Source: an optimization exercise on an open RTL-to-GDS flow (aim: small area). Production flows keep margins and buffers that such runs may drop.
At most, simulation tests tie the RTL to the original design; equivalence was not proved.
Some runs may be left out. An edit can pass the tests and still lose a function that they never use.
For runs 9 and 11, only the layout was checked, not whether the RTL still works.

$ cat design/flow/run.sh
#!/bin/bash
# synth_recipe.tcl (not shown) runs the flow's synth.tcl, then flattens the netlist and writes it again
# the make line also repeats each setting of config.mk as NAME=value (left out here)
make -C /OpenROAD-flow-scripts/flow DESIGN_CONFIG=/design/flow/config.mk WORK_HOME=/design/flow/orfs CLKGATE_MAP_FILE= SYNTH_SCRIPT=/design/flow/synth_recipe.tcl finish
$ cat design/flow/constraint.sdc
create_clock -name core_clock -period 12.0 [get_ports {clk}]
set_input_delay 2.4000 -clock core_clock [delete_from_list [all_inputs] [get_ports {clk}]]
set_output_delay 2.4000 -clock core_clock [all_outputs]
set_load 0.01 [all_outputs]
$ cat design/flow/design.v
module TwoByTwoMatMul(
	input [31:0] a, b,
	output [63:0] c
);
wire[7:0] a0, a1, a2, a3, b0, b1, b2, b3;
assign a0 = a[31:24];
assign a1 = a[23:16];
assign a2 = a[15:8];
assign a3 = a[7:0];
assign b0 = b[31:24];
assign b1 = b[23:16];
assign b2 = b[15:8];
assign b3 = b[7:0];
assign c[63:48] = a0*b0+a1*b1;
assign c[47:32] = a0*b2+a1*b3;
assign c[31:16] = a2*b0+a3*b1;
assign c[15:0]  = a2*b2+a3*b3;
endmodule
module TwoByEightMatMul (
	input [127:0] a, b,
	output[63:0] c
);
wire [63:0] ca, cb, cc, cd;
TwoByTwoMatMul matmul1({a[127-:16],a[63-:16]},{b[127-:16],b[63-:16]},ca);
TwoByTwoMatMul matmul2({a[111-:16],a[47-:16]},{b[111-:16],b[47-:16]},cb);
TwoByTwoMatMul matmul3({a[95-:16],a[31-:16]},{b[95-:16],b[31-:16]},cc);
TwoByTwoMatMul matmul4({a[79-:16],a[15:0]},{b[79-:16],b[15:0]},cd);
genvar i;
generate
for(i=16; i<=64; i=i+16) begin: gen
	assign c[(i-1)-:16] = ca[(i-1)-:16] + cb[(i-1)-:16] + cc[(i-1)-:16] + cd[(i-1)-:16];
end
endgenerate
endmodule
module MatMul (
	input clk,
	input rw, cs, comdat,
	input[7:0] data_in,
	output[7:0] data_out
);
reg[7:0] ram_a[0:63], ram_b[0:63];
reg[7:0] a[0:15], b[0:15];
wire[63:0] c;
reg[7:0] ab[0:127];
reg[6:0] addr, ab_addr;
TwoByEightMatMul mm({a[0],a[1],a[2],a[3],a[4],a[5],a[6],a[7],a[8],a[9],a[10],a[11],a[12],a[13],a[14],a[15]},
					  {b[0],b[1],b[2],b[3],b[4],b[5],b[6],b[7],b[8],b[9],b[10],b[11],b[12],b[13],b[14],b[15]},
						c);
assign data_out = ab[addr];
localparam S0 = 4'd0, S1 = 4'd1, S2 = 4'd3, S3 = 4'd2, S4 = 4'd4, S5 = 4'd5, S6 = 4'd7, S7 = 4'd6, S8 = 4'd8, S9 = 4'd9, S10 = 4'd11, S11 = 4'd10,
			  S12 = 4'd12, S13 = 4'd13, S14 = 4'd15, S15 
			  = 4'd14;
reg[3:0] state, nextstate;
integer i;
always @(posedge clk) begin
	if(cs) begin
		if(rw == 1) begin								 
			addr <= addr + 7'b0000001;
		end else begin									 
			if(comdat == 0) begin					 
				addr <= addr + 7'b0000001;
				if(addr[6] == 0)
					ram_a[addr[5:0]] <= data_in;
				else
					ram_b[addr[5:0]] <= data_in;
			end else begin								 
				addr <= data_in[6:0];
			end
		end
	end
end
always @(posedge clk) begin
	state <= nextstate;
	ab[ab_addr] <= c[63-:8];
	ab[ab_addr+1] <= c[55-:8];
	ab[ab_addr+2] <= c[47-:8];
	ab[ab_addr+3] <= c[39-:8];
	ab[ab_addr+16] <= c[31-:8];
	ab[ab_addr+17] <= c[23-:8];
	ab[ab_addr+18] <= c[15-:8];
	ab[ab_addr+19] <= c[7:0]; 
end
always @(*)begin
	nextstate = state + 4'b1;
	case(state)
		S0: begin
			for(i=0; i<8; i=i+1)begin
				a[i] = ram_a[i];
				b[i] = ram_b[8*i];
			end
			for(i=0; i<8; i=i+1)begin
				a[8+i] = ram_a[8+i];
				b[8+i] = ram_b[8*i+1];
			end
			ab_addr = 0; 
		end
		S1: begin
			for(i=0; i<8; i=i+1)begin
				a[i] = ram_a[i];
				b[i] = ram_b[8*i+2];
			end
			for(i=0; i<8; i=i+1)begin
				a[8+i] = ram_a[8+i];
				b[8+i] = ram_b[8*i+3];
			end
			ab_addr = 4;
		end
		S2: begin
			for(i=0; i<8; i=i+1)begin
				a[i] = ram_a[i];
				b[i] = ram_b[8*i+4];
			end
			for(i=0; i<8; i=i+1)begin
				a[8+i] = ram_a[8+i];
				b[8+i] = ram_b[8*i+5];
			end
			ab_addr = 8;
		end
		S3: begin
			for(i=0; i<8; i=i+1)begin
				a[i] = ram_a[i];
				b[i] = ram_b[8*i+6];
			end
			for(i=0; i<8; i=i+1)begin
				a[8+i] = ram_a[8+i];
				b[8+i] = ram_b[8*i+7];
			end
			ab_addr = 12;
		end
		S4: begin
			for(i=0; i<8; i=i+1)begin
				a[i] = ram_a[i+16];
				b[i] = ram_b[8*i];
			end
			for(i=0; i<8; i=i+1)begin
				a[8+i] = ram_a[i+24];
				b[8+i] = ram_b[8*i+1];
			end
			ab_addr = 32;
		end
		S5: begin
			for(i=0; i<8; i=i+1)begin
				a[i] = ram_a[i+16];
				b[i] = ram_b[8*i+2];
			end
			for(i=0; i<8; i=i+1)begin
				a[8+i] = ram_a[i+24];
				b[8+i] = ram_b[8*i+3];
			end
			ab_addr = 36;
		end
		S6: begin
			for(i=0; i<8; i=i+1)begin
				a[i] = ram_a[i+16];
				b[i] = ram_b[8*i+4];
			end
			for(i=0; i<8; i=i+1)begin
				a[8+i] = ram_a[i+24];
				b[8+i] = ram_b[8*i+5];
			end
			ab_addr = 40;
		end
		S7: begin
			for(i=0; i<8; i=i+1)begin
				a[i] = ram_a[i+16];
				b[i] = ram_b[8*i+6];
			end
			for(i=0; i<8; i=i+1)begin
				a[8+i] = ram_a[i+24];
				b[8+i] = ram_b[8*i+7];
			end
			ab_addr = 44;
		end
		S8: begin
			for(i=0; i<8; i=i+1)begin
				a[i] = ram_a[i+32];
				b[i] = ram_b[8*i];
			end
			for(i=0; i<8; i=i+1)begin
				a[8+i] = ram_a[i+40];
				b[8+i] = ram_b[8*i+1];
			end
			ab_addr = 64;
		end
		S9: begin
			for(i=0; i<8; i=i+1)begin
				a[i] = ram_a[i+32];
				b[i] = ram_b[8*i+2];
			end
			for(i=0; i<8; i=i+1)begin
				a[8+i] = ram_a[i+40];
				b[8+i] = ram_b[8*i+3];
			end
			ab_addr = 68;
		end
		S10: begin
			for(i=0; i<8; i=i+1)begin
				a[i] = ram_a[i+32];
				b[i] = ram_b[8*i+4];
			end
			for(i=0; i<8; i=i+1)begin
				a[8+i] = ram_a[i+40];
				b[8+i] = ram_b[8*i+5];
			end
			ab_addr = 72;
		end
		S11: begin
			for(i=0; i<8; i=i+1)begin
				a[i] = ram_a[i+32];
				b[i] = ram_b[8*i+6];
			end
			for(i=0; i<8; i=i+1)begin
				a[8+i] = ram_a[i+40];
				b[8+i] = ram_b[8*i+7];
			end
			ab_addr = 76;
		end
		S12: begin
			for(i=0; i<8; i=i+1)begin
				a[i] = ram_a[i+48];
				b[i] = ram_b[8*i];
			end
			for(i=0; i<8; i=i+1)begin
				a[8+i] = ram_a[i+56];
				b[8+i] = ram_b[8*i+1];
			end
			ab_addr = 96;
		end
		S13: begin
			for(i=0; i<8; i=i+1)begin
				a[i] = ram_a[i+48];
				b[i] = ram_b[8*i+2];
			end
			for(i=0; i<8; i=i+1)begin
				a[8+i] = ram_a[i+56];
				b[8+i] = ram_b[8*i+3];
			end
			ab_addr = 100;
		end
		S14: begin
			for(i=0; i<8; i=i+1)begin
				a[i] = ram_a[i+48];
				b[i] = ram_b[8*i+4];
			end
			for(i=0; i<8; i=i+1)begin
				a[8+i] = ram_a[i+56];
				b[8+i] = ram_b[8*i+5];
			end
			ab_addr = 104;
		end
		S15: begin
			for(i=0; i<8; i=i+1)begin
				a[i] = ram_a[i+48];
				b[i] = ram_b[8*i+6];
			end
			for(i=0; i<8; i=i+1)begin
				a[8+i] = ram_a[i+56];
				b[8+i] = ram_b[8*i+7];
			end
			ab_addr = 108;
		end
		default: begin
			for(i=0; i<16; i=i+1)begin
				a[i] = 8'd0;
				b[i] = 8'd0;
			end
			ab_addr = 0;
		end
	endcase
end
endmodule
module MatMul_top (
	input clk, read, resetn, cs,
	input[31:0] writedata,
	output[31:0] readdata,
	output[7:0] conduit
);
wire[7:0] from_mm, to_mm;
assign conduit = from_mm;
assign readdata = {24'b0, from_mm};
assign to_mm = writedata[7:0];
MatMul mm(.clk(clk), .cs(cs), .rw(read), .comdat(to_mm[7]), .data_in({1'b0, to_mm[6:0]}), .data_out(from_mm));
endmodule 
$ cat design/flow/config.mk
export PLATFORM = sky130hd
export DESIGN_NAME = MatMul_top
export DESIGN_NICKNAME = MatMul_top
export VERILOG_FILES = /design/flow/design.v
export SDC_FILE = /design/flow/constraint.sdc
export NUM_CORES = 4
export LEC_CHECK = 0
export CAP_MARGIN = 20
export CORE_MARGIN = 2
export CORE_UTILIZATION = 40
export SLEW_MARGIN = 20
==> impl_metrics.yaml, run 1 <==
clocking:
  cts-root-buf: "clkbuf_16"
  cts_hold_buf: 0
  h-tree-depth: 4
  clkTransAtPathRegs_ps: 80
  tritoncts: "yes"
  cts_inserted_buffers: 203
  cts_setup_buffers: 0
  worstSkewPairLatency_ps: 950
  cts.path.max_buffers: 4
  cts_sinks: 1938
  cts_resized: 0
setup_path:
  critPathArrivalTime_ps: 11920
  worstReg2RegStart: "mm.state[0]"
  worst-path-stages: 34
  cp-start-kind: "register"
  worstReg2RegEnd: "mm.ab[62][7]"
  reg2reg_slack_ps: 610
  path_buf_inv: 10
  crit_required_ps: 12530
  reg2reg_depth: 34
  path_delay_family: "adder cells"
  cp-endpoint: "mm.ab[62][7]"
  cp_slowest_stage_delay_ps: 790
layout:
  nonClockBufferCount: 383
  syn2layout_area_growth_pct: 10.25
  nets: 12730
  top_register: "mm.ab"
  seq_cells: 1938
  largest_reg_flops: 1024
  inv_count: 1884
  biggestCellCategory: "multi-input combinational cells"
  stdcell_count: 14880
  multi_input_area_share: 0.4435
  multi_input_cells: 5961
  multi_input_area_um2: 63730
  signal_buffer_area_fraction: 0.02118
  final_common_cell: "edfxtp_1"
  most-common-layout-cells: "edfxtp_1 (1927), inv_1 (1884), fa_1 (1432)"
  clk_share: 0.04376
  diodes: 18
grt:
  grt.overflow.total: 0
  grt_antenna_before_repair: 15
  globalRouteMet2Util: 0.3976
  grt_max_degree: 126
  grt_pass1_wl_um: 590100
  use_met3: 0.04656
  busiest_layer: "met2"
  grt_pass1_vias: 83830
  grt_usage: 0.2486
timing:
  drv_slew: 0
  fin_crit_sh: 0.9491
  hold_viol_final: 0
  rsz0062_at_grt: "false"
  slew_headroom: 0.03381
  period_needed_ps: 11390
  fmax_mhz: 87.80
  setup_slack_ps: 611.0
  worst_pin_slew_ps: 1449
detailed_routing:
  wire_per_inst_um: 27.51
  antenna_left: 0
  via_per_inst: 5.391
  top_layer_used: "met5"
  wl_met3_um: 31820
  initialDrtViolationCount: 8218
  firstDrtPassIters: 9
  dr_wl_met2_um: 190300
  drt-met1-wl_um: 165400
yosys:
  synth.area.top_cells: "edfxtp_1 (44%), fa_1 (22%), ha_1 (8.5%)"
  synth.distinct_cells: 73
  yosysSeqAreaShare: 0.4456
  synthTopCellsByCount: "edfxtp_1 (1927), inv_1 (1884), fa_1 (1432)"
  ys_ff_latch: 1938
  syn_area_per_cell_um2: 12.73
  synth_top_family_by_area: "adder cells"
  synth_ff_type: "edfxtp_1"
  synth_area_leader_cell: "edfxtp_1"
  yosysTopAreaCellShare: 0.4440
  syn-cell-area_um2: 130300
  synthSimpleGateAreaFrac: 0.07483
  synth_edf_count: 1927
  synth_xor_area_frac: 0.004704
  syn-instance-count: 10240
die:
  dieArea_um2: 330400
  die_w_um: 574.8
  start_util: 0.4020
  rows: 209
  tap_cells: 4325
  fp.dieH_um: 574.8
  core_area_um2: 324300
place:
  hpwl_um: 305500
  pre_cts_slack_ps: 688.8
  place_area_um2: 137300
  portBuffers: 26
worst_hold_path:
  hold_start: "mm.state[0]"
  hold_class: "register to register"
job:
  drv_cap: 0
status:
  status: "no timing/DRC/antenna violations"
==> run_1/io_placement.png <==
Pins as bars across the die edge, other pins in grey.
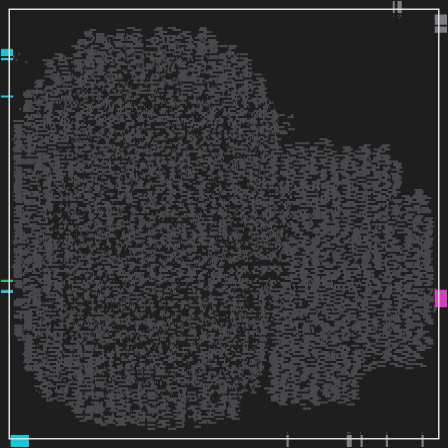
Key: writedata = cyan [pins 32, direction input, edge 24 south, 8 west]; cs = green [pins 1, direction input, edge west]; conduit = magenta [pins 8, direction output, edge east]
All pins by edge: 32 south, 29 east, 11 west, 4 north.

==> run_1/flops_by_reg.png <==
Bar = 200 um. Other sequential cells in the stronger grey, the rest of the logic in the fainter grey.
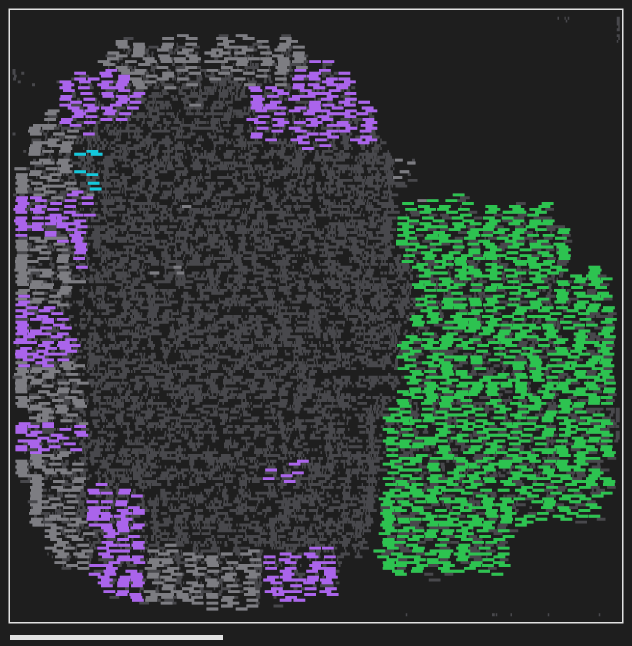
Key: mm.addr = cyan [placed flops 7, where north-west]; mm.ram_b = purple [placed flops 448]; mm.ab = green [placed flops 1024]
Another 459 sequential cells are not coloured.
Register Area: 58110 um^2
Seq/total area: 0.4044
final core occ: 0.4432

==> run_1/layer_met1.png <==
Bar = 200 um.
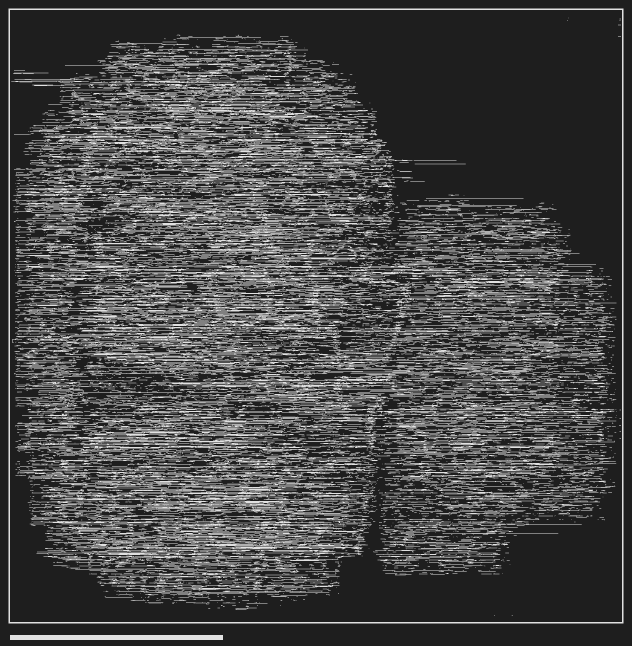
12023 nets have wire on it. The layer holds 40% of the routed length. The wires run mostly horizontal.
wirelength, routed: 409300 um
met1 Usage GRT: 0.3299
Via Count: 80210

==> run_1/layer_met2.png <==
Cells faint in the background.
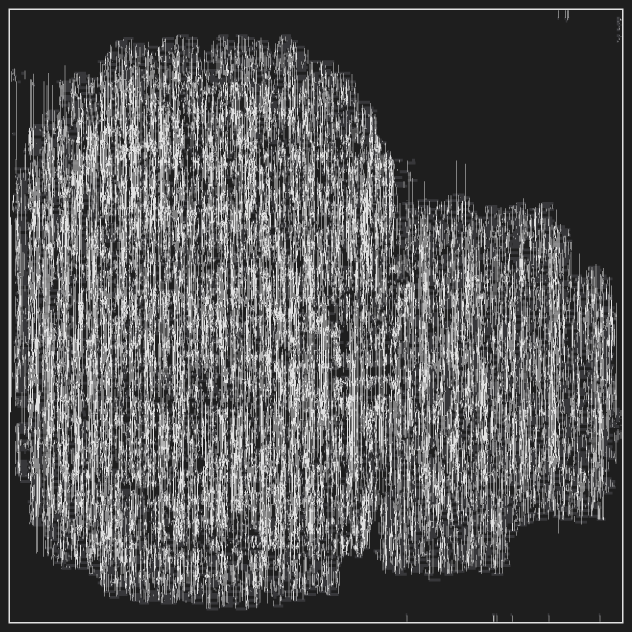
The wires run mostly vertical. 10791 nets have wire on it. The longest straight run is 189 um. The layer holds 46% of the routed length.

==> run 2, diff against run 1 <==
==> design/flow/design.v (replaced) <==
module TwoByEightMatMul (
	input [55:0] a, b,
	output[15:0] c
);
assign c = a[6:0]*b[6:0] + a[13:7]*b[13:7] + a[20:14]*b[20:14] + a[27:21]*b[27:21]
         + a[34:28]*b[34:28] + a[41:35]*b[41:35] + a[48:42]*b[48:42] + a[55:49]*b[55:49];
endmodule
module MatMul (
	input clk,
	input rw, cs, comdat,
	input[6:0] data_in,
	output[7:0] data_out
);
reg[6:0] addr;
reg[6:0] ram_a[0:63], ram_b[0:63];
always @(posedge clk) begin
	if(cs) begin
		if(rw || !comdat)
			addr <= addr + 7'd1;
		else
			addr <= data_in;
	end
end
wire we = cs && !rw && !comdat;
integer n;
always @(posedge clk) begin
	for(n=0; n<64; n=n+1) begin
		if(we && addr == n)
			ram_a[n] <= data_in;
		if(we && addr == 64+n)
			ram_b[n] <= data_in;
	end
end
wire[2:0] row = addr[6:4];
wire[2:0] col = addr[3:1];
wire[55:0] arow, bcol;
genvar k;
generate
for(k=0; k<8; k=k+1) begin: sel
	assign arow[7*k+:7] = ram_a[{row, k[2:0]}];
	assign bcol[7*k+:7] = ram_b[{k[2:0], col}];
end
endgenerate
wire[15:0] c;
TwoByEightMatMul dot(.a(arow), .b(bcol), .c(c));
assign data_out = addr[0] ? c[7:0] : c[15:8];
endmodule
module MatMul_top (
	input clk, read, resetn, cs,
	input[31:0] writedata,
	output[31:0] readdata,
	output[7:0] conduit
);
wire[7:0] from_mm;
assign conduit = from_mm;
assign readdata = {24'b0, from_mm};
MatMul mm(.clk(clk), .cs(cs), .rw(read), .comdat(writedata[7]), .data_in(writedata[6:0]), .data_out(from_mm));
endmodule
==> impl_metrics.yaml, run 2 <==
detailed_routing:
  wire_per_inst_um: 25.02
  top_layer_used: "met4"
  dr_wl_met2_um: 65360
  antenna_left: 0
  wl_met3_um: 8769
  drt-met1-wl_um: 57600
  via_per_inst: 5.387
  firstDrtPassIters: 5
  initialDrtViolationCount: 2869
setup_path:
  worstReg2RegStart: "mm.addr[0]"
  worst-path-stages: 29
  path_buf_inv: 10
  critPathArrivalTime_ps: 9320
  cp-endpoint: "conduit[7]"
  reg2reg_slack_ps: 8390
  crit_required_ps: 9600
  reg2reg_depth: 5
  cp-startpoint: "mm.addr[6]"
  worstReg2RegEnd: "mm.ram_b[2][0]"
  cp-start-kind: "register"
  cp_slowest_cell: "fa_1"
  cp_slowest_stage_delay_ps: 570
  path_delay_family: "adder cells"
  crit_top_cell: "fa_1"
yosys:
  synthTopCellsByCount: "edfxtp_1 (903), inv_1 (465), nor2_1 (428)"
  synth_compound_gate_area_share: 0.06149
  synth.area.top_cells: "edfxtp_1 (55%), fa_1 (14%), ha_1 (5.0%)"
  ys_ff_latch: 903
  synth_top_family_by_area: "adder cells"
  synth_area_leader_cell: "edfxtp_1"
  yosysSeqAreaShare: 0.5502
  synth_edf_count: 903
  syn-instance-count: 3469
  synth_ff_type: "edfxtp_1"
  yosysTopAreaCellShare: 0.5502
  synthSimpleGateAreaFrac: 0.06626
  synth_xor_area_frac: 0.004621
  syn-cell-area_um2: 49280
  syn_area_per_cell_um2: 14.21
  synth.distinct_cells: 72
layout:
  biggestCellCategory: "flip-flops and latches"
  diodes: 2
  nets: 4349
  seq_cells: 903
  syn2layout_area_growth_pct: 15.27
  clk_share: 0.04925
  nonClockBufferCount: 340
  multi_input_area_um2: 20030
  clkbuf_count: 108
  stdcell_count: 5463
  multi_input_cells: 1967
  inv_count: 466
  drive_above_1_share: 0.2054
  multi_input_area_share: 0.3525
  final_common_cell: "edfxtp_1"
  fillerInstances: 10740
  most-common-layout-cells: "edfxtp_1 (903), inv_1 (462), nor2_1 (425)"
  signal_buffer_area_fraction: 0.05405
  seq_share: 0.4773
die:
  fp.dieH_um: 355.0
  core_area_um2: 122000
  dieArea_um2: 126000
  rows: 128
  start_util: 0.4038
  io_pins: 76
  tap_cells: 1625
  die_w_um: 355.0
clocking:
  cts_sinks: 903
  cts.path.max_buffers: 3
  cts_hold_buf: 0
  cts-root-buf: "clkbuf_16"
  cts_setup_buffers: 29
  clkTransAtPathRegs_ps: 60
  h-tree-depth: 3
  worstSkewPairLatency_ps: 680
  tritoncts: "yes"
  cts_resized: 76
  cts_inserted_buffers: 89
timing:
  worst_pin_slew_ps: 1106
  hold_viol_final: 0
  fin_crit_sh: 0.9765
  drv_slew: 0
  period_needed_ps: 11720
  slew_headroom: 0.2624
  fmax_mhz: 85.34
  setup_slack_ps: 281.8
worst_hold_path:
  hold_start: "mm.addr[4]"
  whs_path_depth: 4
  hold_class: "register to register"
  holdPathEnd: "mm.addr[5]"
place:
  hpwl_um: 97000
  place_area_um2: 52720
  portBuffers: 26
  pre_cts_slack_ps: -200.0
grt:
  grt_pass1_wl_um: 201300
  use_met3: 0.02431
  grt.overflow.total: 0
  busiest_layer: "met2"
  grt_usage: 0.2168
  grt_pass1_vias: 30090
  grt_antenna_before_repair: 0
  globalRouteMet2Util: 0.3584
  grt_max_degree: 98
status:
  status: "no timing/DRC/antenna violations"
job:
  drv_cap: 0
==> run_2/layer_met1.png <==
Bar = 100 um.
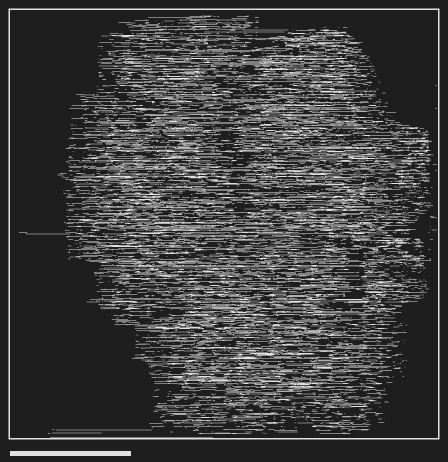
The layer holds 42% of the routed length. The layer carries 57.6 mm of wire. 4073 nets have wire on it.
wirelength, routed: 136700 um
met1 Usage GRT: 0.3002
Via Count: 29430

==> run_2/flops_by_reg.png <==
Bar = 100 um. Other sequential cells in the stronger grey, the rest of the logic in the fainter grey.
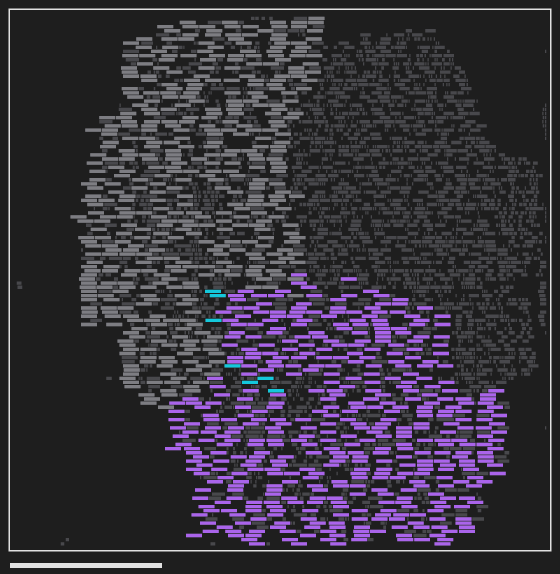
Key: mm.addr = cyan [placed flops 7]; mm.ram_b = purple [placed flops 448]
Another 448 sequential cells are not coloured.
Register Area: 27120 um^2
final core occ: 0.4655

--- run 3: outline of the changes from run 2 ---
design/flow/design.v: 58 -> 1190 lines; modules unchanged: 1
  TwoByEightMatMul: edited, 7 -> 1139 lines
  MatMul: edited, 40 -> 40 lines
==> module MatMul as of run 3 <==
module MatMul (
	input clk,
	input rw, cs, comdat,
	input[6:0] data_in,
	output[7:0] data_out
);
reg[6:0] addr;
reg[6:0] ram_a[0:63], ram_b[0:63];
reg[7:0] rsel, csel;
wire[6:0] addr_next = !cs ? addr : (rw || !comdat) ? addr + 7'd1 : data_in;
always @(posedge clk) begin
	addr <= addr_next;
	rsel <= 8'd1 << addr_next[6:4];
	csel <= 8'd1 << addr_next[3:1];
end
wire we = cs && !rw && !comdat;
integer n;
always @(posedge clk) begin
	for(n=0; n<64; n=n+1) begin
		if(we && addr == n)
			ram_a[n] <= data_in;
		if(we && addr == 64+n)
			ram_b[n] <= data_in;
	end
end
reg[55:0] arow, bcol;
integer k, r;
always @(*) begin
	arow = 56'd0;
	bcol = 56'd0;
	for(k=0; k<8; k=k+1)
		for(r=0; r<8; r=r+1) begin
			arow[7*k+:7] = arow[7*k+:7] | ({7{rsel[r]}} & ram_a[8*r+k]);
			bcol[7*k+:7] = bcol[7*k+:7] | ({7{csel[r]}} & ram_b[8*k+r]);
		end
end
wire[15:0] c;
TwoByEightMatMul dot(.a(arow), .b(bcol), .c(c));
assign data_out = addr[0] ? c[7:0] : c[15:8];
endmodule
==> impl_metrics.yaml, run 3 <==
status:
  status: "no timing/DRC/antenna violations"
die:
  dieArea_um2: 112100
  tap_cells: 1414
  fp.dieH_um: 334.8
  die_w_um: 334.8
layout:
  nonClockBufferCount: 81
  stdcell_count: 4305
  seq_cells: 919
  fillerInstances: 9400
  biggestCellCategory: "flip-flops and latches"
  multi_input_area_um2: 15170
  signal_buffer_area_fraction: 0.01797
  clkbuf_count: 99
  final_common_cell: "edfxtp_1"
  multi_input_area_share: 0.3132
  seq_share: 0.5658
  most-common-layout-cells: "edfxtp_1 (897), nor2_1 (542), a22oi_1 (449)"
  syn2layout_area_growth_pct: 10.69
  seqCellArea_um2: 27420
clocking:
  cts.path.max_buffers: 3
  cts_inserted_buffers: 87
  h-tree-depth: 3
  clkTransAtPathRegs_ps: 60
  cts-root-buf: "clkbuf_16"
  cts_resized: 4
  tritoncts: "yes"
setup_path:
  crit_top_cell: "fa_1"
  worstReg2RegEnd: "mm.ram_a[59][1]"
  critPathArrivalTime_ps: 9250
  cp_slowest_stage_delay_ps: 630
  cp-startpoint: "mm.csel[0]"
  cp-endpoint: "conduit[6]"
  cp_slowest_cell: "fa_1"
  path_buf_inv: 5
  reg2reg_depth: 6
  worst-path-stages: 24
grt:
  busiest_layer: "met2"
  grt_pass1_wl_um: 176700
  grt_usage: 0.2160
  globalRouteMet2Util: 0.3440
  grt_pass1_vias: 25690
  grt_antenna_before_repair: 0
yosys:
  synthTopCellsByCount: "edfxtp_1 (897), nor2_1 (542), a22oi_1 (449)"
  synth_ff_type: "edfxtp_1"
  synth_top_family_by_area: "adder cells"
  synthSimpleGateAreaFrac: 0.08114
  syn-cell-area_um2: 43780
  synth_compound_gate_area_share: 0.08751
  synth_edf_count: 897
  yosysTopAreaCellShare: 0.6153
  syn-instance-count: 2892
  syn_area_per_cell_um2: 15.14
  synth_area_leader_cell: "edfxtp_1"
detailed_routing:
  top_layer_used: "met4"
  initialDrtViolationCount: 2901
  antenna_left: 0
  via_per_inst: 5.844
  vias: 25160
  detail_route.wirelength_um: 122200
  drt-met1-wl_um: 51410
worst_hold_path:
  whs_path_depth: 2
  hold_start: "mm.addr[1]"
  hold_class: "register to register"
place:
  portBuffers: 26
  pre_cts_slack_ps: 608.0
timing:
  hold_viol_final: 0
  slew_headroom: 0.2377
  drv_slew: 0
  fin_crit_sh: 0.9705
  worst_pin_slew_ps: 1143
job:
  drv_cap: 0
==> run_3/layer_met1.png <==
Bar = 100 um.
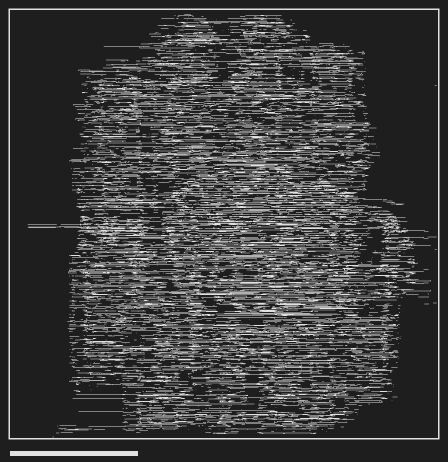
The layer carries 51.4 mm of wire. The longest straight run is 81.9 um.

==> run_3/congestion.png <==
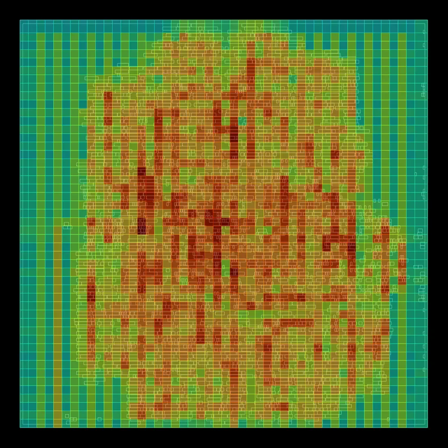
grt met3 use: 0.04314
met1 Usage GRT: 0.3019
final core occ: 0.4458
average wire per standard cell: 28.38 um

==> run 4, diff against run 3 <==
--- a/design/flow/config.mk
+++ b/design/flow/config.mk
@@ -9,3 +9,3 @@
 export CORE_MARGIN = 2
-export CORE_UTILIZATION = 40
+export CORE_UTILIZATION = 65
 export SLEW_MARGIN = 20
==> impl_metrics.yaml, run 4 <==
status:
  status: "no timing/DRC/antenna violations"
layout:
  biggestCellCategory: "flip-flops and latches"
  fin_util: 0.7110
  inv_count: 46
  most-common-layout-cells: "edfxtp_1 (897), nor2_1 (542), a22oi_1 (449)"
  fillerInstances: 4354
  signal_buffer_area_fraction: 0.01859
  clkbuf_count: 110
  syn2layout_area_growth_pct: 8.683
  clk_share: 0.05948
  multi_input_area_share: 0.3188
  seq_cells: 919
  seq_share: 0.5765
  final_common_cell: "edfxtp_1"
  nonClockBufferCount: 85
  multi_input_area_um2: 15170
  seqCellArea_um2: 27430
  stdcell_area_um2: 47580
  stdcell_count: 3768
grt:
  busiest_layer: "met2"
  met1_usage: 0.5078
  grt_pass1_wl_um: 174600
  grt_pass1_vias: 25990
  grt_antenna_before_repair: 0
  grt_usage: 0.3495
  use_met3: 0.07623
setup_path:
  reg2reg_depth: 6
  path_buf_inv: 6
  cp-endpoint: "conduit[5]"
  cp_slowest_cell: "dfxtp_4"
  worst-path-stages: 24
  cp-startpoint: "mm.csel[1]"
  critPathArrivalTime_ps: 9370
  cp-start-kind: "register"
  path_delay_family: "adder cells"
  cp_slowest_stage_delay_ps: 680
  worstReg2RegEnd: "mm.ram_b[7][0]"
  crit_required_ps: 9600
  crit_top_cell: "fa_1"
  worstSetupPathType: "register to output pin"
  worstReg2RegStart: "mm.addr[0]"
  critPathCaptureType: "output pin"
place:
  portBuffers: 26
  gp_congestion: 0.9940
  pre_cts_slack_ps: 657.0
detailed_routing:
  antenna_left: 0
  dr_wl_met2_um: 55600
  top_layer_used: "met4"
  wl_met3_um: 12900
  via_per_inst: 6.807
  initialDrtViolationCount: 3349
  drt-met1-wl_um: 46620
  wire_per_inst_um: 31.62
yosys:
  syn_area_per_cell_um2: 15.14
  synth_ff_type: "edfxtp_1"
  syn-cell-area_um2: 43780
  synth.distinct_cells: 66
  synthTopCellsByCount: "edfxtp_1 (897), nor2_1 (542), a22oi_1 (449)"
  synth.area.top_cells: "edfxtp_1 (62%), fa_1 (17%), a22oi_1 (7.7%)"
  synth_top_family_by_area: "adder cells"
  synth_area_leader_cell: "edfxtp_1"
  synthMuxAreaShare: 0.001143
  yosysTopAreaCellShare: 0.6153
  async_flop_share: 0
  synth_xor_area_frac: 0.001601
  syn-instance-count: 2892
  ys_ff_latch: 919
  synthSimpleGateAreaFrac: 0.08114
  synth_compound_gate_area_share: 0.08751
  synth_edf_count: 897
  synth_adder_area_share: 0.1727
clocking:
  clkTransAtPathRegs_ps: 60
  worstSkewPairLatency_ps: 660
  cts_inserted_buffers: 89
  tritoncts: "yes"
  h-tree-depth: 3
  cts_resized: 4
  cts_sinks: 919
  cts-root-buf: "clkbuf_16"
  cts.path.max_buffers: 3
worst_hold_path:
  hold_start: "mm.addr[3]"
  hold_class: "register to register"
  whs_path_depth: 1
die:
  dieArea_um2: 69440
  tap_cells: 873
  rows: 95
  fp.dieH_um: 263.5
  die_w_um: 263.5
  core_area_um2: 66920
job:
  drv_cap: 0
timing:
  slew_headroom: 0.2784
  drv_slew: 0
  worst_pin_slew_ps: 1082
  hold_viol_final: 0
  fin_crit_sh: 0.9805
  fmax_mhz: 84.99
  setup_slack_ps: 233.6
==> run_4/layer_met1.png <==
Bar = 100 um.
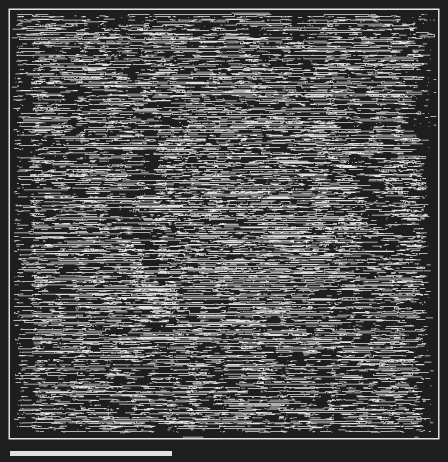
The longest straight run is 95.2 um. The layer carries 46.6 mm of wire. The wires run mostly horizontal. 3009 nets have wire on it.

==> run_4/layer_met2.png <==
Cells faint in the background.
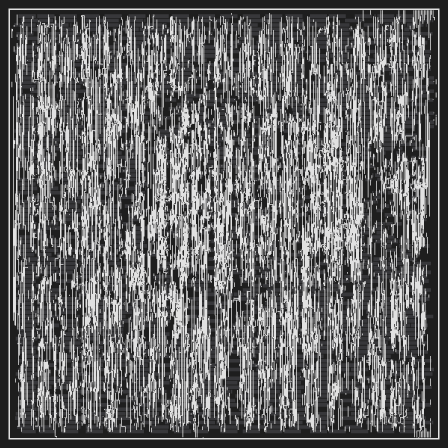
Via Count: 25650
GR Util met2: 0.5393
wirelength, routed: 119100 um

==> run 5, diff against run 4 <==
--- a/design/flow/config.mk
+++ b/design/flow/config.mk
@@ -9,3 +9,5 @@
 export CORE_MARGIN = 2
-export CORE_UTILIZATION = 65
+export CORE_UTILIZATION = 40
+export CTS_CLUSTER_DIAMETER = 60
+export CTS_CLUSTER_SIZE = 25
 export SLEW_MARGIN = 20
==> impl_metrics.yaml, run 5 <==
grt:
  met1_usage: 0.3040
  busiest_layer: "met2"
  grt_usage: 0.2131
  grt_pass1_vias: 25230
  use_met3: 0.03464
  grt_antenna_before_repair: 0
  grt_pass1_wl_um: 174800
timing:
  slew_headroom: 0.2391
  hold_viol_final: 0
  setup_slack_ps: 324.9
  drv_slew: 0
  fmax_mhz: 85.65
  fin_crit_sh: 0.9729
die:
  rows: 121
  dieArea_um2: 112100
  die_w_um: 334.8
  tap_cells: 1414
  core_area_um2: 108700
worst_hold_path:
  hold_start: "mm.addr[1]"
  hold_class: "register to register"
  whs_path_depth: 2
yosys:
  syn_area_per_cell_um2: 15.14
  syn-instance-count: 2892
  synth.distinct_cells: 66
  synth_edf_count: 897
  ys_ff_latch: 919
  synthSimpleGateAreaFrac: 0.08114
  yosysTopAreaCellShare: 0.6153
  synth_adder_area_share: 0.1727
  synth.area.top_cells: "edfxtp_1 (62%), fa_1 (17%), a22oi_1 (7.7%)"
  synth_compound_gate_area_share: 0.08751
  syn-cell-area_um2: 43780
  synthMuxAreaShare: 0.001143
  synth_xor_area_frac: 0.001601
  synthTopCellsByCount: "edfxtp_1 (897), nor2_1 (542), a22oi_1 (449)"
  synth_ff_type: "edfxtp_1"
  async_flop_share: 0
  synth_top_family_by_area: "adder cells"
layout:
  clk_share: 0.03675
  final_common_cell: "edfxtp_1"
  biggestCellCategory: "flip-flops and latches"
  multi_input_area_share: 0.3221
  fillerInstances: 9509
  stdcell_area_um2: 47150
  fin_util: 0.4337
  seq_cells: 919
  most-common-layout-cells: "edfxtp_1 (897), nor2_1 (542), a22oi_1 (449)"
  syn2layout_area_growth_pct: 7.700
  clkbuf_count: 69
  nonClockBufferCount: 81
  inv_count: 46
  multi_input_area_um2: 15180
setup_path:
  reg2reg_depth: 6
  critPathArrivalTime_ps: 9280
  cp-startpoint: "mm.csel[0]"
  worstReg2RegEnd: "mm.ram_a[59][3]"
  crit_required_ps: 9600
  path_delay_family: "adder cells"
  path_buf_inv: 5
  worstReg2RegStart: "mm.addr[0]"
  worst-path-stages: 24
  worstSetupPathType: "register to output pin"
  cp-start-kind: "register"
  critPathCaptureType: "output pin"
clocking:
  cts_resized: 4
  worstSkewPairLatency_ps: 650
  cts-root-buf: "clkbuf_16"
  cts.path.max_buffers: 3
  tritoncts: "yes"
  cts_inserted_buffers: 51
  h-tree-depth: 2
  cts_sinks: 919
  clkTransAtPathRegs_ps: 90
place:
  portBuffers: 26
  pre_cts_slack_ps: 608.0
detailed_routing:
  top_layer_used: "met4"
  drt-met1-wl_um: 51130
  wire_per_inst_um: 28.58
  wl_met3_um: 9759
  antenna_left: 0
  dr_wl_met2_um: 56860
  initialDrtViolationCount: 2841
job:
  drv_cap: 0
status:
  status: "no timing/DRC/antenna violations"
==> run_5/layer_met2.png <==
Cells faint in the background.
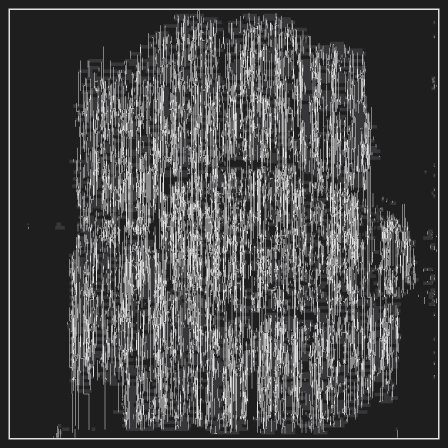
2748 nets have wire on it. The layer holds 47% of the routed length.
GR Util met2: 0.3396
wirelength, routed: 121200 um
Via Count: 24920

==> run_5/flops_by_reg.png <==
Bar = 100 um. Other sequential cells in the stronger grey, the rest of the logic in the fainter grey.
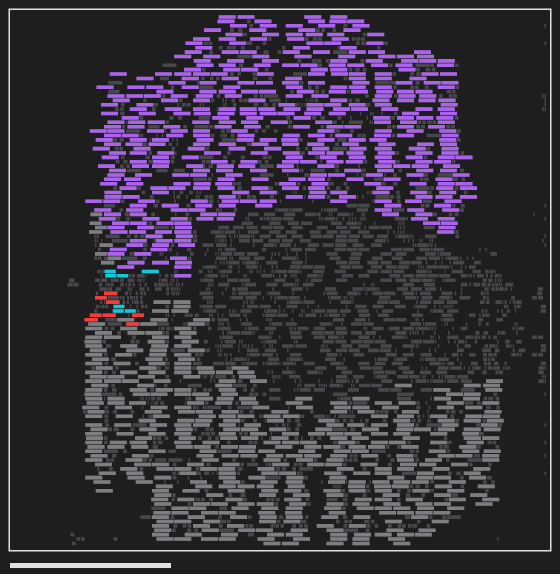
Key: mm.ram_b = purple [placed flops 448]; mm.rsel = red [placed flops 8, where west]; mm.addr = cyan [placed flops 7, where west]
Another 456 sequential cells are not coloured.
Register Area: 27420 um^2
Seq/total area: 0.5815

==> run 6, diff against run 5 <==
--- a/design/flow/config.mk
+++ b/design/flow/config.mk
@@ -10,4 +10,6 @@
 export CORE_UTILIZATION = 40
+export CTS_BUF_LIST = sky130_fd_sc_hd__clkbuf_8
 export CTS_CLUSTER_DIAMETER = 60
-export CTS_CLUSTER_SIZE = 25
+export CTS_CLUSTER_SIZE = 16
+export GPL_TIMING_DRIVEN = 0
 export SLEW_MARGIN = 20
==> impl_metrics.yaml, run 6 <==
job:
  drv_cap: 0
detailed_routing:
  via_per_inst: 6.191
  drt-met1-wl_um: 56520
  drc: 0
  wire_per_inst_um: 33.02
  antenna_left: 0
  dr_wl_met2_um: 65720
  initialDrtViolationCount: 4076
  wl_met3_um: 16650
  top_layer_used: "met5"
setup_path:
  path_buf_inv: 10
  cp-startpoint: "mm.csel[1]"
  cp_slowest_cell: "clkdlybuf4s50_1"
  crit_fanout: 10
  critPathCaptureType: "output pin"
  critPathArrivalTime_ps: 9340
  worstSetupPathType: "register to output pin"
  path_delay_family: "adder cells"
  crit_required_ps: 9600
  worstReg2RegEnd: "mm.ram_a[16][0]"
  worst-path-stages: 29
  reg2reg_depth: 6
  cp-start-kind: "register"
  crit_top_cell: "fa_1"
  worstReg2RegStart: "mm.addr[0]"
yosys:
  synth_edf_count: 897
  synth_area_leader_cell: "edfxtp_1"
  ys_ff_latch: 919
  syn-instance-count: 2892
  synthSimpleGateAreaFrac: 0.08114
  synth.area.top_cells: "edfxtp_1 (62%), fa_1 (17%), a22oi_1 (7.7%)"
  synth_ff_type: "edfxtp_1"
  syn_area_per_cell_um2: 15.14
  synth_compound_gate_area_share: 0.08751
  yosysTopAreaCellShare: 0.6153
  synth_top_family_by_area: "adder cells"
  async_flop_share: 0
  synth.distinct_cells: 66
  synthTopCellsByCount: "edfxtp_1 (897), nor2_1 (542), a22oi_1 (449)"
  synth_xor_area_frac: 0.001601
  syn-cell-area_um2: 43780
  synth_adder_area_share: 0.1727
  synthMuxAreaShare: 0.001143
worst_hold_path:
  hold_class: "register to register"
  hold_start: "mm.addr[3]"
  whs_path_depth: 1
layout:
  inv_count: 46
  multi_input_area_share: 0.3222
  nonClockBufferCount: 218
  seqCellArea_um2: 27380
  biggestCellCategory: "flip-flops and latches"
  clk_share: 0.02542
  stdcell_area_um2: 47830
  fillerInstances: 9687
  multi_input_area_um2: 15410
  final_common_cell: "edfxtp_1"
  seq_cells: 919
  most-common-layout-cells: "edfxtp_1 (897), nor2_1 (541), a22oi_1 (443)"
  syn2layout_area_growth_pct: 9.263
  clkbuf_count: 73
grt:
  met1_usage: 0.3629
  grt_pass1_vias: 26670
  use_met3: 0.04672
  busiest_layer: "met2"
  grt_pass1_wl_um: 201900
  grt_usage: 0.2571
  grt_antenna_before_repair: 6
clocking:
  tritoncts: "yes"
  clkTransAtPathRegs_ps: 110
  h-tree-depth: 3
  cts-root-buf: "clkbuf_8"
  cts.path.max_buffers: 3
  worstSkewPairLatency_ps: 750
  cts_setup_buffers: 0
  cts_sinks: 919
  cts_resized: 371
  cts_inserted_buffers: 71
timing:
  slew_headroom: 0.3397
  fmax_mhz: 85.16
  hold_viol_final: 0
  setup_slack_ps: 257.1
  drv_slew: 0
  fin_crit_sh: 0.9786
die:
  core_area_um2: 108700
  rows: 121
  dieArea_um2: 112100
  die_w_um: 334.8
  tap_cells: 1414
  start_util: 0.4027
place:
  portBuffers: 26
  pre_cts_slack_ps: -230.9
status:
  status: "no timing/DRC/antenna violations"
==> run_6/layer_met2.png <==
Cells faint in the background.
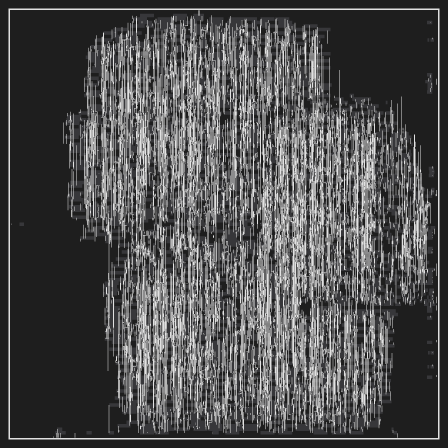
wirelength, routed: 144800 um
Via Count: 27150
GR Util met2: 0.4024

==> run_6/flops_by_reg.png <==
Bar = 100 um. Other sequential cells in the stronger grey, the rest of the logic in the fainter grey.
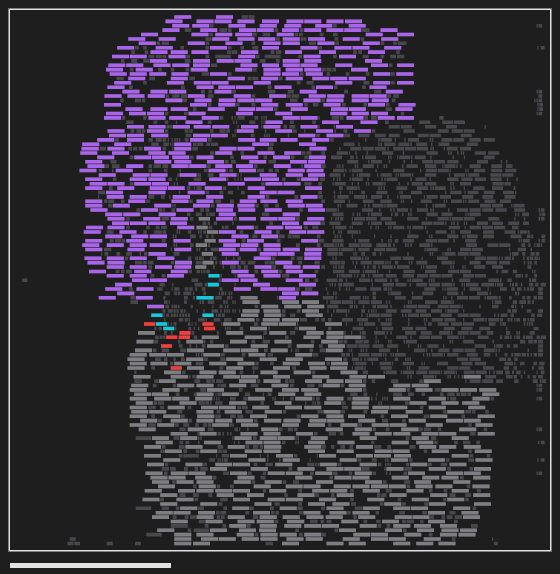
Key: mm.ram_b = purple [placed flops 448]; mm.rsel = red [placed flops 8]; mm.addr = cyan [placed flops 7]
Seq/total area: 0.5723
final core occ: 0.4400

==> run 7, diff against run 6 <==
--- a/design/flow/config.mk
+++ b/design/flow/config.mk
@@ -13,3 +13,2 @@
 export CTS_CLUSTER_SIZE = 16
-export GPL_TIMING_DRIVEN = 0
 export SLEW_MARGIN = 20
==> impl_metrics.yaml, run 7 <==
setup_path:
  worstReg2RegEnd: "mm.ram_b[59][4]"
  cp-startpoint: "mm.csel[1]"
  worstSetupPathType: "register to output pin"
  cp_slowest_cell: "fa_1"
  crit_top_cell: "fa_1"
  critPathCaptureType: "output pin"
  crit_fanout: 23
  worst-path-stages: 24
  reg2reg_depth: 6
  worstReg2RegStart: "mm.addr[0]"
  cp-start-kind: "register"
  critPathArrivalTime_ps: 9300
  crit_required_ps: 9600
  path_buf_inv: 5
  path_delay_family: "adder cells"
  reg2reg_slack_ps: 8360
clocking:
  cts_sinks: 919
  cts_setup_buffers: 0
  cts_inserted_buffers: 70
  clkTransAtPathRegs_ps: 90
  cts-root-buf: "clkbuf_8"
  cts.path.max_buffers: 3
  h-tree-depth: 3
  worstSkewPairLatency_ps: 720
  cts_resized: 5
  tritoncts: "yes"
yosys:
  synthSimpleGateAreaFrac: 0.08114
  async_flop_share: 0
  synth_ff_type: "edfxtp_1"
  syn-cell-area_um2: 43780
  ys_ff_latch: 919
  synth_area_leader_cell: "edfxtp_1"
  yosysSeqAreaShare: 0.6253
  synth.area.top_cells: "edfxtp_1 (62%), fa_1 (17%), a22oi_1 (7.7%)"
  synth_compound_gate_area_share: 0.08751
  synth_xor_area_frac: 0.001601
  synth_adder_area_share: 0.1727
  yosysMostFrequentCell: "edfxtp_1"
  synth_top_family_by_area: "adder cells"
  syn-instance-count: 2892
  synthTopCellsByCount: "edfxtp_1 (897), nor2_1 (542), a22oi_1 (449)"
  synth.distinct_cells: 66
  synthMuxAreaShare: 0.001143
  synth_edf_count: 897
  syn_area_per_cell_um2: 15.14
  yosysTopAreaCellShare: 0.6153
worst_hold_path:
  hold_start: "mm.addr[1]"
  whs_path_depth: 2
  hold_class: "register to register"
  holdPathEnd: "mm.addr[1]"
detailed_routing:
  initialDrtViolationCount: 2975
  dr_wl_met2_um: 58110
  drt-met1-wl_um: 51430
  antenna_left: 0
  wl_met3_um: 10300
  top_layer_used: "met4"
  via_per_inst: 5.878
  drc: 0
  firstDrtPassIters: 5
job:
  drv_cap: 0
timing:
  hold_viol_final: 0
  worst_pin_slew_ps: 1130
  clock_skew_ps: 51.03
  drv_slew: 0
  whs_ps: 676.7
  period_needed_ps: 11700
  slew_headroom: 0.2467
  setup_slack_ps: 296.9
  fin_crit_sh: 0.9753
  fmax_mhz: 85.45
layout:
  clk_share: 0.02547
  syn2layout_area_growth_pct: 6.702
  diodes: 2
  fillerInstances: 9581
  seq_cells: 919
  stdcell_area_um2: 46710
  nonClockBufferCount: 84
  final_common_cell: "edfxtp_1"
  signal_buffer_area_fraction: 0.02014
  multi_input_area_share: 0.3256
  inv_count: 46
  most-common-layout-cells: "edfxtp_1 (897), nor2_1 (542), a22oi_1 (449)"
  seqCellArea_um2: 27430
  multi_input_cells: 1686
  seq_share: 0.5871
  fin_util: 0.4297
  biggestCellCategory: "flip-flops and latches"
  clkbuf_count: 72
  multi_input_area_um2: 15210
die:
  fp.dieH_um: 334.8
  rows: 121
  core_area_um2: 108700
  die_w_um: 334.8
  start_util: 0.4027
  tap_cells: 1414
  dieArea_um2: 112100
place:
  place_inst: 4143
  place_area_um2: 45290
  pre_cts_slack_ps: 608.0
  portBuffers: 26
grt:
  grt_max_degree: 90
  grt_pass1_vias: 25470
  grt_pass1_wl_um: 175300
  grt_antenna_before_repair: 2
  use_met3: 0.03921
status:
  status: "no timing/DRC/antenna violations"
==> run_7/layer_met1.png <==
Bar = 100 um.
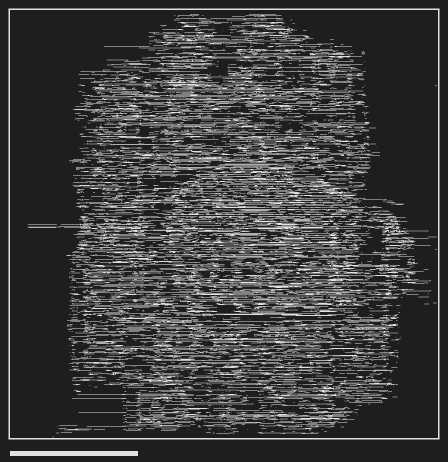
met1 Usage GRT: 0.3029
Via Count: 24970
wirelength, routed: 122300 um

==> run_7/congestion.png <==
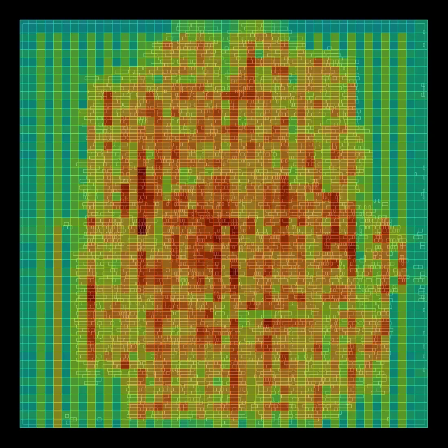
average wire per standard cell: 28.79 um
GR Util met2: 0.3433
gr usage total: 0.2142
GRT Max-Usage Layer: met2

==> run 8, diff against run 7 <==
--- a/design/flow/config.mk
+++ b/design/flow/config.mk
@@ -7,5 +7,5 @@
 export LEC_CHECK = 0
-export CAP_MARGIN = 20
+export CAP_MARGIN = 10
 export CORE_MARGIN = 2
-export CORE_UTILIZATION = 40
+export CORE_UTILIZATION = 60
 export CTS_BUF_LIST = sky130_fd_sc_hd__clkbuf_8
@@ -13,2 +13,2 @@
 export CTS_CLUSTER_SIZE = 16
-export SLEW_MARGIN = 20
+export SLEW_MARGIN = 10
==> impl_metrics.yaml, run 8 <==
worst_hold_path:
  hold_start: "mm.addr[3]"
  whs_path_depth: 1
  holdPathEnd: "mm.addr[3]"
detailed_routing:
  initialDrtViolationCount: 3255
  top_layer_used: "met5"
  wire_per_inst_um: 31.81
yosys:
  ys_ff_latch: 919
  syn-cell-area_um2: 43780
  synthTopCellsByCount: "edfxtp_1 (897), nor2_1 (542), a22oi_1 (449)"
  synth.distinct_cells: 66
  synth_area_leader_cell: "edfxtp_1"
  synth_edf_count: 897
  synth_top_family_by_area: "adder cells"
  syn-instance-count: 2892
  synthMuxAreaShare: 0.001143
  yosysTopAreaCellShare: 0.6153
clocking:
  cts.path.max_buffers: 3
  tritoncts: "yes"
  cts_setup_buffers: 0
  cts-root-buf: "clkbuf_8"
  clkTransAtPathRegs_ps: 90
  cts_sinks: 919
setup_path:
  cp_slowest_cell: "clkdlybuf4s50_1"
  cp-startpoint: "mm.csel[6]"
  reg2reg_depth: 6
  worstReg2RegStart: "mm.addr[0]"
  path_buf_inv: 5
  worstReg2RegEnd: "mm.ram_a[23][0]"
  worst-path-stages: 24
  critPathArrivalTime_ps: 9250
  critPathCaptureType: "output pin"
layout:
  clk_share: 0.02660
  biggestCellCategory: "flip-flops and latches"
  syn2layout_area_growth_pct: 5.630
  nonClockBufferCount: 89
  multi_input_area_um2: 15210
  fillerInstances: 5314
  seqCellArea_um2: 27430
  clkbuf_count: 72
  inv_count: 46
  seq_cells: 919
  multi_input_cells: 1686
grt:
  grt_antenna_before_repair: 5
  use_met3: 0.07391
  grt_max_degree: 92
place:
  pre_cts_slack_ps: 569.2
  place_area_um2: 44750
die:
  rows: 99
  core_area_um2: 72590
  tap_cells: 959
timing:
  whs_ps: 666.4
  drv_slew: 0
  hold_viol_final: 0
  worst_pin_slew_ps: 1076
status:
  status: "no timing/DRC/antenna violations"
job:
  drv_cap: 0
==> run_8/io_placement.png <==
Pins as bars across the die edge, other pins in grey.
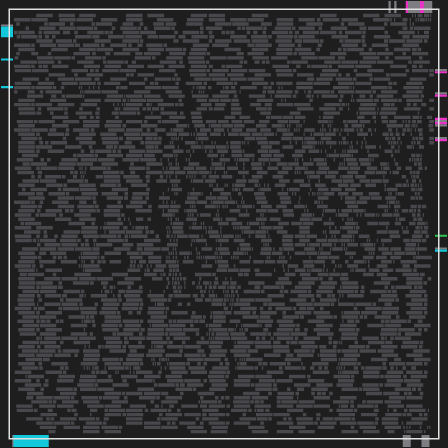
Key: cs = green [pins 1, direction input, edge east]; conduit = magenta [pins 8, direction output, edge 5 east, 3 north]; writedata = cyan [pins 32, direction input, edge 24 south, 7 west, 1 east]
All pins by edge: 35 south, 20 north, 13 east, 8 west.
die height: 274.1 um
Die Wd: 274.1 um
Port-buffer cells: 26

==> run_8/layer_met2.png <==
Cells faint in the background.
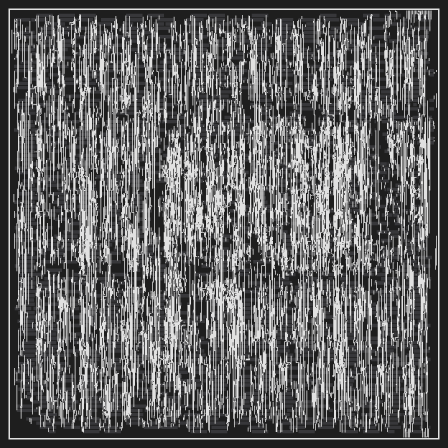
wirelength, routed: 121300 um
GR Util met2: 0.4908
Via Count: 25280

==> run 9, diff against run 8 <==
--- a/design/flow/design.v
+++ b/design/flow/design.v
@@ -1147,9 +1147,6 @@
 reg[6:0] ram_a[0:63], ram_b[0:63];
-reg[7:0] rsel, csel;
+reg[15:0] result;	 
 wire[6:0] addr_next = !cs ? addr : (rw || !comdat) ? addr + 7'd1 : data_in;
-always @(posedge clk) begin
+always @(posedge clk)
 	addr <= addr_next;
-	rsel <= 8'd1 << addr_next[6:4];
-	csel <= 8'd1 << addr_next[3:1];
-end
 wire we = cs && !rw && !comdat;
@@ -1164,2 +1161,4 @@
 end
+wire[7:0] rsel = 8'd1 << addr_next[6:4];
+wire[7:0] csel = 8'd1 << addr_next[3:1];
 reg[55:0] arow, bcol;
@@ -1177,3 +1176,5 @@
 TwoByEightMatMul dot(.a(arow), .b(bcol), .c(c));
-assign data_out = addr[0] ? c[7:0] : c[15:8];
+always @(posedge clk)
+	result <= c;
+assign data_out = addr[0] ? result[7:0] : result[15:8];
 endmodule
--- a/design/flow/config.mk
+++ b/design/flow/config.mk
@@ -7,5 +7,5 @@
 export LEC_CHECK = 0
-export CAP_MARGIN = 10
+export CAP_MARGIN = 20
 export CORE_MARGIN = 2
-export CORE_UTILIZATION = 60
+export CORE_UTILIZATION = 40
 export CTS_BUF_LIST = sky130_fd_sc_hd__clkbuf_8
@@ -13,2 +13,2 @@
 export CTS_CLUSTER_SIZE = 16
-export SLEW_MARGIN = 10
+export SLEW_MARGIN = 20
==> impl_metrics.yaml, run 9 <==
status:
  status: "no timing/DRC/antenna violations"
yosys:
  synthSimpleGateAreaFrac: 0.07718
  async_flop_share: 0
  syn-cell-area_um2: 45440
  yosysMostFrequentCell: "edfxtp_1"
  yosysSeqAreaShare: 0.6024
  synth.distinct_cells: 67
  syn-instance-count: 2977
  synthMuxAreaShare: 0.06688
  synthTopCellsByCount: "edfxtp_1 (897), nor2_1 (553), fa_1 (362)"
  synth.area.top_cells: "edfxtp_1 (59%), fa_1 (16%), nor2_1 (4.6%)"
  yosys_warnings: 3
  synth_edf_count: 897
  synth_compound_gate_area_share: 0.06209
  yosysTopAreaCellShare: 0.5927
  synth_area_leader_cell: "edfxtp_1"
  synth_xor_area_frac: 0.002698
  ys_ff_latch: 919
  synth_ff_type: "edfxtp_1"
  synth_adder_area_share: 0.1664
  synth_top_family_by_area: "adder cells"
die:
  core_area_um2: 112700
  rows: 123
  start_util: 0.4034
  tap_cells: 1500
  dieArea_um2: 116300
  io_pins: 76
detailed_routing:
  wl_met3_um: 10640
  top_layer_used: "met5"
  drc: 0
  detail_route.wirelength_um: 132300
  initialDrtViolationCount: 3022
  via_per_inst: 5.716
  vias: 26860
  drt-met1-wl_um: 57010
layout:
  syn2layout_area_growth_pct: 10.33
  biggestCellCategory: "flip-flops and latches"
  clk_share: 0.02760
  clkbuf_count: 78
  fillerInstances: 10010
  multi_input_cells: 1869
  seq_cells: 919
  seqCellArea_um2: 27380
  inv_count: 51
  most-common-layout-cells: "edfxtp_1 (897), nor2_1 (549), fa_1 (362)"
  stdcell_count: 4699
  nonClockBufferCount: 241
  seq_share: 0.5461
  multi_input_area_um2: 17200
  drive_above_1_share: 0.1560
setup_path:
  cp-endpoint: "mm.result[15]"
  crit_top_cell: "fa_1"
  cp_slowest_cell: "nor3_1"
  reg2reg_slack_ps: 1990
  critPathArrivalTime_ps: 11800
  path_buf_inv: 7
  reg2reg_depth: 32
  worst-path-stages: 30
  worstReg2RegEnd: "mm.result[15]"
  worstReg2RegStart: "mm.addr[0]"
  path_delay_family: "adder cells"
  critPathCaptureType: "register"
  worstSetupPathType: "primary input to register"
  cp-startpoint: "read"
grt:
  grt_usage: 0.2287
  use_met3: 0.04467
  grt_pass1_wl_um: 192400
  globalRouteMet2Util: 0.3483
  grt_pass1_vias: 27240
  grt.overflow.total: 0
  grt_antenna_before_repair: 3
  grt_max_degree: 89
timing:
  slew_headroom: 0.2642
  tns_ps: 0
  whs_ps: 1127
  setup_viol: 0
  worst_pin_slew_ps: 1094
  drv_slew: 0
  hold_viol_final: 0
  setup_slack_ps: 836.2
  rsz0062_at_grt: "false"
  clock_skew_ps: 58.21
clocking:
  cts-root-buf: "clkbuf_8"
  cts_inserted_buffers: 74
  tritoncts: "yes"
  cts_sinks: 919
  cts.path.max_buffers: 3
  cts_resized: 0
  clkTransAtPathRegs_ps: 90
  cts_setup_buffers: 0
worst_hold_path:
  whs_path_depth: 3
  hold_start: "mm.addr[1]"
  holdPathEnd: "mm.addr[1]"
place:
  place_area_um2: 48750
  hpwl_um: 95140
  gp_congestion: 0.9334
  pre_cts_slack_ps: 148.5
  portBuffers: 26
job:
  drv_cap: 0
==> run_9/io_placement.png <==
Pins as bars across the die edge, other pins in grey.
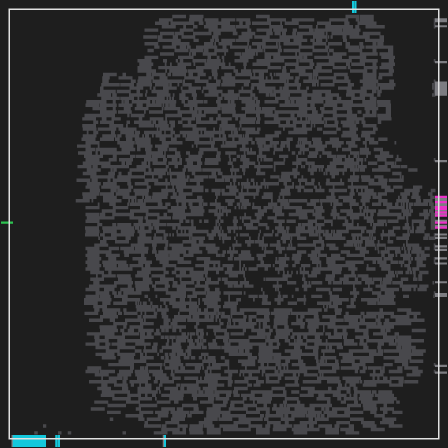
Key: writedata = cyan [pins 32, direction input, edge 30 south, 2 north]; conduit = magenta [pins 8, direction output, edge east]; cs = green [pins 1, direction input, edge west]
All pins by edge: 40 east, 33 south, 2 north, 1 west.
Die Wd: 341.1 um
die height: 341.1 um

==> run_9/congestion.png <==
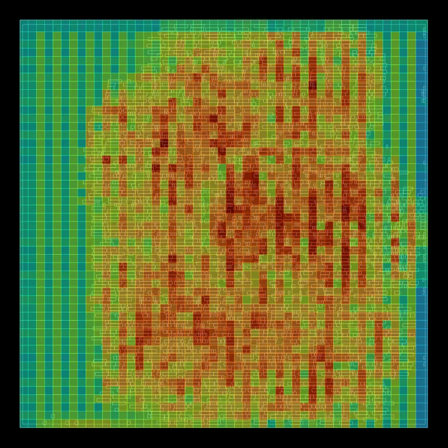
average wire per standard cell: 28.15 um
met1 Usage GRT: 0.3282
final core occ: 0.4450

==> run 10, diff against run 9 <==
--- a/design/flow/design.v
+++ b/design/flow/design.v
@@ -1147,6 +1147,9 @@
 reg[6:0] ram_a[0:63], ram_b[0:63];
-reg[15:0] result;	 
+reg[7:0] rsel, csel;
 wire[6:0] addr_next = !cs ? addr : (rw || !comdat) ? addr + 7'd1 : data_in;
-always @(posedge clk)
+always @(posedge clk) begin
 	addr <= addr_next;
+	rsel <= 8'd1 << addr_next[6:4];
+	csel <= 8'd1 << addr_next[3:1];
+end
 wire we = cs && !rw && !comdat;
@@ -1161,4 +1164,2 @@
 end
-wire[7:0] rsel = 8'd1 << addr_next[6:4];
-wire[7:0] csel = 8'd1 << addr_next[3:1];
 reg[55:0] arow, bcol;
@@ -1176,5 +1177,3 @@
 TwoByEightMatMul dot(.a(arow), .b(bcol), .c(c));
-always @(posedge clk)
-	result <= c;
-assign data_out = addr[0] ? result[7:0] : result[15:8];
+assign data_out = addr[0] ? c[7:0] : c[15:8];
 endmodule
==> design/flow/flow/run.sh (new file) <==
#!/bin/bash
# Own flow: the standard synthesis and layout, with plain buffers (buf_2)
# on the ports and no dummy loads in the clock tree.
set -euo pipefail
bash standard.sh finish \
  "BUFFER_PORTS_ARGS=-buffer_cell sky130_fd_sc_hd__buf_2" \
  "CTS_ARGS=-sink_clustering_enable -repair_clock_nets -sink_clustering_size 16 -sink_clustering_max_diameter 60 -buf_list sky130_fd_sc_hd__clkbuf_8 -dont_use_dummy_load" \
  > std_flow.log 2>&1
==> design/flow/standard.sh (new file) <==
#!/bin/bash
# synth_recipe.tcl (not shown) runs the flow's synth.tcl, then flattens the netlist and writes it again
# the make line also repeats each setting of config.mk as NAME=value (left out here)
make -C /OpenROAD-flow-scripts/flow DESIGN_CONFIG=/design/flow/config.mk WORK_HOME=/design/flow/orfs CLKGATE_MAP_FILE= SYNTH_SCRIPT=/design/flow/synth_recipe.tcl "${@:-finish}"
removed: design/flow/run.sh
==> impl_metrics.yaml, run 10 <==
status:
  status: "no timing/DRC/antenna violations"
timing:
  period_needed_ps: 11600
  fin_crit_sh: 0.9669
  rsz0062_at_grt: "false"
  setup_slack_ps: 396.8
  drv_slew: 0
  hold_viol_final: 0
  whs_ps: 695.5
  clock_skew_ps: 71.59
  setup_viol: 0
  tns_ps: 0
  fmax_mhz: 86.18
  slew_headroom: 0.2786
  worst_pin_slew_ps: 1082
yosys:
  yosysTopAreaCellShare: 0.6153
  synth.distinct_cells: 66
  synthMuxAreaShare: 0.001143
  syn-instance-count: 2892
  synthSimpleGateAreaFrac: 0.08114
  ys_ff_latch: 919
  synth_top_family_by_area: "adder cells"
  yosys_warnings: 3
  synth_adder_area_share: 0.1727
  syn-cell-area_um2: 43780
  synth_ff_type: "edfxtp_1"
  yosysMostFrequentCell: "edfxtp_1"
  synth_edf_count: 897
  synth_area_leader_cell: "edfxtp_1"
  yosysSeqAreaShare: 0.6253
  syn_area_per_cell_um2: 15.14
  synth_compound_gate_area_share: 0.08751
  synthTopCellsByCount: "edfxtp_1 (897), nor2_1 (542), a22oi_1 (449)"
  synth.area.top_cells: "edfxtp_1 (62%), fa_1 (17%), a22oi_1 (7.7%)"
  synth_xor_area_frac: 0.001601
  async_flop_share: 0
layout:
  biggestCellCategory: "flip-flops and latches"
  nonClockBufferCount: 53
  seq_cells: 919
  stdcell_count: 4191
  diodes: 3
  nets: 3199
  fillerInstances: 9627
  seqCellArea_um2: 27410
  signal_buffer_area_fraction: 0.01051
  multi_input_cells: 1686
  multi_input_area_um2: 15150
  clk_share: 0.02096
  drive_above_1_share: 0.05732
  most-common-layout-cells: "edfxtp_1 (897), nor2_1 (542), a22oi_1 (449)"
  final_common_cell: "edfxtp_1"
  stdcell_area_um2: 45960
  multi_input_area_share: 0.3297
  inv_count: 46
  seq_share: 0.5964
  syn2layout_area_growth_pct: 4.984
  clkbuf_count: 70
setup_path:
  path_buf_inv: 4
  crit_top_cell: "fa_1"
  worstReg2RegEnd: "mm.ram_b[11][1]"
  cp_slowest_stage_delay_ps: 930
  cp-endpoint: "readdata[7]"
  worstReg2RegStart: "mm.addr[0]"
  crit_required_ps: 9600
  path_delay_family: "adder cells"
  crit_chain: "a22oi_1 > and4_1 > nor2_1 > fa_1 > fa_1 > fa_1 > fa_1 > fa_1 > fa_1 > fa_1 > fa_1 > inv_1 > fa_1 > inv_1 > fa_1 > inv_1 > ha_1 > nand4_1 > or2_1 > o31ai_1 > mux2i_1 > a211oi_2 > buf_2"
  critPathCaptureType: "output pin"
  cp-startpoint: "mm.csel[3]"
  worstSetupPathType: "register to output pin"
  cp_slowest_cell: "dfxtp_4"
  reg2reg_slack_ps: 8580
  reg2reg_depth: 5
  worst-path-stages: 23
  critPathArrivalTime_ps: 9200
  cp-start-kind: "register"
  crit_fanout: 56
grt:
  grt.overflow.total: 0
  grt_pass1_vias: 25360
  grt_max_degree: 94
  grt_pass1_wl_um: 177600
  busiest_layer: "met2"
  grt_antenna_before_repair: 5
die:
  core_area_um2: 108700
  tap_cells: 1414
  fp.dieH_um: 334.8
  die_w_um: 334.8
  dieArea_um2: 112100
  rows: 121
  start_util: 0.4027
  io_pins: 76
place:
  hpwl_um: 82970
  place_area_um2: 44960
  pre_cts_slack_ps: 1032
  portBuffers: 26
  place_inst: 4117
  gp_congestion: 1.036
clocking:
  cts_sinks: 919
  cts_inserted_buffers: 70
  worstSkewPairLatency_ps: 710
  cts_hold_buf: 0
  cts_setup_buffers: 0
  tritoncts: "yes"
  cts-root-buf: "clkbuf_8"
  cts.path.max_buffers: 3
  h-tree-depth: 3
  cts_resized: 0
  clkTransAtPathRegs_ps: 100
job:
  drv_cap: 0
detailed_routing:
  antenna_left: 0
  wl_met3_um: 11660
  drt-met1-wl_um: 50900
  via_per_inst: 5.949
  initialDrtViolationCount: 3264
  drc: 0
  firstDrtPassIters: 8
  dr_wl_met2_um: 56940
  top_layer_used: "met5"
worst_hold_path:
  hold_class: "register to register"
  hold_start: "mm.addr[3]"
  whs_path_depth: 1
  holdPathEnd: "mm.addr[3]"
==> run_10/layer_met1.png <==
Bar = 100 um.
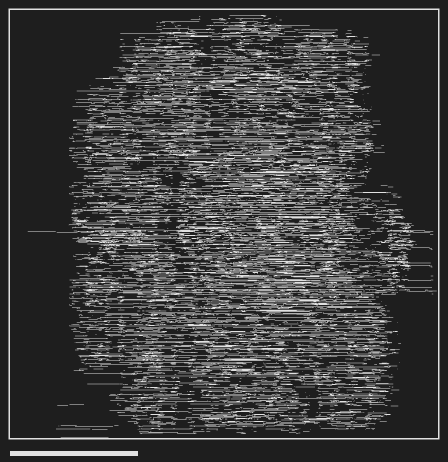
2947 nets have wire on it. The longest straight run is 107 um. The layer holds 42% of the routed length. The layer carries 50.9 mm of wire. The wires run mostly horizontal.
wirelength, routed: 122000 um
met1 Usage GRT: 0.3086
Via Count: 24930

==> run_10/congestion.png <==
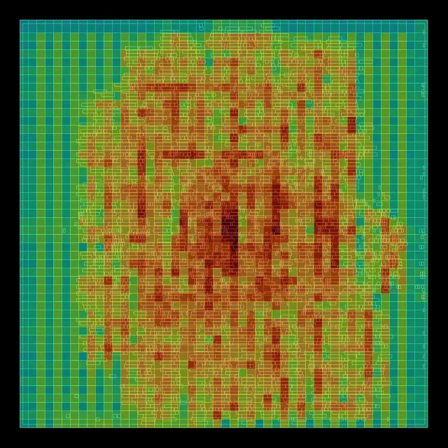
gr usage total: 0.2179
average wire per standard cell: 29.11 um
GR Util met2: 0.3427
grt met3 use: 0.04933
final core occ: 0.4228

==> run 11, diff against run 10 <==
--- a/design/flow/design.v
+++ b/design/flow/design.v
@@ -1147,9 +1147,6 @@
 reg[6:0] ram_a[0:63], ram_b[0:63];
-reg[7:0] rsel, csel;
+reg[15:0] result;	 
 wire[6:0] addr_next = !cs ? addr : (rw || !comdat) ? addr + 7'd1 : data_in;
-always @(posedge clk) begin
+always @(posedge clk)
 	addr <= addr_next;
-	rsel <= 8'd1 << addr_next[6:4];
-	csel <= 8'd1 << addr_next[3:1];
-end
 wire we = cs && !rw && !comdat;
@@ -1164,2 +1161,4 @@
 end
+wire[7:0] rsel = 8'd1 << addr_next[6:4];
+wire[7:0] csel = 8'd1 << addr_next[3:1];
 reg[55:0] arow, bcol;
@@ -1177,3 +1176,5 @@
 TwoByEightMatMul dot(.a(arow), .b(bcol), .c(c));
-assign data_out = addr[0] ? c[7:0] : c[15:8];
+always @(posedge clk)
+	result <= c;
+assign data_out = addr[0] ? result[7:0] : result[15:8];
 endmodule
==> design/flow/flow/run.sh (replaced) <==
#!/bin/bash
# Own flow: the standard synthesis, then its combinational gates (all but
# the flip-flops, the full/half adder cells and the tie cells) mapped again by
# ABC with an area-oriented script (flow/area.abc), then the standard
# layout of that netlist. Registers keep the standard synthesis's names and
# cells. Each tool writes its full output to a log of its own here.
set -euo pipefail
W=$(pwd)
F=$W/flow
P=${FLOW_PLATFORM:-sky130hd}
R=$W/orfs/results/$P/MatMul_top/base
L=$W/orfs/logs/$P/MatMul_top/base
O=$W/orfs/objects/$P/MatMul_top/base
YOSYS=$FLOW_HOME/../tools/install/yosys/bin/yosys
[[ -x $YOSYS ]] || YOSYS=$(command -v yosys)
LIB=$FLOW_HOME/platforms/$P/lib/sky130_fd_sc_hd__tt_025C_1v80.lib

# 1. the standard synthesis
bash standard.sh synth > std_synth.log 2>&1

# 2. remap the combinational logic
python3 $F/mkfuncs.py $LIB $W/funcs.v > mkfuncs.log 2>&1
DU=$(grep -o -- '-dont_use [^ ]*' $L/1_2_yosys.log | sort -u | tr '\n' ' ')
cat > $W/remap.ys <<EOF
read_verilog $R/1_2_yosys.v
read_liberty -lib $LIB
techmap -map $W/funcs.v
techmap
opt -purge
abc -script $F/area.abc -liberty $LIB $DU -constr $O/abc.constr
splitnets
opt_clean -purge
hilomap -singleton -hicell sky130_fd_sc_hd__conb_1 HI -locell sky130_fd_sc_hd__conb_1 LO
insbuf -buf sky130_fd_sc_hd__buf_4 A X
opt_clean -purge
check -assert
stat -liberty $LIB
write_verilog -noattr -noexpr -nohex -nodec $W/remapped.v
EOF
$YOSYS -s $W/remap.ys > remap.log 2>&1

# 3. the standard layout of the remapped netlist (the standard synthesis's
# results are moved aside so make takes the remapped netlist from the start)
mkdir -p $W/std_synth
mv $R/1_* $W/std_synth/
bash standard.sh finish SYNTH_NETLIST_FILES=$W/remapped.v > std_layout.log 2>&1
==> design/flow/flow/area.abc (new file) <==
&get -n
&st
&dch
&nf -p -a
&put
==> design/flow/flow/mkfuncs.py (new file) <==
#!/usr/bin/env python3
"""Write a Yosys techmap file that turns each single-output combinational
sky130_fd_sc_hd cell (except the adders and tie cells) back into plain logic,
from the functions in the liberty file."""
import re, sys
lib = open(sys.argv[1]).read()
keep = re.compile(r"__(fa|ha|conb|fah|dlygate|dlymetal|clkdly|probe|lpflow|tap|fill|decap|diode|macro)")
out = []
for c in re.split(r'\n\s*cell\s*\(', lib)[1:]:
    name = re.match(r'"?(\w+)"?', c).group(1)
    if keep.search(name) or 'ff (' in c or 'latch (' in c or 'statetable' in c:
        continue
    pins = re.findall(r'pin\s*\(\s*"?(\w+)"?\s*\)\s*\{(.*?)\n\s{8}\}', c, re.S)
    ins, outs = [], []
    for p, body in pins:
        d = re.search(r'direction\s*:\s*"?(\w+)"?', body)
        if not d: continue
        if d.group(1) == 'input': ins.append(p)
        elif d.group(1) == 'output':
            f = re.search(r'function\s*:\s*"([^"]*)"', body)
            if f: outs.append((p, f.group(1)))
    if len(outs) != 1 or not ins: continue
    o, f = outs[0]
    f = f.replace('!', '~').replace('*', '&').replace('+', '|')
    f = re.sub(r'(\w+)\s+(?=[\w(~])', r'\1 & ', f)  # implicit AND by space
    f = re.sub(r'\)\s+(?=[\w(~])', ') & ', f)
    out.append(f"module {name}({', '.join(ins + [o])});\n  input {', '.join(ins)};\n  output {o};\n  assign {o} = {f};\nendmodule\n")
open(sys.argv[2], 'w').write("\n".join(out))
print(len(out), "cells")
==> impl_metrics.yaml, run 11 <==
worst_hold_path:
  hold_start: "mm.addr[3]"
  whs_path_depth: 3
  hold_class: "register to register"
setup_path:
  reg2reg_slack_ps: 1420
  crit_fanout: 17
  cp-endpoint: "mm.result[15]"
  cp_slowest_stage_delay_ps: 560
  worst-path-stages: 29
  cp_slowest_cell: "nor4_1"
  path_buf_inv: 6
  critPathArrivalTime_ps: 11950
  worstReg2RegStart: "mm.addr[5]"
  critPathCaptureType: "register"
  path_delay_family: "adder cells"
place:
  portBuffers: 26
  pre_cts_slack_ps: -36.32
  gp_congestion: 0.9320
  place_inst: 4703
grt:
  grt_pass1_vias: 28660
  grt.overflow.total: 0
  busiest_layer: "met2"
  grt_pass1_wl_um: 204500
  grt_max_degree: 97
clocking:
  tritoncts: "yes"
  h-tree-depth: 3
  cts.path.max_buffers: 3
  cts_resized: 0
  cts_sinks: 919
  cts_hold_buf: 0
  worstSkewPairLatency_ps: 760
layout:
  biggestCellCategory: "flip-flops and latches"
  drive_above_1_share: 0.1271
  multi_input_area_share: 0.3385
  final_common_cell: "edfxtp_1"
  nonClockBufferCount: 285
  multi_input_area_um2: 17090
  seq_cells: 919
  nets: 3717
  fin_util: 0.4555
  syn2layout_area_growth_pct: 12.82
  diodes: 1
  signal_buffer_area_fraction: 0.04786
  multi_input_cells: 1951
timing:
  whs_ps: 921.8
  setup_slack_ps: 658.8
  fin_crit_sh: 0.9451
  tns_ps: 0
  period_needed_ps: 11340
  setup_viol: 0
detailed_routing:
  dr_wl_met2_um: 65120
  antenna_left: 0
  detail_route.wirelength_um: 142600
  initialDrtViolationCount: 3816
  via_per_inst: 5.976
  drt-met1-wl_um: 58740
yosys:
  yosys_warnings: 0
  syn-cell-area_um2: 44740
die:
  start_util: 0.4037
  rows: 122
  io_pins: 76
status:
  status: "no timing/DRC/antenna violations"
==> run_11/layer_met2.png <==
Cells faint in the background.
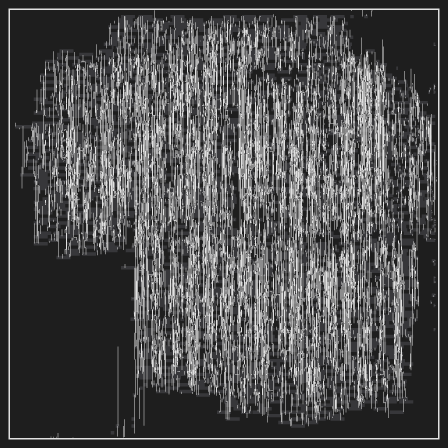
The longest straight run is 125 um. The wires run mostly vertical. 3137 nets have wire on it.

==> run_11/congestion.png <==
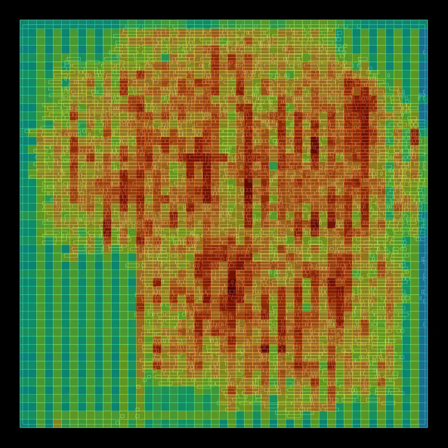
gr usage total: 0.2465
grt met3 use: 0.04739
average wire per standard cell: 29.55 um

==> run 12, diff against run 11 <==
--- a/design/flow/design.v
+++ b/design/flow/design.v
@@ -1147,6 +1147,9 @@
 reg[6:0] ram_a[0:63], ram_b[0:63];
-reg[15:0] result;	 
+reg[7:0] rsel, csel;
 wire[6:0] addr_next = !cs ? addr : (rw || !comdat) ? addr + 7'd1 : data_in;
-always @(posedge clk)
+always @(posedge clk) begin
 	addr <= addr_next;
+	rsel <= 8'd1 << addr_next[6:4];
+	csel <= 8'd1 << addr_next[3:1];
+end
 wire we = cs && !rw && !comdat;
@@ -1161,4 +1164,2 @@
 end
-wire[7:0] rsel = 8'd1 << addr_next[6:4];
-wire[7:0] csel = 8'd1 << addr_next[3:1];
 reg[55:0] arow, bcol;
@@ -1176,5 +1177,3 @@
 TwoByEightMatMul dot(.a(arow), .b(bcol), .c(c));
-always @(posedge clk)
-	result <= c;
-assign data_out = addr[0] ? result[7:0] : result[15:8];
+assign data_out = addr[0] ? c[7:0] : c[15:8];
 endmodule
--- a/design/flow/flow/run.sh
+++ b/design/flow/flow/run.sh
@@ -41,3 +41,4 @@
 
-# 3. the standard layout of the remapped netlist (the standard synthesis's
+# 3. the standard layout of the remapped netlist, with plain buffers
+# (buf_2) on the ports and no dummy loads in the clock tree (the standard synthesis's
 # results are moved aside so make takes the remapped netlist from the start)
@@ -45,2 +46,5 @@
 mv $R/1_* $W/std_synth/
-bash standard.sh finish SYNTH_NETLIST_FILES=$W/remapped.v > std_layout.log 2>&1
+bash standard.sh finish SYNTH_NETLIST_FILES=$W/remapped.v \
+  "BUFFER_PORTS_ARGS=-buffer_cell sky130_fd_sc_hd__buf_2" \
+  "CTS_ARGS=-sink_clustering_enable -repair_clock_nets -sink_clustering_size 16 -sink_clustering_max_diameter 60 -buf_list sky130_fd_sc_hd__clkbuf_8 -dont_use_dummy_load" \
+  > std_layout.log 2>&1
==> design/flow/flow/area.abc (replaced) <==
&get -n
&st
&dch
&nf
&put
==> impl_metrics.yaml, run 12 <==
clocking:
  worstSkewPairLatency_ps: 710
  h-tree-depth: 3
  cts_resized: 0
  cts_sinks: 919
  cts_hold_buf: 0
  cts_setup_buffers: 0
  cts_inserted_buffers: 69
  tritoncts: "yes"
  cts.path.max_buffers: 3
die:
  die_w_um: 328.5
  rows: 119
  io_pins: 76
  start_util: 0.4019
  core_area_um2: 104800
layout:
  stdcell_count: 4137
  syn2layout_area_growth_pct: 8.256
  multi_input_cells: 1604
  clkbuf_count: 69
  biggestCellCategory: "flip-flops and latches"
  nets: 3169
  fillerInstances: 9215
  signal_buffer_area_fraction: 0.01909
  diodes: 2
  nonClockBufferCount: 108
  multi_input_area_um2: 14450
  final_common_cell: "edfxtp_1"
  multi_input_area_share: 0.3168
  clk_share: 0.02082
  seq_cells: 919
  drive_above_1_share: 0.07143
timing:
  whs_ps: 711.2
  period_needed_ps: 11660
  setup_viol: 0
  setup_slack_ps: 341.6
  slew_headroom: 0.2571
  drv_slew: 0
  fmax_mhz: 85.78
  fin_crit_sh: 0.9715
  tns_ps: 0
  clock_skew_ps: 76.44
detailed_routing:
  via_per_inst: 6.010
  dr_wl_met2_um: 56030
  antenna_left: 0
  top_layer_used: "met5"
  initialDrtViolationCount: 3845
  drt-met1-wl_um: 48570
  detail_route.wirelength_um: 118900
  wire_per_inst_um: 28.75
grt:
  grt_pass1_wl_um: 173500
  met1_usage: 0.3088
  grt_max_degree: 94
  use_met3: 0.03926
  grt_usage: 0.2206
  grt.overflow.total: 0
  busiest_layer: "met2"
  grt_pass1_vias: 25350
  globalRouteMet2Util: 0.3531
setup_path:
  path_buf_inv: 6
  cp_slowest_cell: "fa_1"
  reg2reg_slack_ps: 8690
  worst-path-stages: 27
  crit_required_ps: 9600
  path_delay_family: "adder cells"
  cp_slowest_stage_delay_ps: 580
  worstReg2RegEnd: "mm.ram_b[44][1]"
  cp-endpoint: "conduit[6]"
  critPathCaptureType: "output pin"
  crit_fanout: 33
  critPathArrivalTime_ps: 9260
  worstReg2RegStart: "mm.addr[0]"
  cp-start-kind: "register"
  worstSetupPathType: "register to output pin"
status:
  status: "no timing/DRC/antenna violations"
place:
  gp_congestion: 0.9745
  portBuffers: 26
  place_area_um2: 44550
  place_inst: 4061
  hpwl_um: 81810
  pre_cts_slack_ps: 881.4
worst_hold_path:
  holdPathEnd: "mm.addr[2]"
  whs_path_depth: 1
  hold_class: "register to register"
  hold_start: "mm.addr[2]"
yosys:
  yosys_warnings: 0
  syn-cell-area_um2: 42130
  syn_area_per_cell_um2: 16.35
job:
  drv_cap: 0
==> run_12/layer_met1.png <==
Bar = 100 um.
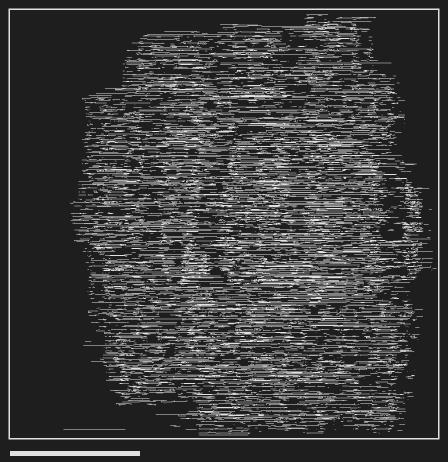
2894 nets have wire on it. The layer carries 48.6 mm of wire.

==> run_12/flops_by_reg.png <==
Bar = 100 um. Other sequential cells in the stronger grey, the rest of the logic in the fainter grey.
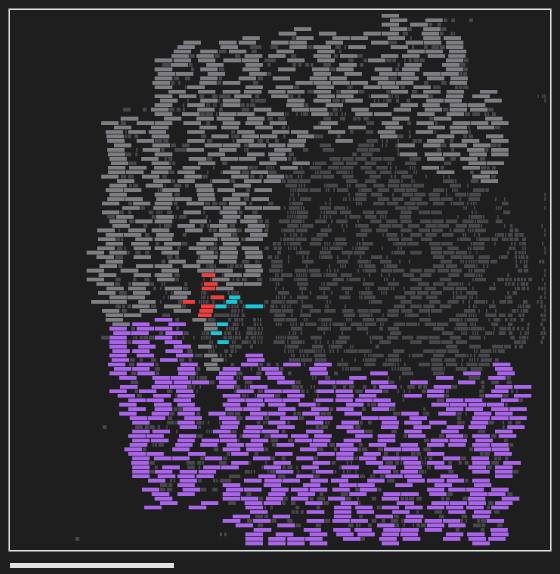
Key: mm.rsel = red [placed flops 8]; mm.addr = cyan [placed flops 7, where centre]; mm.ram_b = purple [placed flops 448]
Another 456 sequential cells are not coloured.
final core occ: 0.4351
Seq/total area: 0.6014
Register Area: 27430 um^2

## Run 13: large edit since run 12, in outline
design/flow/design.v: 1190 -> 1190 lines; modules unchanged: 1
  TwoByEightMatMul: edited, 1139 -> 1139 lines
  MatMul: edited, 40 -> 40 lines
==> module MatMul as of run 13 <==
module MatMul (
	input clk,
	input rw, cs, comdat,
	input[6:0] data_in,
	output[7:0] data_out
);
reg[6:0] addr;
reg[6:0] ram_a[0:63], ram_b[0:63];
reg[7:0] rsel_n, csel_n;
wire[6:0] addr_next = !cs ? addr : (rw || !comdat) ? addr + 7'd1 : data_in;
always @(posedge clk) begin
	addr <= addr_next;
	rsel_n <= ~(8'd1 << addr_next[6:4]);
	csel_n <= ~(8'd1 << addr_next[3:1]);
end
wire we = cs && !rw && !comdat;
integer n;
always @(posedge clk) begin
	for(n=0; n<64; n=n+1) begin
		if(we && addr == n)
			ram_a[n] <= data_in;
		if(we && addr == 64+n)
			ram_b[n] <= data_in;
	end
end
reg[55:0] arow, bcol;
integer k, r;
always @(*) begin
	arow = {56{1'b1}};
	bcol = {56{1'b1}};
	for(k=0; k<8; k=k+1)
		for(r=0; r<8; r=r+1) begin
			arow[7*k+:7] = arow[7*k+:7] & ({7{rsel_n[r]}} | ram_a[8*r+k]);
			bcol[7*k+:7] = bcol[7*k+:7] & ({7{csel_n[r]}} | ram_b[8*k+r]);
		end
end
wire[15:0] c;
TwoByEightMatMul dot(.a(arow), .b(bcol), .c(c));
assign data_out = addr[0] ? c[7:0] : c[15:8];
endmodule
==> design/flow/flow/run.sh (replaced) <==
#!/bin/bash
# Own flow: the standard synthesis and layout, with plain buffers (buf_2)
# on the ports and no dummy loads in the clock tree.
set -euo pipefail
bash standard.sh finish \
  "BUFFER_PORTS_ARGS=-buffer_cell sky130_fd_sc_hd__buf_2" \
  "CTS_ARGS=-sink_clustering_enable -repair_clock_nets -sink_clustering_size 10 -sink_clustering_max_diameter 50 -buf_list sky130_fd_sc_hd__clkbuf_4 -dont_use_dummy_load" \
  > std_flow.log 2>&1
removed: design/flow/flow/area.abc
removed: design/flow/flow/mkfuncs.py
==> impl_metrics.yaml, run 13 <==
die:
  core_area_um2: 106900
  die_w_um: 331.9
  start_util: 0.4023
  io_pins: 76
  rows: 120
  fp.dieH_um: 331.9
layout:
  syn2layout_area_growth_pct: 5.194
  fillerInstances: 9484
  multi_input_cells: 1646
  drive_above_1_share: 0.09690
  stdcell_count: 4180
  multi_input_area_share: 0.3197
  stdcell_area_um2: 45240
  nets: 3197
  clkbuf_count: 106
  clk_share: 0.01759
  diodes: 1
  nonClockBufferCount: 66
  seq_cells: 919
  multi_input_area_um2: 14460
  biggestCellCategory: "flip-flops and latches"
  final_common_cell: "edfxtp_1"
  signal_buffer_area_fraction: 0.01474
yosys:
  yosysMostFrequentCell: "edfxtp_1"
  async_flop_share: 0
  yosysTopAreaCellShare: 0.6264
  synth_edf_count: 897
  yosysSeqAreaShare: 0.6366
  synthSimpleGateAreaFrac: 0.07582
  syn-instance-count: 2844
  syn_area_per_cell_um2: 15.12
  synth_xor_area_frac: 0.002648
  synth.area.top_cells: "edfxtp_1 (63%), fa_1 (17%), o22ai_1 (6.5%)"
  yosys_warnings: 3
  synthTopCellsByCount: "edfxtp_1 (897), nor2_1 (531), o22ai_1 (449)"
  syn-cell-area_um2: 43000
  synthMuxAreaShare: 0.001658
setup_path:
  reg2reg_slack_ps: 8090
  worstReg2RegStart: "mm.addr[0]"
  cp-startpoint: "mm.rsel_n[4]"
  cp-endpoint: "readdata[6]"
  crit_required_ps: 9600
  cp_slowest_cell: "or4_1"
  critPathArrivalTime_ps: 9290
  cp_slowest_stage_delay_ps: 730
  path_buf_inv: 5
  crit_chain: "buf_12 > o22ai_1 > or4_1 > nor2_1 > fa_1 > fa_1 > fa_1 > fa_1 > fa_1 > fa_1 > fa_1 > fa_1 > inv_1 > fa_1 > inv_1 > fa_1 > inv_1 > ha_1 > a21oi_1 > o21ai_0 > a311oi_1 > xnor2_1 > mux2i_1 > buf_2"
  worst-path-stages: 24
  worstSetupPathType: "register to output pin"
  cp-start-kind: "register"
  reg2reg_depth: 4
  worstReg2RegEnd: "mm.ram_b[12][0]"
  path_delay_family: "adder cells"
  crit_fanout: 41
  critPathCaptureType: "output pin"
clocking:
  cts_hold_buf: 0
  cts.path.max_buffers: 3
  cts_resized: 2
  cts_inserted_buffers: 106
  worstSkewPairLatency_ps: 990
  cts-root-buf: "clkbuf_4"
  tritoncts: "yes"
  cts_sinks: 919
  cts_setup_buffers: 0
  clkTransAtPathRegs_ps: 100
  h-tree-depth: 3
detailed_routing:
  drt-met1-wl_um: 48190
  via_per_inst: 5.932
  detail_route.wirelength_um: 119000
  wire_per_inst_um: 28.47
  antenna_left: 0
  initialDrtViolationCount: 2696
  drc: 0
  top_layer_used: "met5"
  dr_wl_met2_um: 55930
timing:
  fmax_mhz: 85.52
  whs_ps: 701.7
  period_needed_ps: 11690
  setup_slack_ps: 307.3
  slew_headroom: 0.2281
  drv_slew: 0
  clock_skew_ps: 110.3
  setup_viol: 0
  tns_ps: 0
  fin_crit_sh: 0.9744
  rsz0062_at_grt: "false"
place:
  hpwl_um: 81490
  portBuffers: 26
  gp_congestion: 0.9660
  pre_cts_slack_ps: 994.1
  place_area_um2: 44110
  place_inst: 4072
worst_hold_path:
  whs_path_depth: 1
  hold_class: "register to register"
  holdPathEnd: "mm.addr[3]"
  hold_start: "mm.addr[3]"
job:
  drv_cap: 0
grt:
  grt_usage: 0.2143
  globalRouteMet2Util: 0.3409
  grt_max_degree: 91
  busiest_layer: "met2"
  grt_pass1_wl_um: 173400
  grt.overflow.total: 0
  use_met3: 0.04052
  grt_pass1_vias: 25490
  met1_usage: 0.2946
status:
  status: "no timing/DRC/antenna violations"
==> run_13/flops_by_reg.png <==
Bar = 100 um. Other sequential cells in the stronger grey, the rest of the logic in the fainter grey.
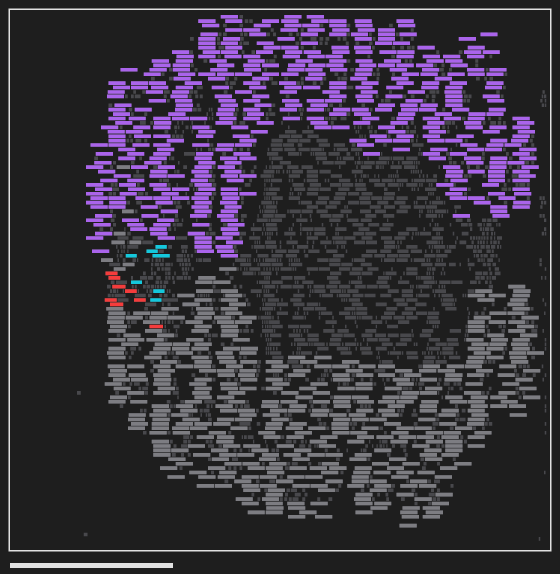
final core occ: 0.4232
Seq/total area: 0.6059
Register Area: 27410 um^2

==> run_13/io_placement.png <==
Pins as bars across the die edge, other pins in grey.
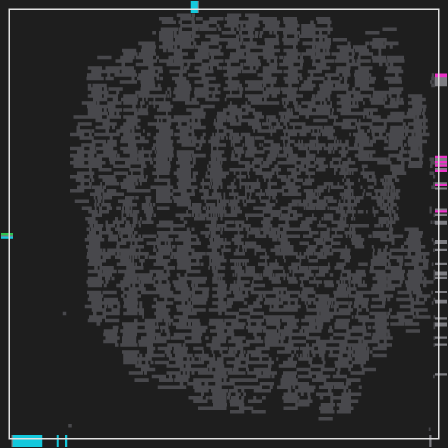
Key: cs = green [pins 1, direction input, edge west]; writedata = cyan [pins 32, direction input, edge 26 south, 5 north, 1 west]; conduit = magenta [pins 8, direction output, edge east]

==> run 14, diff against run 13 <==
==> design/flow/flow/run.sh (replaced) <==
#!/bin/bash
# Own flow: the standard synthesis and layout, with plain buffers (buf_2)
# on the ports and no dummy loads in the clock tree.
set -euo pipefail
bash standard.sh finish \
  "BUFFER_PORTS_ARGS=-buffer_cell sky130_fd_sc_hd__buf_2" \
  "CTS_ARGS=-sink_clustering_enable -repair_clock_nets -sink_clustering_size 20 -sink_clustering_max_diameter 50 -buf_list sky130_fd_sc_hd__clkbuf_8 -dont_use_dummy_load" \
  > std_flow.log 2>&1
==> impl_metrics.yaml, run 14 <==
worst_hold_path:
  hold_start: "mm.addr[3]"
  whs_path_depth: 1
  hold_class: "register to register"
  holdPathEnd: "mm.addr[3]"
clocking:
  cts_setup_buffers: 0
  cts_inserted_buffers: 80
  cts-root-buf: "clkbuf_8"
  cts_resized: 0
  cts.path.max_buffers: 3
  h-tree-depth: 3
  worstSkewPairLatency_ps: 740
  cts_hold_buf: 0
  clkTransAtPathRegs_ps: 110
  tritoncts: "yes"
  cts_sinks: 919
setup_path:
  cp-startpoint: "mm.csel_n[6]"
  cp_slowest_cell: "or4_1"
  reg2reg_depth: 4
  reg2reg_slack_ps: 8130
  worstSetupPathType: "register to output pin"
  worst-path-stages: 24
  critPathArrivalTime_ps: 9250
  crit_required_ps: 9600
  cp-endpoint: "readdata[6]"
  crit_chain: "buf_12 > o22ai_1 > or4_1 > nor2_1 > fa_1 > fa_1 > fa_1 > fa_1 > fa_1 > fa_1 > fa_1 > fa_1 > inv_1 > fa_1 > inv_1 > fa_1 > inv_1 > ha_1 > a21oi_1 > o21ai_0 > a311oi_1 > xnor2_1 > mux2i_1 > buf_2"
  path_delay_family: "adder cells"
  worstReg2RegEnd: "mm.ram_b[12][0]"
  worstReg2RegStart: "mm.addr[0]"
  cp-start-kind: "register"
  critPathCaptureType: "output pin"
  cp_slowest_stage_delay_ps: 780
  path_buf_inv: 5
detailed_routing:
  initialDrtViolationCount: 2646
  drt-met1-wl_um: 48380
  drc: 0
  wire_per_inst_um: 28.44
  top_layer_used: "met4"
  antenna_left: 0
  via_per_inst: 5.926
  wl_met3_um: 10200
  dr_wl_met2_um: 55880
grt:
  grt_max_degree: 91
  grt_pass1_wl_um: 172300
  grt_usage: 0.2130
  busiest_layer: "met2"
  grt.overflow.total: 0
  use_met3: 0.03836
  globalRouteMet2Util: 0.3402
  grt_pass1_vias: 25270
  grt_antenna_before_repair: 3
layout:
  nonClockBufferCount: 65
  multi_input_cells: 1646
  seq_cells: 919
  drive_above_1_share: 0.06366
  seqCellArea_um2: 27400
  stdcell_count: 4154
  clk_share: 0.02433
  diodes: 2
  stdcell_area_um2: 45250
  final_common_cell: "edfxtp_1"
  multi_input_area_um2: 14210
  nets: 3170
  biggestCellCategory: "flip-flops and latches"
  signal_buffer_area_fraction: 0.01391
  multi_input_area_share: 0.3140
  syn2layout_area_growth_pct: 5.226
  clkbuf_count: 80
  seq_share: 0.6056
  fin_util: 0.4233
  fillerInstances: 9482
die:
  start_util: 0.4023
  fp.dieH_um: 331.9
  core_area_um2: 106900
  rows: 120
  die_w_um: 331.9
  io_pins: 76
yosys:
  async_flop_share: 0
  syn_area_per_cell_um2: 15.12
  synthSimpleGateAreaFrac: 0.07582
  synthMuxAreaShare: 0.001658
  synth_edf_count: 897
  syn-instance-count: 2844
  yosysMostFrequentCell: "edfxtp_1"
  synthTopCellsByCount: "edfxtp_1 (897), nor2_1 (531), o22ai_1 (449)"
  yosysSeqAreaShare: 0.6366
  synth_xor_area_frac: 0.002648
  syn-cell-area_um2: 43000
  yosysTopAreaCellShare: 0.6264
  yosys_warnings: 3
  synth.area.top_cells: "edfxtp_1 (63%), fa_1 (17%), o22ai_1 (6.5%)"
place:
  pre_cts_slack_ps: 994.1
  place_area_um2: 44110
  portBuffers: 26
  hpwl_um: 81490
  place_inst: 4072
  gp_congestion: 0.9660
job:
  drv_cap: 0
timing:
  whs_ps: 701.4
  tns_ps: 0
  clock_skew_ps: 76.76
  setup_slack_ps: 351.3
  drv_slew: 0
  setup_viol: 0
  fin_crit_sh: 0.9707
  period_needed_ps: 11650
  slew_headroom: 0.2139
  fmax_mhz: 85.85
status:
  status: "no timing/DRC/antenna violations"
==> run_14/layer_met1.png <==
Bar = 100 um.
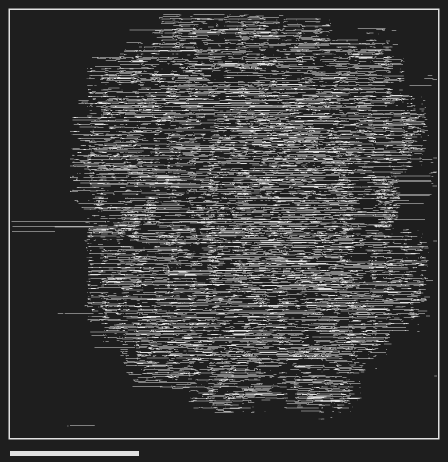
The layer carries 48.4 mm of wire. The layer holds 41% of the routed length. The longest straight run is 86.5 um. The wires run mostly horizontal.
met1 Usage GRT: 0.2950
wirelength, routed: 118200 um
Via Count: 24620

==> run_14/flops_by_reg.png <==
Bar = 100 um. Other sequential cells in the stronger grey, the rest of the logic in the fainter grey.
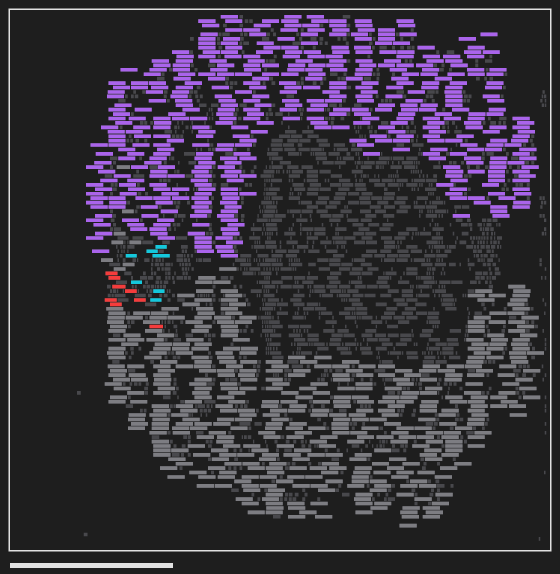
Key: mm.ram_b = purple [placed flops 448]; mm.addr = cyan [placed flops 7, where west]; mm.rsel_n = red [placed flops 8, where west]

==> run 15, diff against run 14 <==
==> design/flow/flow/run.sh (replaced) <==
#!/bin/bash
# Own flow: the standard synthesis and layout, with plain buffers (buf_2)
# on the ports and no dummy loads in the clock tree.
set -euo pipefail
bash standard.sh finish \
  "BUFFER_PORTS_ARGS=-buffer_cell sky130_fd_sc_hd__buf_2" \
  "CTS_ARGS=-sink_clustering_enable -repair_clock_nets -sink_clustering_size 16 -sink_clustering_max_diameter 60 -buf_list sky130_fd_sc_hd__clkbuf_8 -dont_use_dummy_load" \
  > std_flow.log 2>&1
==> impl_metrics.yaml, run 15 <==
layout:
  final_common_cell: "edfxtp_1"
  drive_above_1_share: 0.05915
  fin_util: 0.4219
  inv_count: 39
  clkbuf_count: 70
  multi_input_cells: 1646
  seq_cells: 919
  seqCellArea_um2: 27400
  nets: 3160
  clk_share: 0.02136
  syn2layout_area_growth_pct: 4.891
  nonClockBufferCount: 65
  biggestCellCategory: "flip-flops and latches"
  stdcell_area_um2: 45110
  signal_buffer_area_fraction: 0.01395
  multi_input_area_um2: 14200
  fillerInstances: 9477
  most-common-layout-cells: "edfxtp_1 (897), nor2_1 (531), o22ai_1 (449)"
  multi_input_area_share: 0.3148
  stdcell_count: 4146
  seq_share: 0.6075
  diodes: 4
grt:
  use_met3: 0.03433
  grt_pass1_wl_um: 171900
  grt_antenna_before_repair: 3
  grt_pass1_vias: 25080
  grt_usage: 0.2128
  busiest_layer: "met2"
  grt.overflow.total: 0
  grt_max_degree: 91
clocking:
  cts_inserted_buffers: 70
  worstSkewPairLatency_ps: 730
  cts_resized: 0
  cts.path.max_buffers: 3
  clkTransAtPathRegs_ps: 100
  cts_sinks: 919
  cts_setup_buffers: 0
  cts-root-buf: "clkbuf_8"
  h-tree-depth: 3
  cts_hold_buf: 0
  tritoncts: "yes"
timing:
  worst_pin_slew_ps: 1188
  fmax_mhz: 85.99
  fin_crit_sh: 0.9691
  whs_ps: 706.3
  drv_slew: 0
  setup_viol: 0
  tns_ps: 0
  hold_viol_final: 0
  period_needed_ps: 11630
  slew_headroom: 0.2059
  clock_skew_ps: 49.99
  setup_slack_ps: 370.7
die:
  fp.dieH_um: 331.9
  io_pins: 76
  rows: 120
  die_w_um: 331.9
  tap_cells: 1403
  core_area_um2: 106900
  dieArea_um2: 110100
  start_util: 0.4023
setup_path:
  reg2reg_slack_ps: 8060
  cp_slowest_cell: "or4_1"
  crit_fanout: 44
  path_delay_family: "adder cells"
  critPathCaptureType: "output pin"
  worst-path-stages: 24
  crit_chain: "buf_12 > o22ai_1 > or4_1 > nor2_1 > fa_1 > fa_1 > fa_1 > fa_1 > fa_1 > fa_1 > fa_1 > fa_1 > inv_1 > fa_1 > inv_1 > fa_1 > inv_1 > ha_1 > a21oi_1 > o21ai_0 > a311oi_1 > xnor2_1 > mux2i_1 > buf_2"
  worstReg2RegEnd: "mm.ram_a[28][6]"
  worstReg2RegStart: "mm.addr[0]"
  worstSetupPathType: "register to output pin"
  cp_slowest_stage_delay_ps: 800
  crit_required_ps: 9600
  cp-startpoint: "mm.rsel_n[7]"
  cp-endpoint: "readdata[6]"
  crit_top_cell: "fa_1"
  path_buf_inv: 5
  reg2reg_depth: 4
  cp-start-kind: "register"
  critPathArrivalTime_ps: 9230
detailed_routing:
  initialDrtViolationCount: 2517
  antenna_left: 0
  dr_wl_met2_um: 55820
  drt-met1-wl_um: 48280
  wire_per_inst_um: 28.48
  via_per_inst: 5.944
  drc: 0
  wl_met3_um: 10220
  firstDrtPassIters: 5
  top_layer_used: "met4"
worst_hold_path:
  hold_start: "mm.addr[3]"
  holdPathEnd: "mm.addr[3]"
  hold_class: "register to register"
  whs_path_depth: 1
yosys:
  synth_ff_type: "edfxtp_1"
  synth.area.top_cells: "edfxtp_1 (63%), fa_1 (17%), o22ai_1 (6.5%)"
  yosys_warnings: 3
  ys_ff_latch: 919
  syn-cell-area_um2: 43000
  synth_edf_count: 897
  synth_top_family_by_area: "adder cells"
  yosysMostFrequentCell: "edfxtp_1"
  async_flop_share: 0
  synth_compound_gate_area_share: 0.07227
  synthMuxAreaShare: 0.001658
  synthTopCellsByCount: "edfxtp_1 (897), nor2_1 (531), o22ai_1 (449)"
  synth.distinct_cells: 52
  syn_area_per_cell_um2: 15.12
  synthSimpleGateAreaFrac: 0.07582
  yosysSeqAreaShare: 0.6366
  syn-instance-count: 2844
  synth_area_leader_cell: "edfxtp_1"
  synth_xor_area_frac: 0.002648
  yosysTopAreaCellShare: 0.6264
  synth_adder_area_share: 0.1753
status:
  status: "no timing/DRC/antenna violations"
place:
  gp_congestion: 0.9660
  hpwl_um: 81490
  place_area_um2: 44110
  pre_cts_slack_ps: 994.1
  portBuffers: 26
  place_inst: 4072
job:
  drv_cap: 0
==> run_15/layer_met1.png <==
Bar = 100 um.
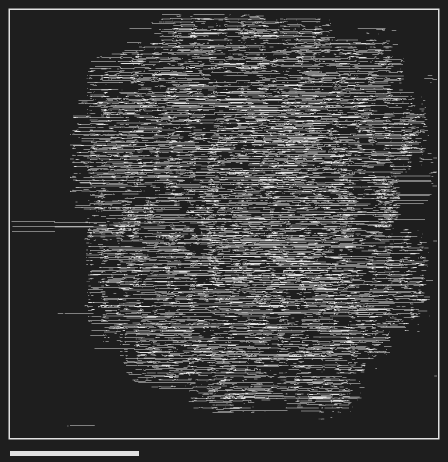
2936 nets have wire on it. The layer holds 41% of the routed length. The layer carries 48.3 mm of wire. The longest straight run is 114 um. The wires run mostly horizontal.
met1 Usage GRT: 0.2978
wirelength, routed: 118100 um
Via Count: 24640

==> run_15/layer_met2.png <==
Cells faint in the background.
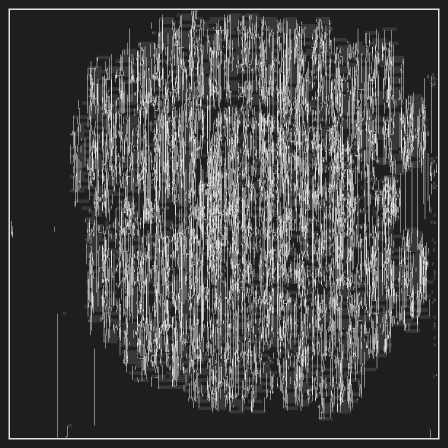
GR Util met2: 0.3409

==> run 16, diff against run 15 <==
==> design/flow/run.sh (new file) <==
#!/bin/bash
# synth_recipe.tcl (not shown) runs the flow's synth.tcl, then flattens the netlist and writes it again
# the make line also repeats each setting of config.mk as NAME=value (left out here)
make -C /OpenROAD-flow-scripts/flow DESIGN_CONFIG=/design/flow/config.mk WORK_HOME=/design/flow/orfs CLKGATE_MAP_FILE= SYNTH_SCRIPT=/design/flow/synth_recipe.tcl finish
removed: design/flow/flow/run.sh
removed: design/flow/standard.sh
==> impl_metrics.yaml, run 16 <==
timing:
  hold_viol_final: 0
  fin_crit_sh: 0.9746
  setup_viol: 0
  worst_pin_slew_ps: 1202
  fmax_mhz: 85.50
  slew_headroom: 0.1965
  tns_ps: 0
  clock_skew_ps: 44.58
  setup_slack_ps: 304.4
  drv_slew: 0
  whs_ps: 680.4
  period_needed_ps: 11700
layout:
  nonClockBufferCount: 113
  stdcell_count: 4221
  signal_buffer_area_fraction: 0.02906
  fillerInstances: 9405
  clkbuf_count: 71
  inv_count: 39
  drive_above_1_share: 0.1033
  most-common-layout-cells: "edfxtp_1 (897), nor2_1 (529), o22ai_1 (449)"
  stdcell_area_um2: 46380
  multi_input_cells: 1646
  seq_share: 0.5915
  final_common_cell: "edfxtp_1"
  clk_share: 0.02514
  fin_util: 0.4338
  multi_input_area_um2: 14530
  nets: 3207
  seq_cells: 919
  diodes: 1
  multi_input_area_share: 0.3133
setup_path:
  worstReg2RegStart: "mm.addr[0]"
  cp-endpoint: "readdata[6]"
  worstReg2RegEnd: "mm.ram_b[60][2]"
  path_delay_family: "adder cells"
  reg2reg_slack_ps: 7900
  worstSetupPathType: "register to output pin"
  reg2reg_depth: 4
  worst-path-stages: 24
  critPathCaptureType: "output pin"
  cp-startpoint: "mm.rsel_n[2]"
  crit_chain: "buf_4 > o22ai_1 > or4_1 > nor2_1 > fa_1 > fa_1 > fa_1 > fa_1 > fa_1 > fa_1 > fa_1 > fa_1 > inv_1 > fa_1 > inv_1 > fa_1 > inv_1 > ha_1 > a21oi_1 > o21ai_0 > a311oi_1 > xnor2_1 > mux2i_1 > clkdlybuf4s50_1"
  crit_top_cell: "fa_1"
  crit_required_ps: 9600
  cp_slowest_cell: "or4_1"
  cp_slowest_stage_delay_ps: 650
  crit_fanout: 23
grt:
  use_met3: 0.03340
  busiest_layer: "met2"
  grt_usage: 0.2202
  grt_max_degree: 75
  globalRouteMet2Util: 0.3517
  grt.overflow.total: 0
  grt_pass1_vias: 25190
  grt_pass1_wl_um: 176800
detailed_routing:
  drt-met1-wl_um: 50940
  top_layer_used: "met5"
  dr_wl_met2_um: 58670
  initialDrtViolationCount: 3140
  wire_per_inst_um: 29.75
  drc: 0
  wl_met3_um: 11660
  antenna_left: 0
  via_per_inst: 6.008
yosys:
  syn-instance-count: 2844
  synthSimpleGateAreaFrac: 0.07582
  synth_adder_area_share: 0.1753
  yosysTopAreaCellShare: 0.6264
  synthMuxAreaShare: 0.001658
  synth.area.top_cells: "edfxtp_1 (63%), fa_1 (17%), o22ai_1 (6.5%)"
  yosys_warnings: 3
  synth_xor_area_frac: 0.002648
  synth_area_leader_cell: "edfxtp_1"
  yosysMostFrequentCell: "edfxtp_1"
  yosysSeqAreaShare: 0.6366
  ys_ff_latch: 919
  synth_ff_type: "edfxtp_1"
  async_flop_share: 0
  synth.distinct_cells: 52
  synth_top_family_by_area: "adder cells"
  synth_edf_count: 897
die:
  rows: 120
  fp.dieH_um: 331.9
  tap_cells: 1403
  core_area_um2: 106900
  start_util: 0.4023
  dieArea_um2: 110100
clocking:
  tritoncts: "yes"
  cts.path.max_buffers: 3
  h-tree-depth: 3
  cts_setup_buffers: 0
  cts_hold_buf: 0
  cts-root-buf: "clkbuf_8"
  cts_resized: 19
  cts_sinks: 919
  cts_inserted_buffers: 69
  worstSkewPairLatency_ps: 740
  clkTransAtPathRegs_ps: 100
place:
  place_inst: 4096
  portBuffers: 26
  gp_congestion: 1.040
  place_area_um2: 44390
  hpwl_um: 85690
worst_hold_path:
  holdPathEnd: "mm.addr[3]"
  whs_path_depth: 1
  hold_start: "mm.addr[3]"
job:
  drv_cap: 0
status:
  status: "no timing/DRC/antenna violations"
==> run_16/flops_by_reg.png <==
Bar = 100 um. Other sequential cells in the stronger grey, the rest of the logic in the fainter grey.
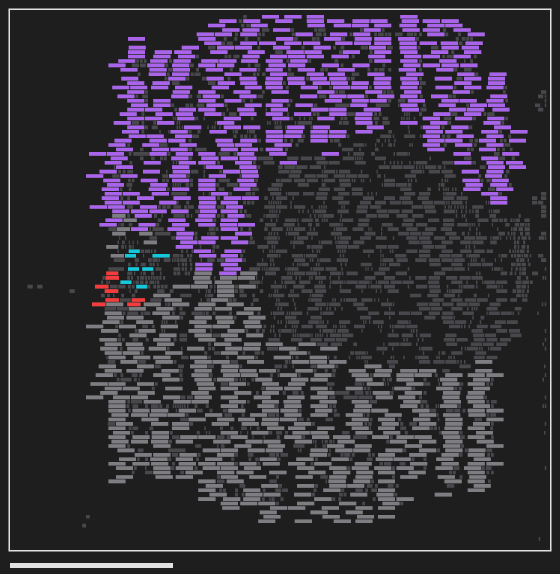
Register Area: 27430 um^2

==> run_16/layer_met1.png <==
Bar = 100 um.
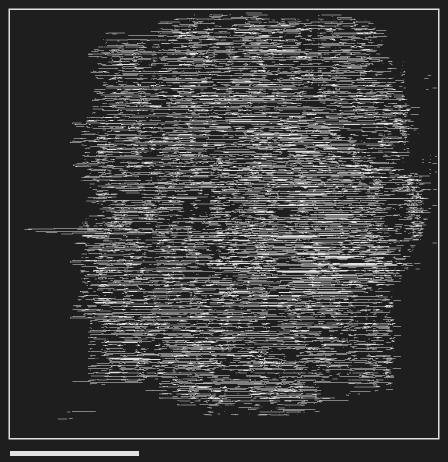
met1 Usage GRT: 0.3086
Via Count: 25360
wirelength, routed: 125600 um


## Gallery

Met2 routing.
Cells faint in the background.
panel A
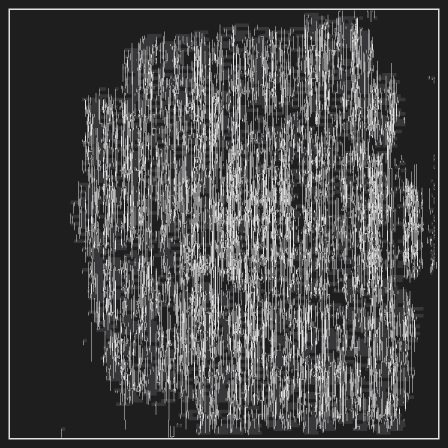
panel B
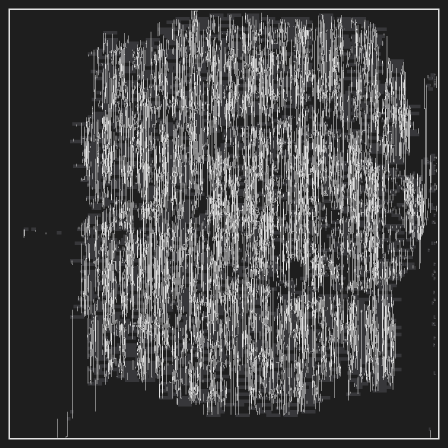
panel C
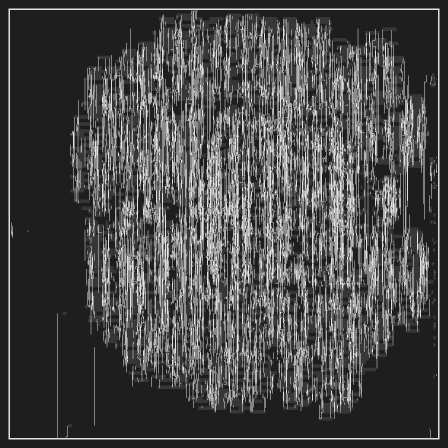
panel D
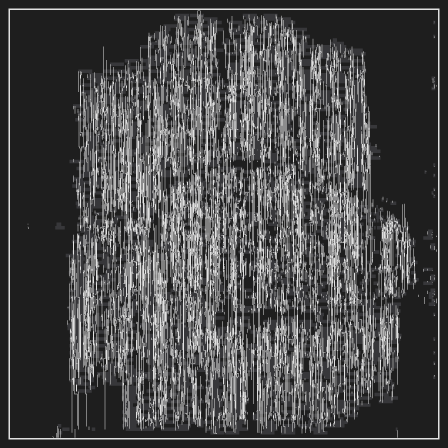
panel E
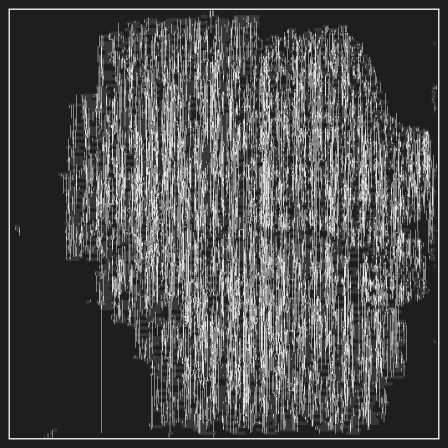
run 2 -> panel E
run 7 -> panel D
run 13 -> panel C
run 16 -> panel B
run 12 -> panel A

Key to panel B:
The wires run mostly vertical. The longest straight run is 118 um. 2763 nets have wire on it. The layer holds 47% of the routed length.


==> screenshots <==
Routing congestion map.
picture 1
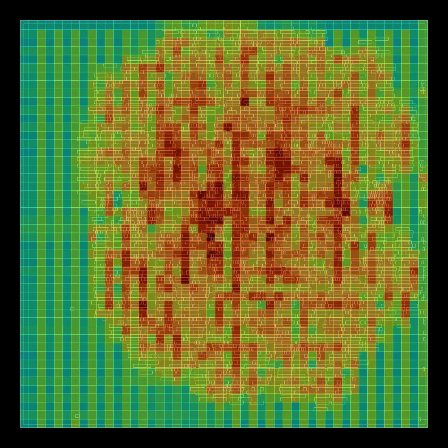
picture 2
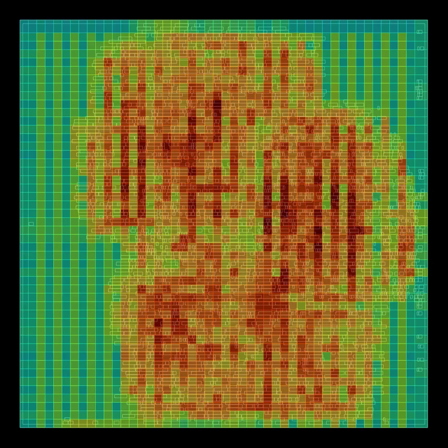
picture 3
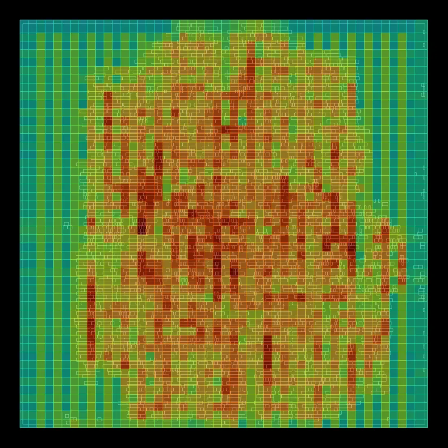
picture 4
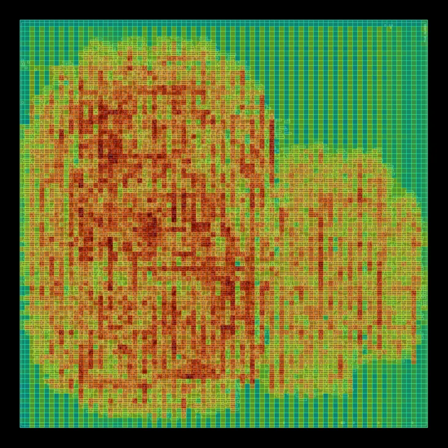
picture 5
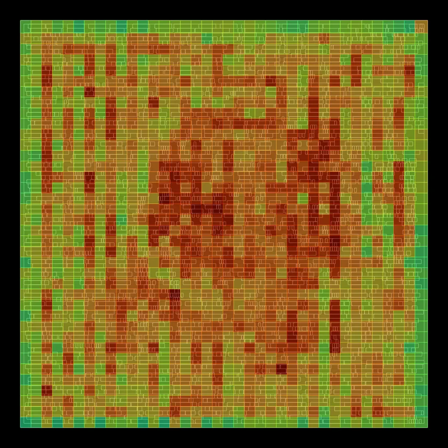
picture 6
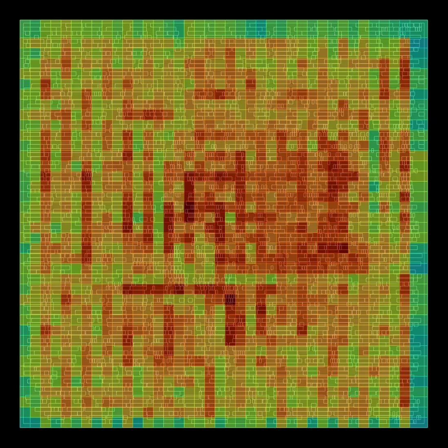
- picture 5 = run 4
- picture 1 = run 13
- picture 3 = run 5
- picture 2 = run 6
- picture 6 = run 8
- picture 4 = run 1

re-timing with driven ports:
In the flow no input, the clock included, has a driving cell. The finished layouts below were timed again as built, in two steps.
Step 1 (the two cells are an assumption about what drives the block):
set clk [get_ports {clk}]
set_driving_cell -lib_cell sky130_fd_sc_hd__clkbuf_16 $clk
set_driving_cell -lib_cell sky130_fd_sc_hd__buf_2 [delete_from_list [all_inputs] $clk]
Step 2, shift: input delay + t, output delay - t, t = (earliest + latest rising clock arrival at the registers) / 2. This alone moves slack from input paths to output paths.
Three values: no drivers, after step 1, after step 2; two values: the first two.
run | t (ns) | setup WS [ns] | slew at the worst register clock pin (ns) | worst data-port slew with drivers (ns)
run 1 | 1.006 | 0.611 / 0.611 / 0.611 | 0.08 / 0.08 | 0.20
run 2 | 0.735 | 0.282 / 0.208 / 0.943 | 0.07 / 0.07 | 0.08
run 3 | 0.720 | 0.354 / 0.284 / 1.004 | 0.07 / 0.07 | 0.05
run 4 | 0.716 | 0.234 / 0.166 / 0.881 | 0.06 / 0.06 | 0.07
run 5 | 0.702 | 0.325 / 0.253 / 0.955 | 0.10 / 0.10 | 0.05
run 6 | 0.791 | 0.257 / 0.192 / 0.984 | 0.11 / 0.11 | 0.11
run 7 | 0.767 | 0.297 / 0.230 / 0.997 | 0.11 / 0.11 | 0.05
run 8 | 0.762 | 0.347 / 0.279 / 1.041 | 0.11 / 0.11 | 0.17
run 9 | 0.781 | 0.836 / 0.878 / 0.097 | 0.11 / 0.11 | 0.14
run 10 | 0.753 | 0.397 / 0.325 / 1.078 | 0.10 / 0.10 | 0.05
run 11 | 0.805 | 0.659 / 0.657 / -0.148 | 0.11 / 0.11 | 0.10
run 12 | 0.744 | 0.342 / 0.272 / 1.017 | 0.10 / 0.10 | 0.10
run 13 | 0.990 | 0.307 / 0.252 / 1.242 | 0.12 / 0.12 | 0.08
run 14 | 0.758 | 0.351 / 0.292 / 1.050 | 0.12 / 0.12 | 0.10
run 15 | 0.759 | 0.371 / 0.315 / 1.074 | 0.10 / 0.10 | 0.10
run 16 | 0.778 | 0.304 / 0.249 / 1.028 | 0.11 / 0.11 | 0.04
With both steps, setup timing fails in run 11, where it was met with ideal ports. The setup slack of run 11, which loses most, moves by -0.002 ns with the drivers and by -0.807 ns with both steps.
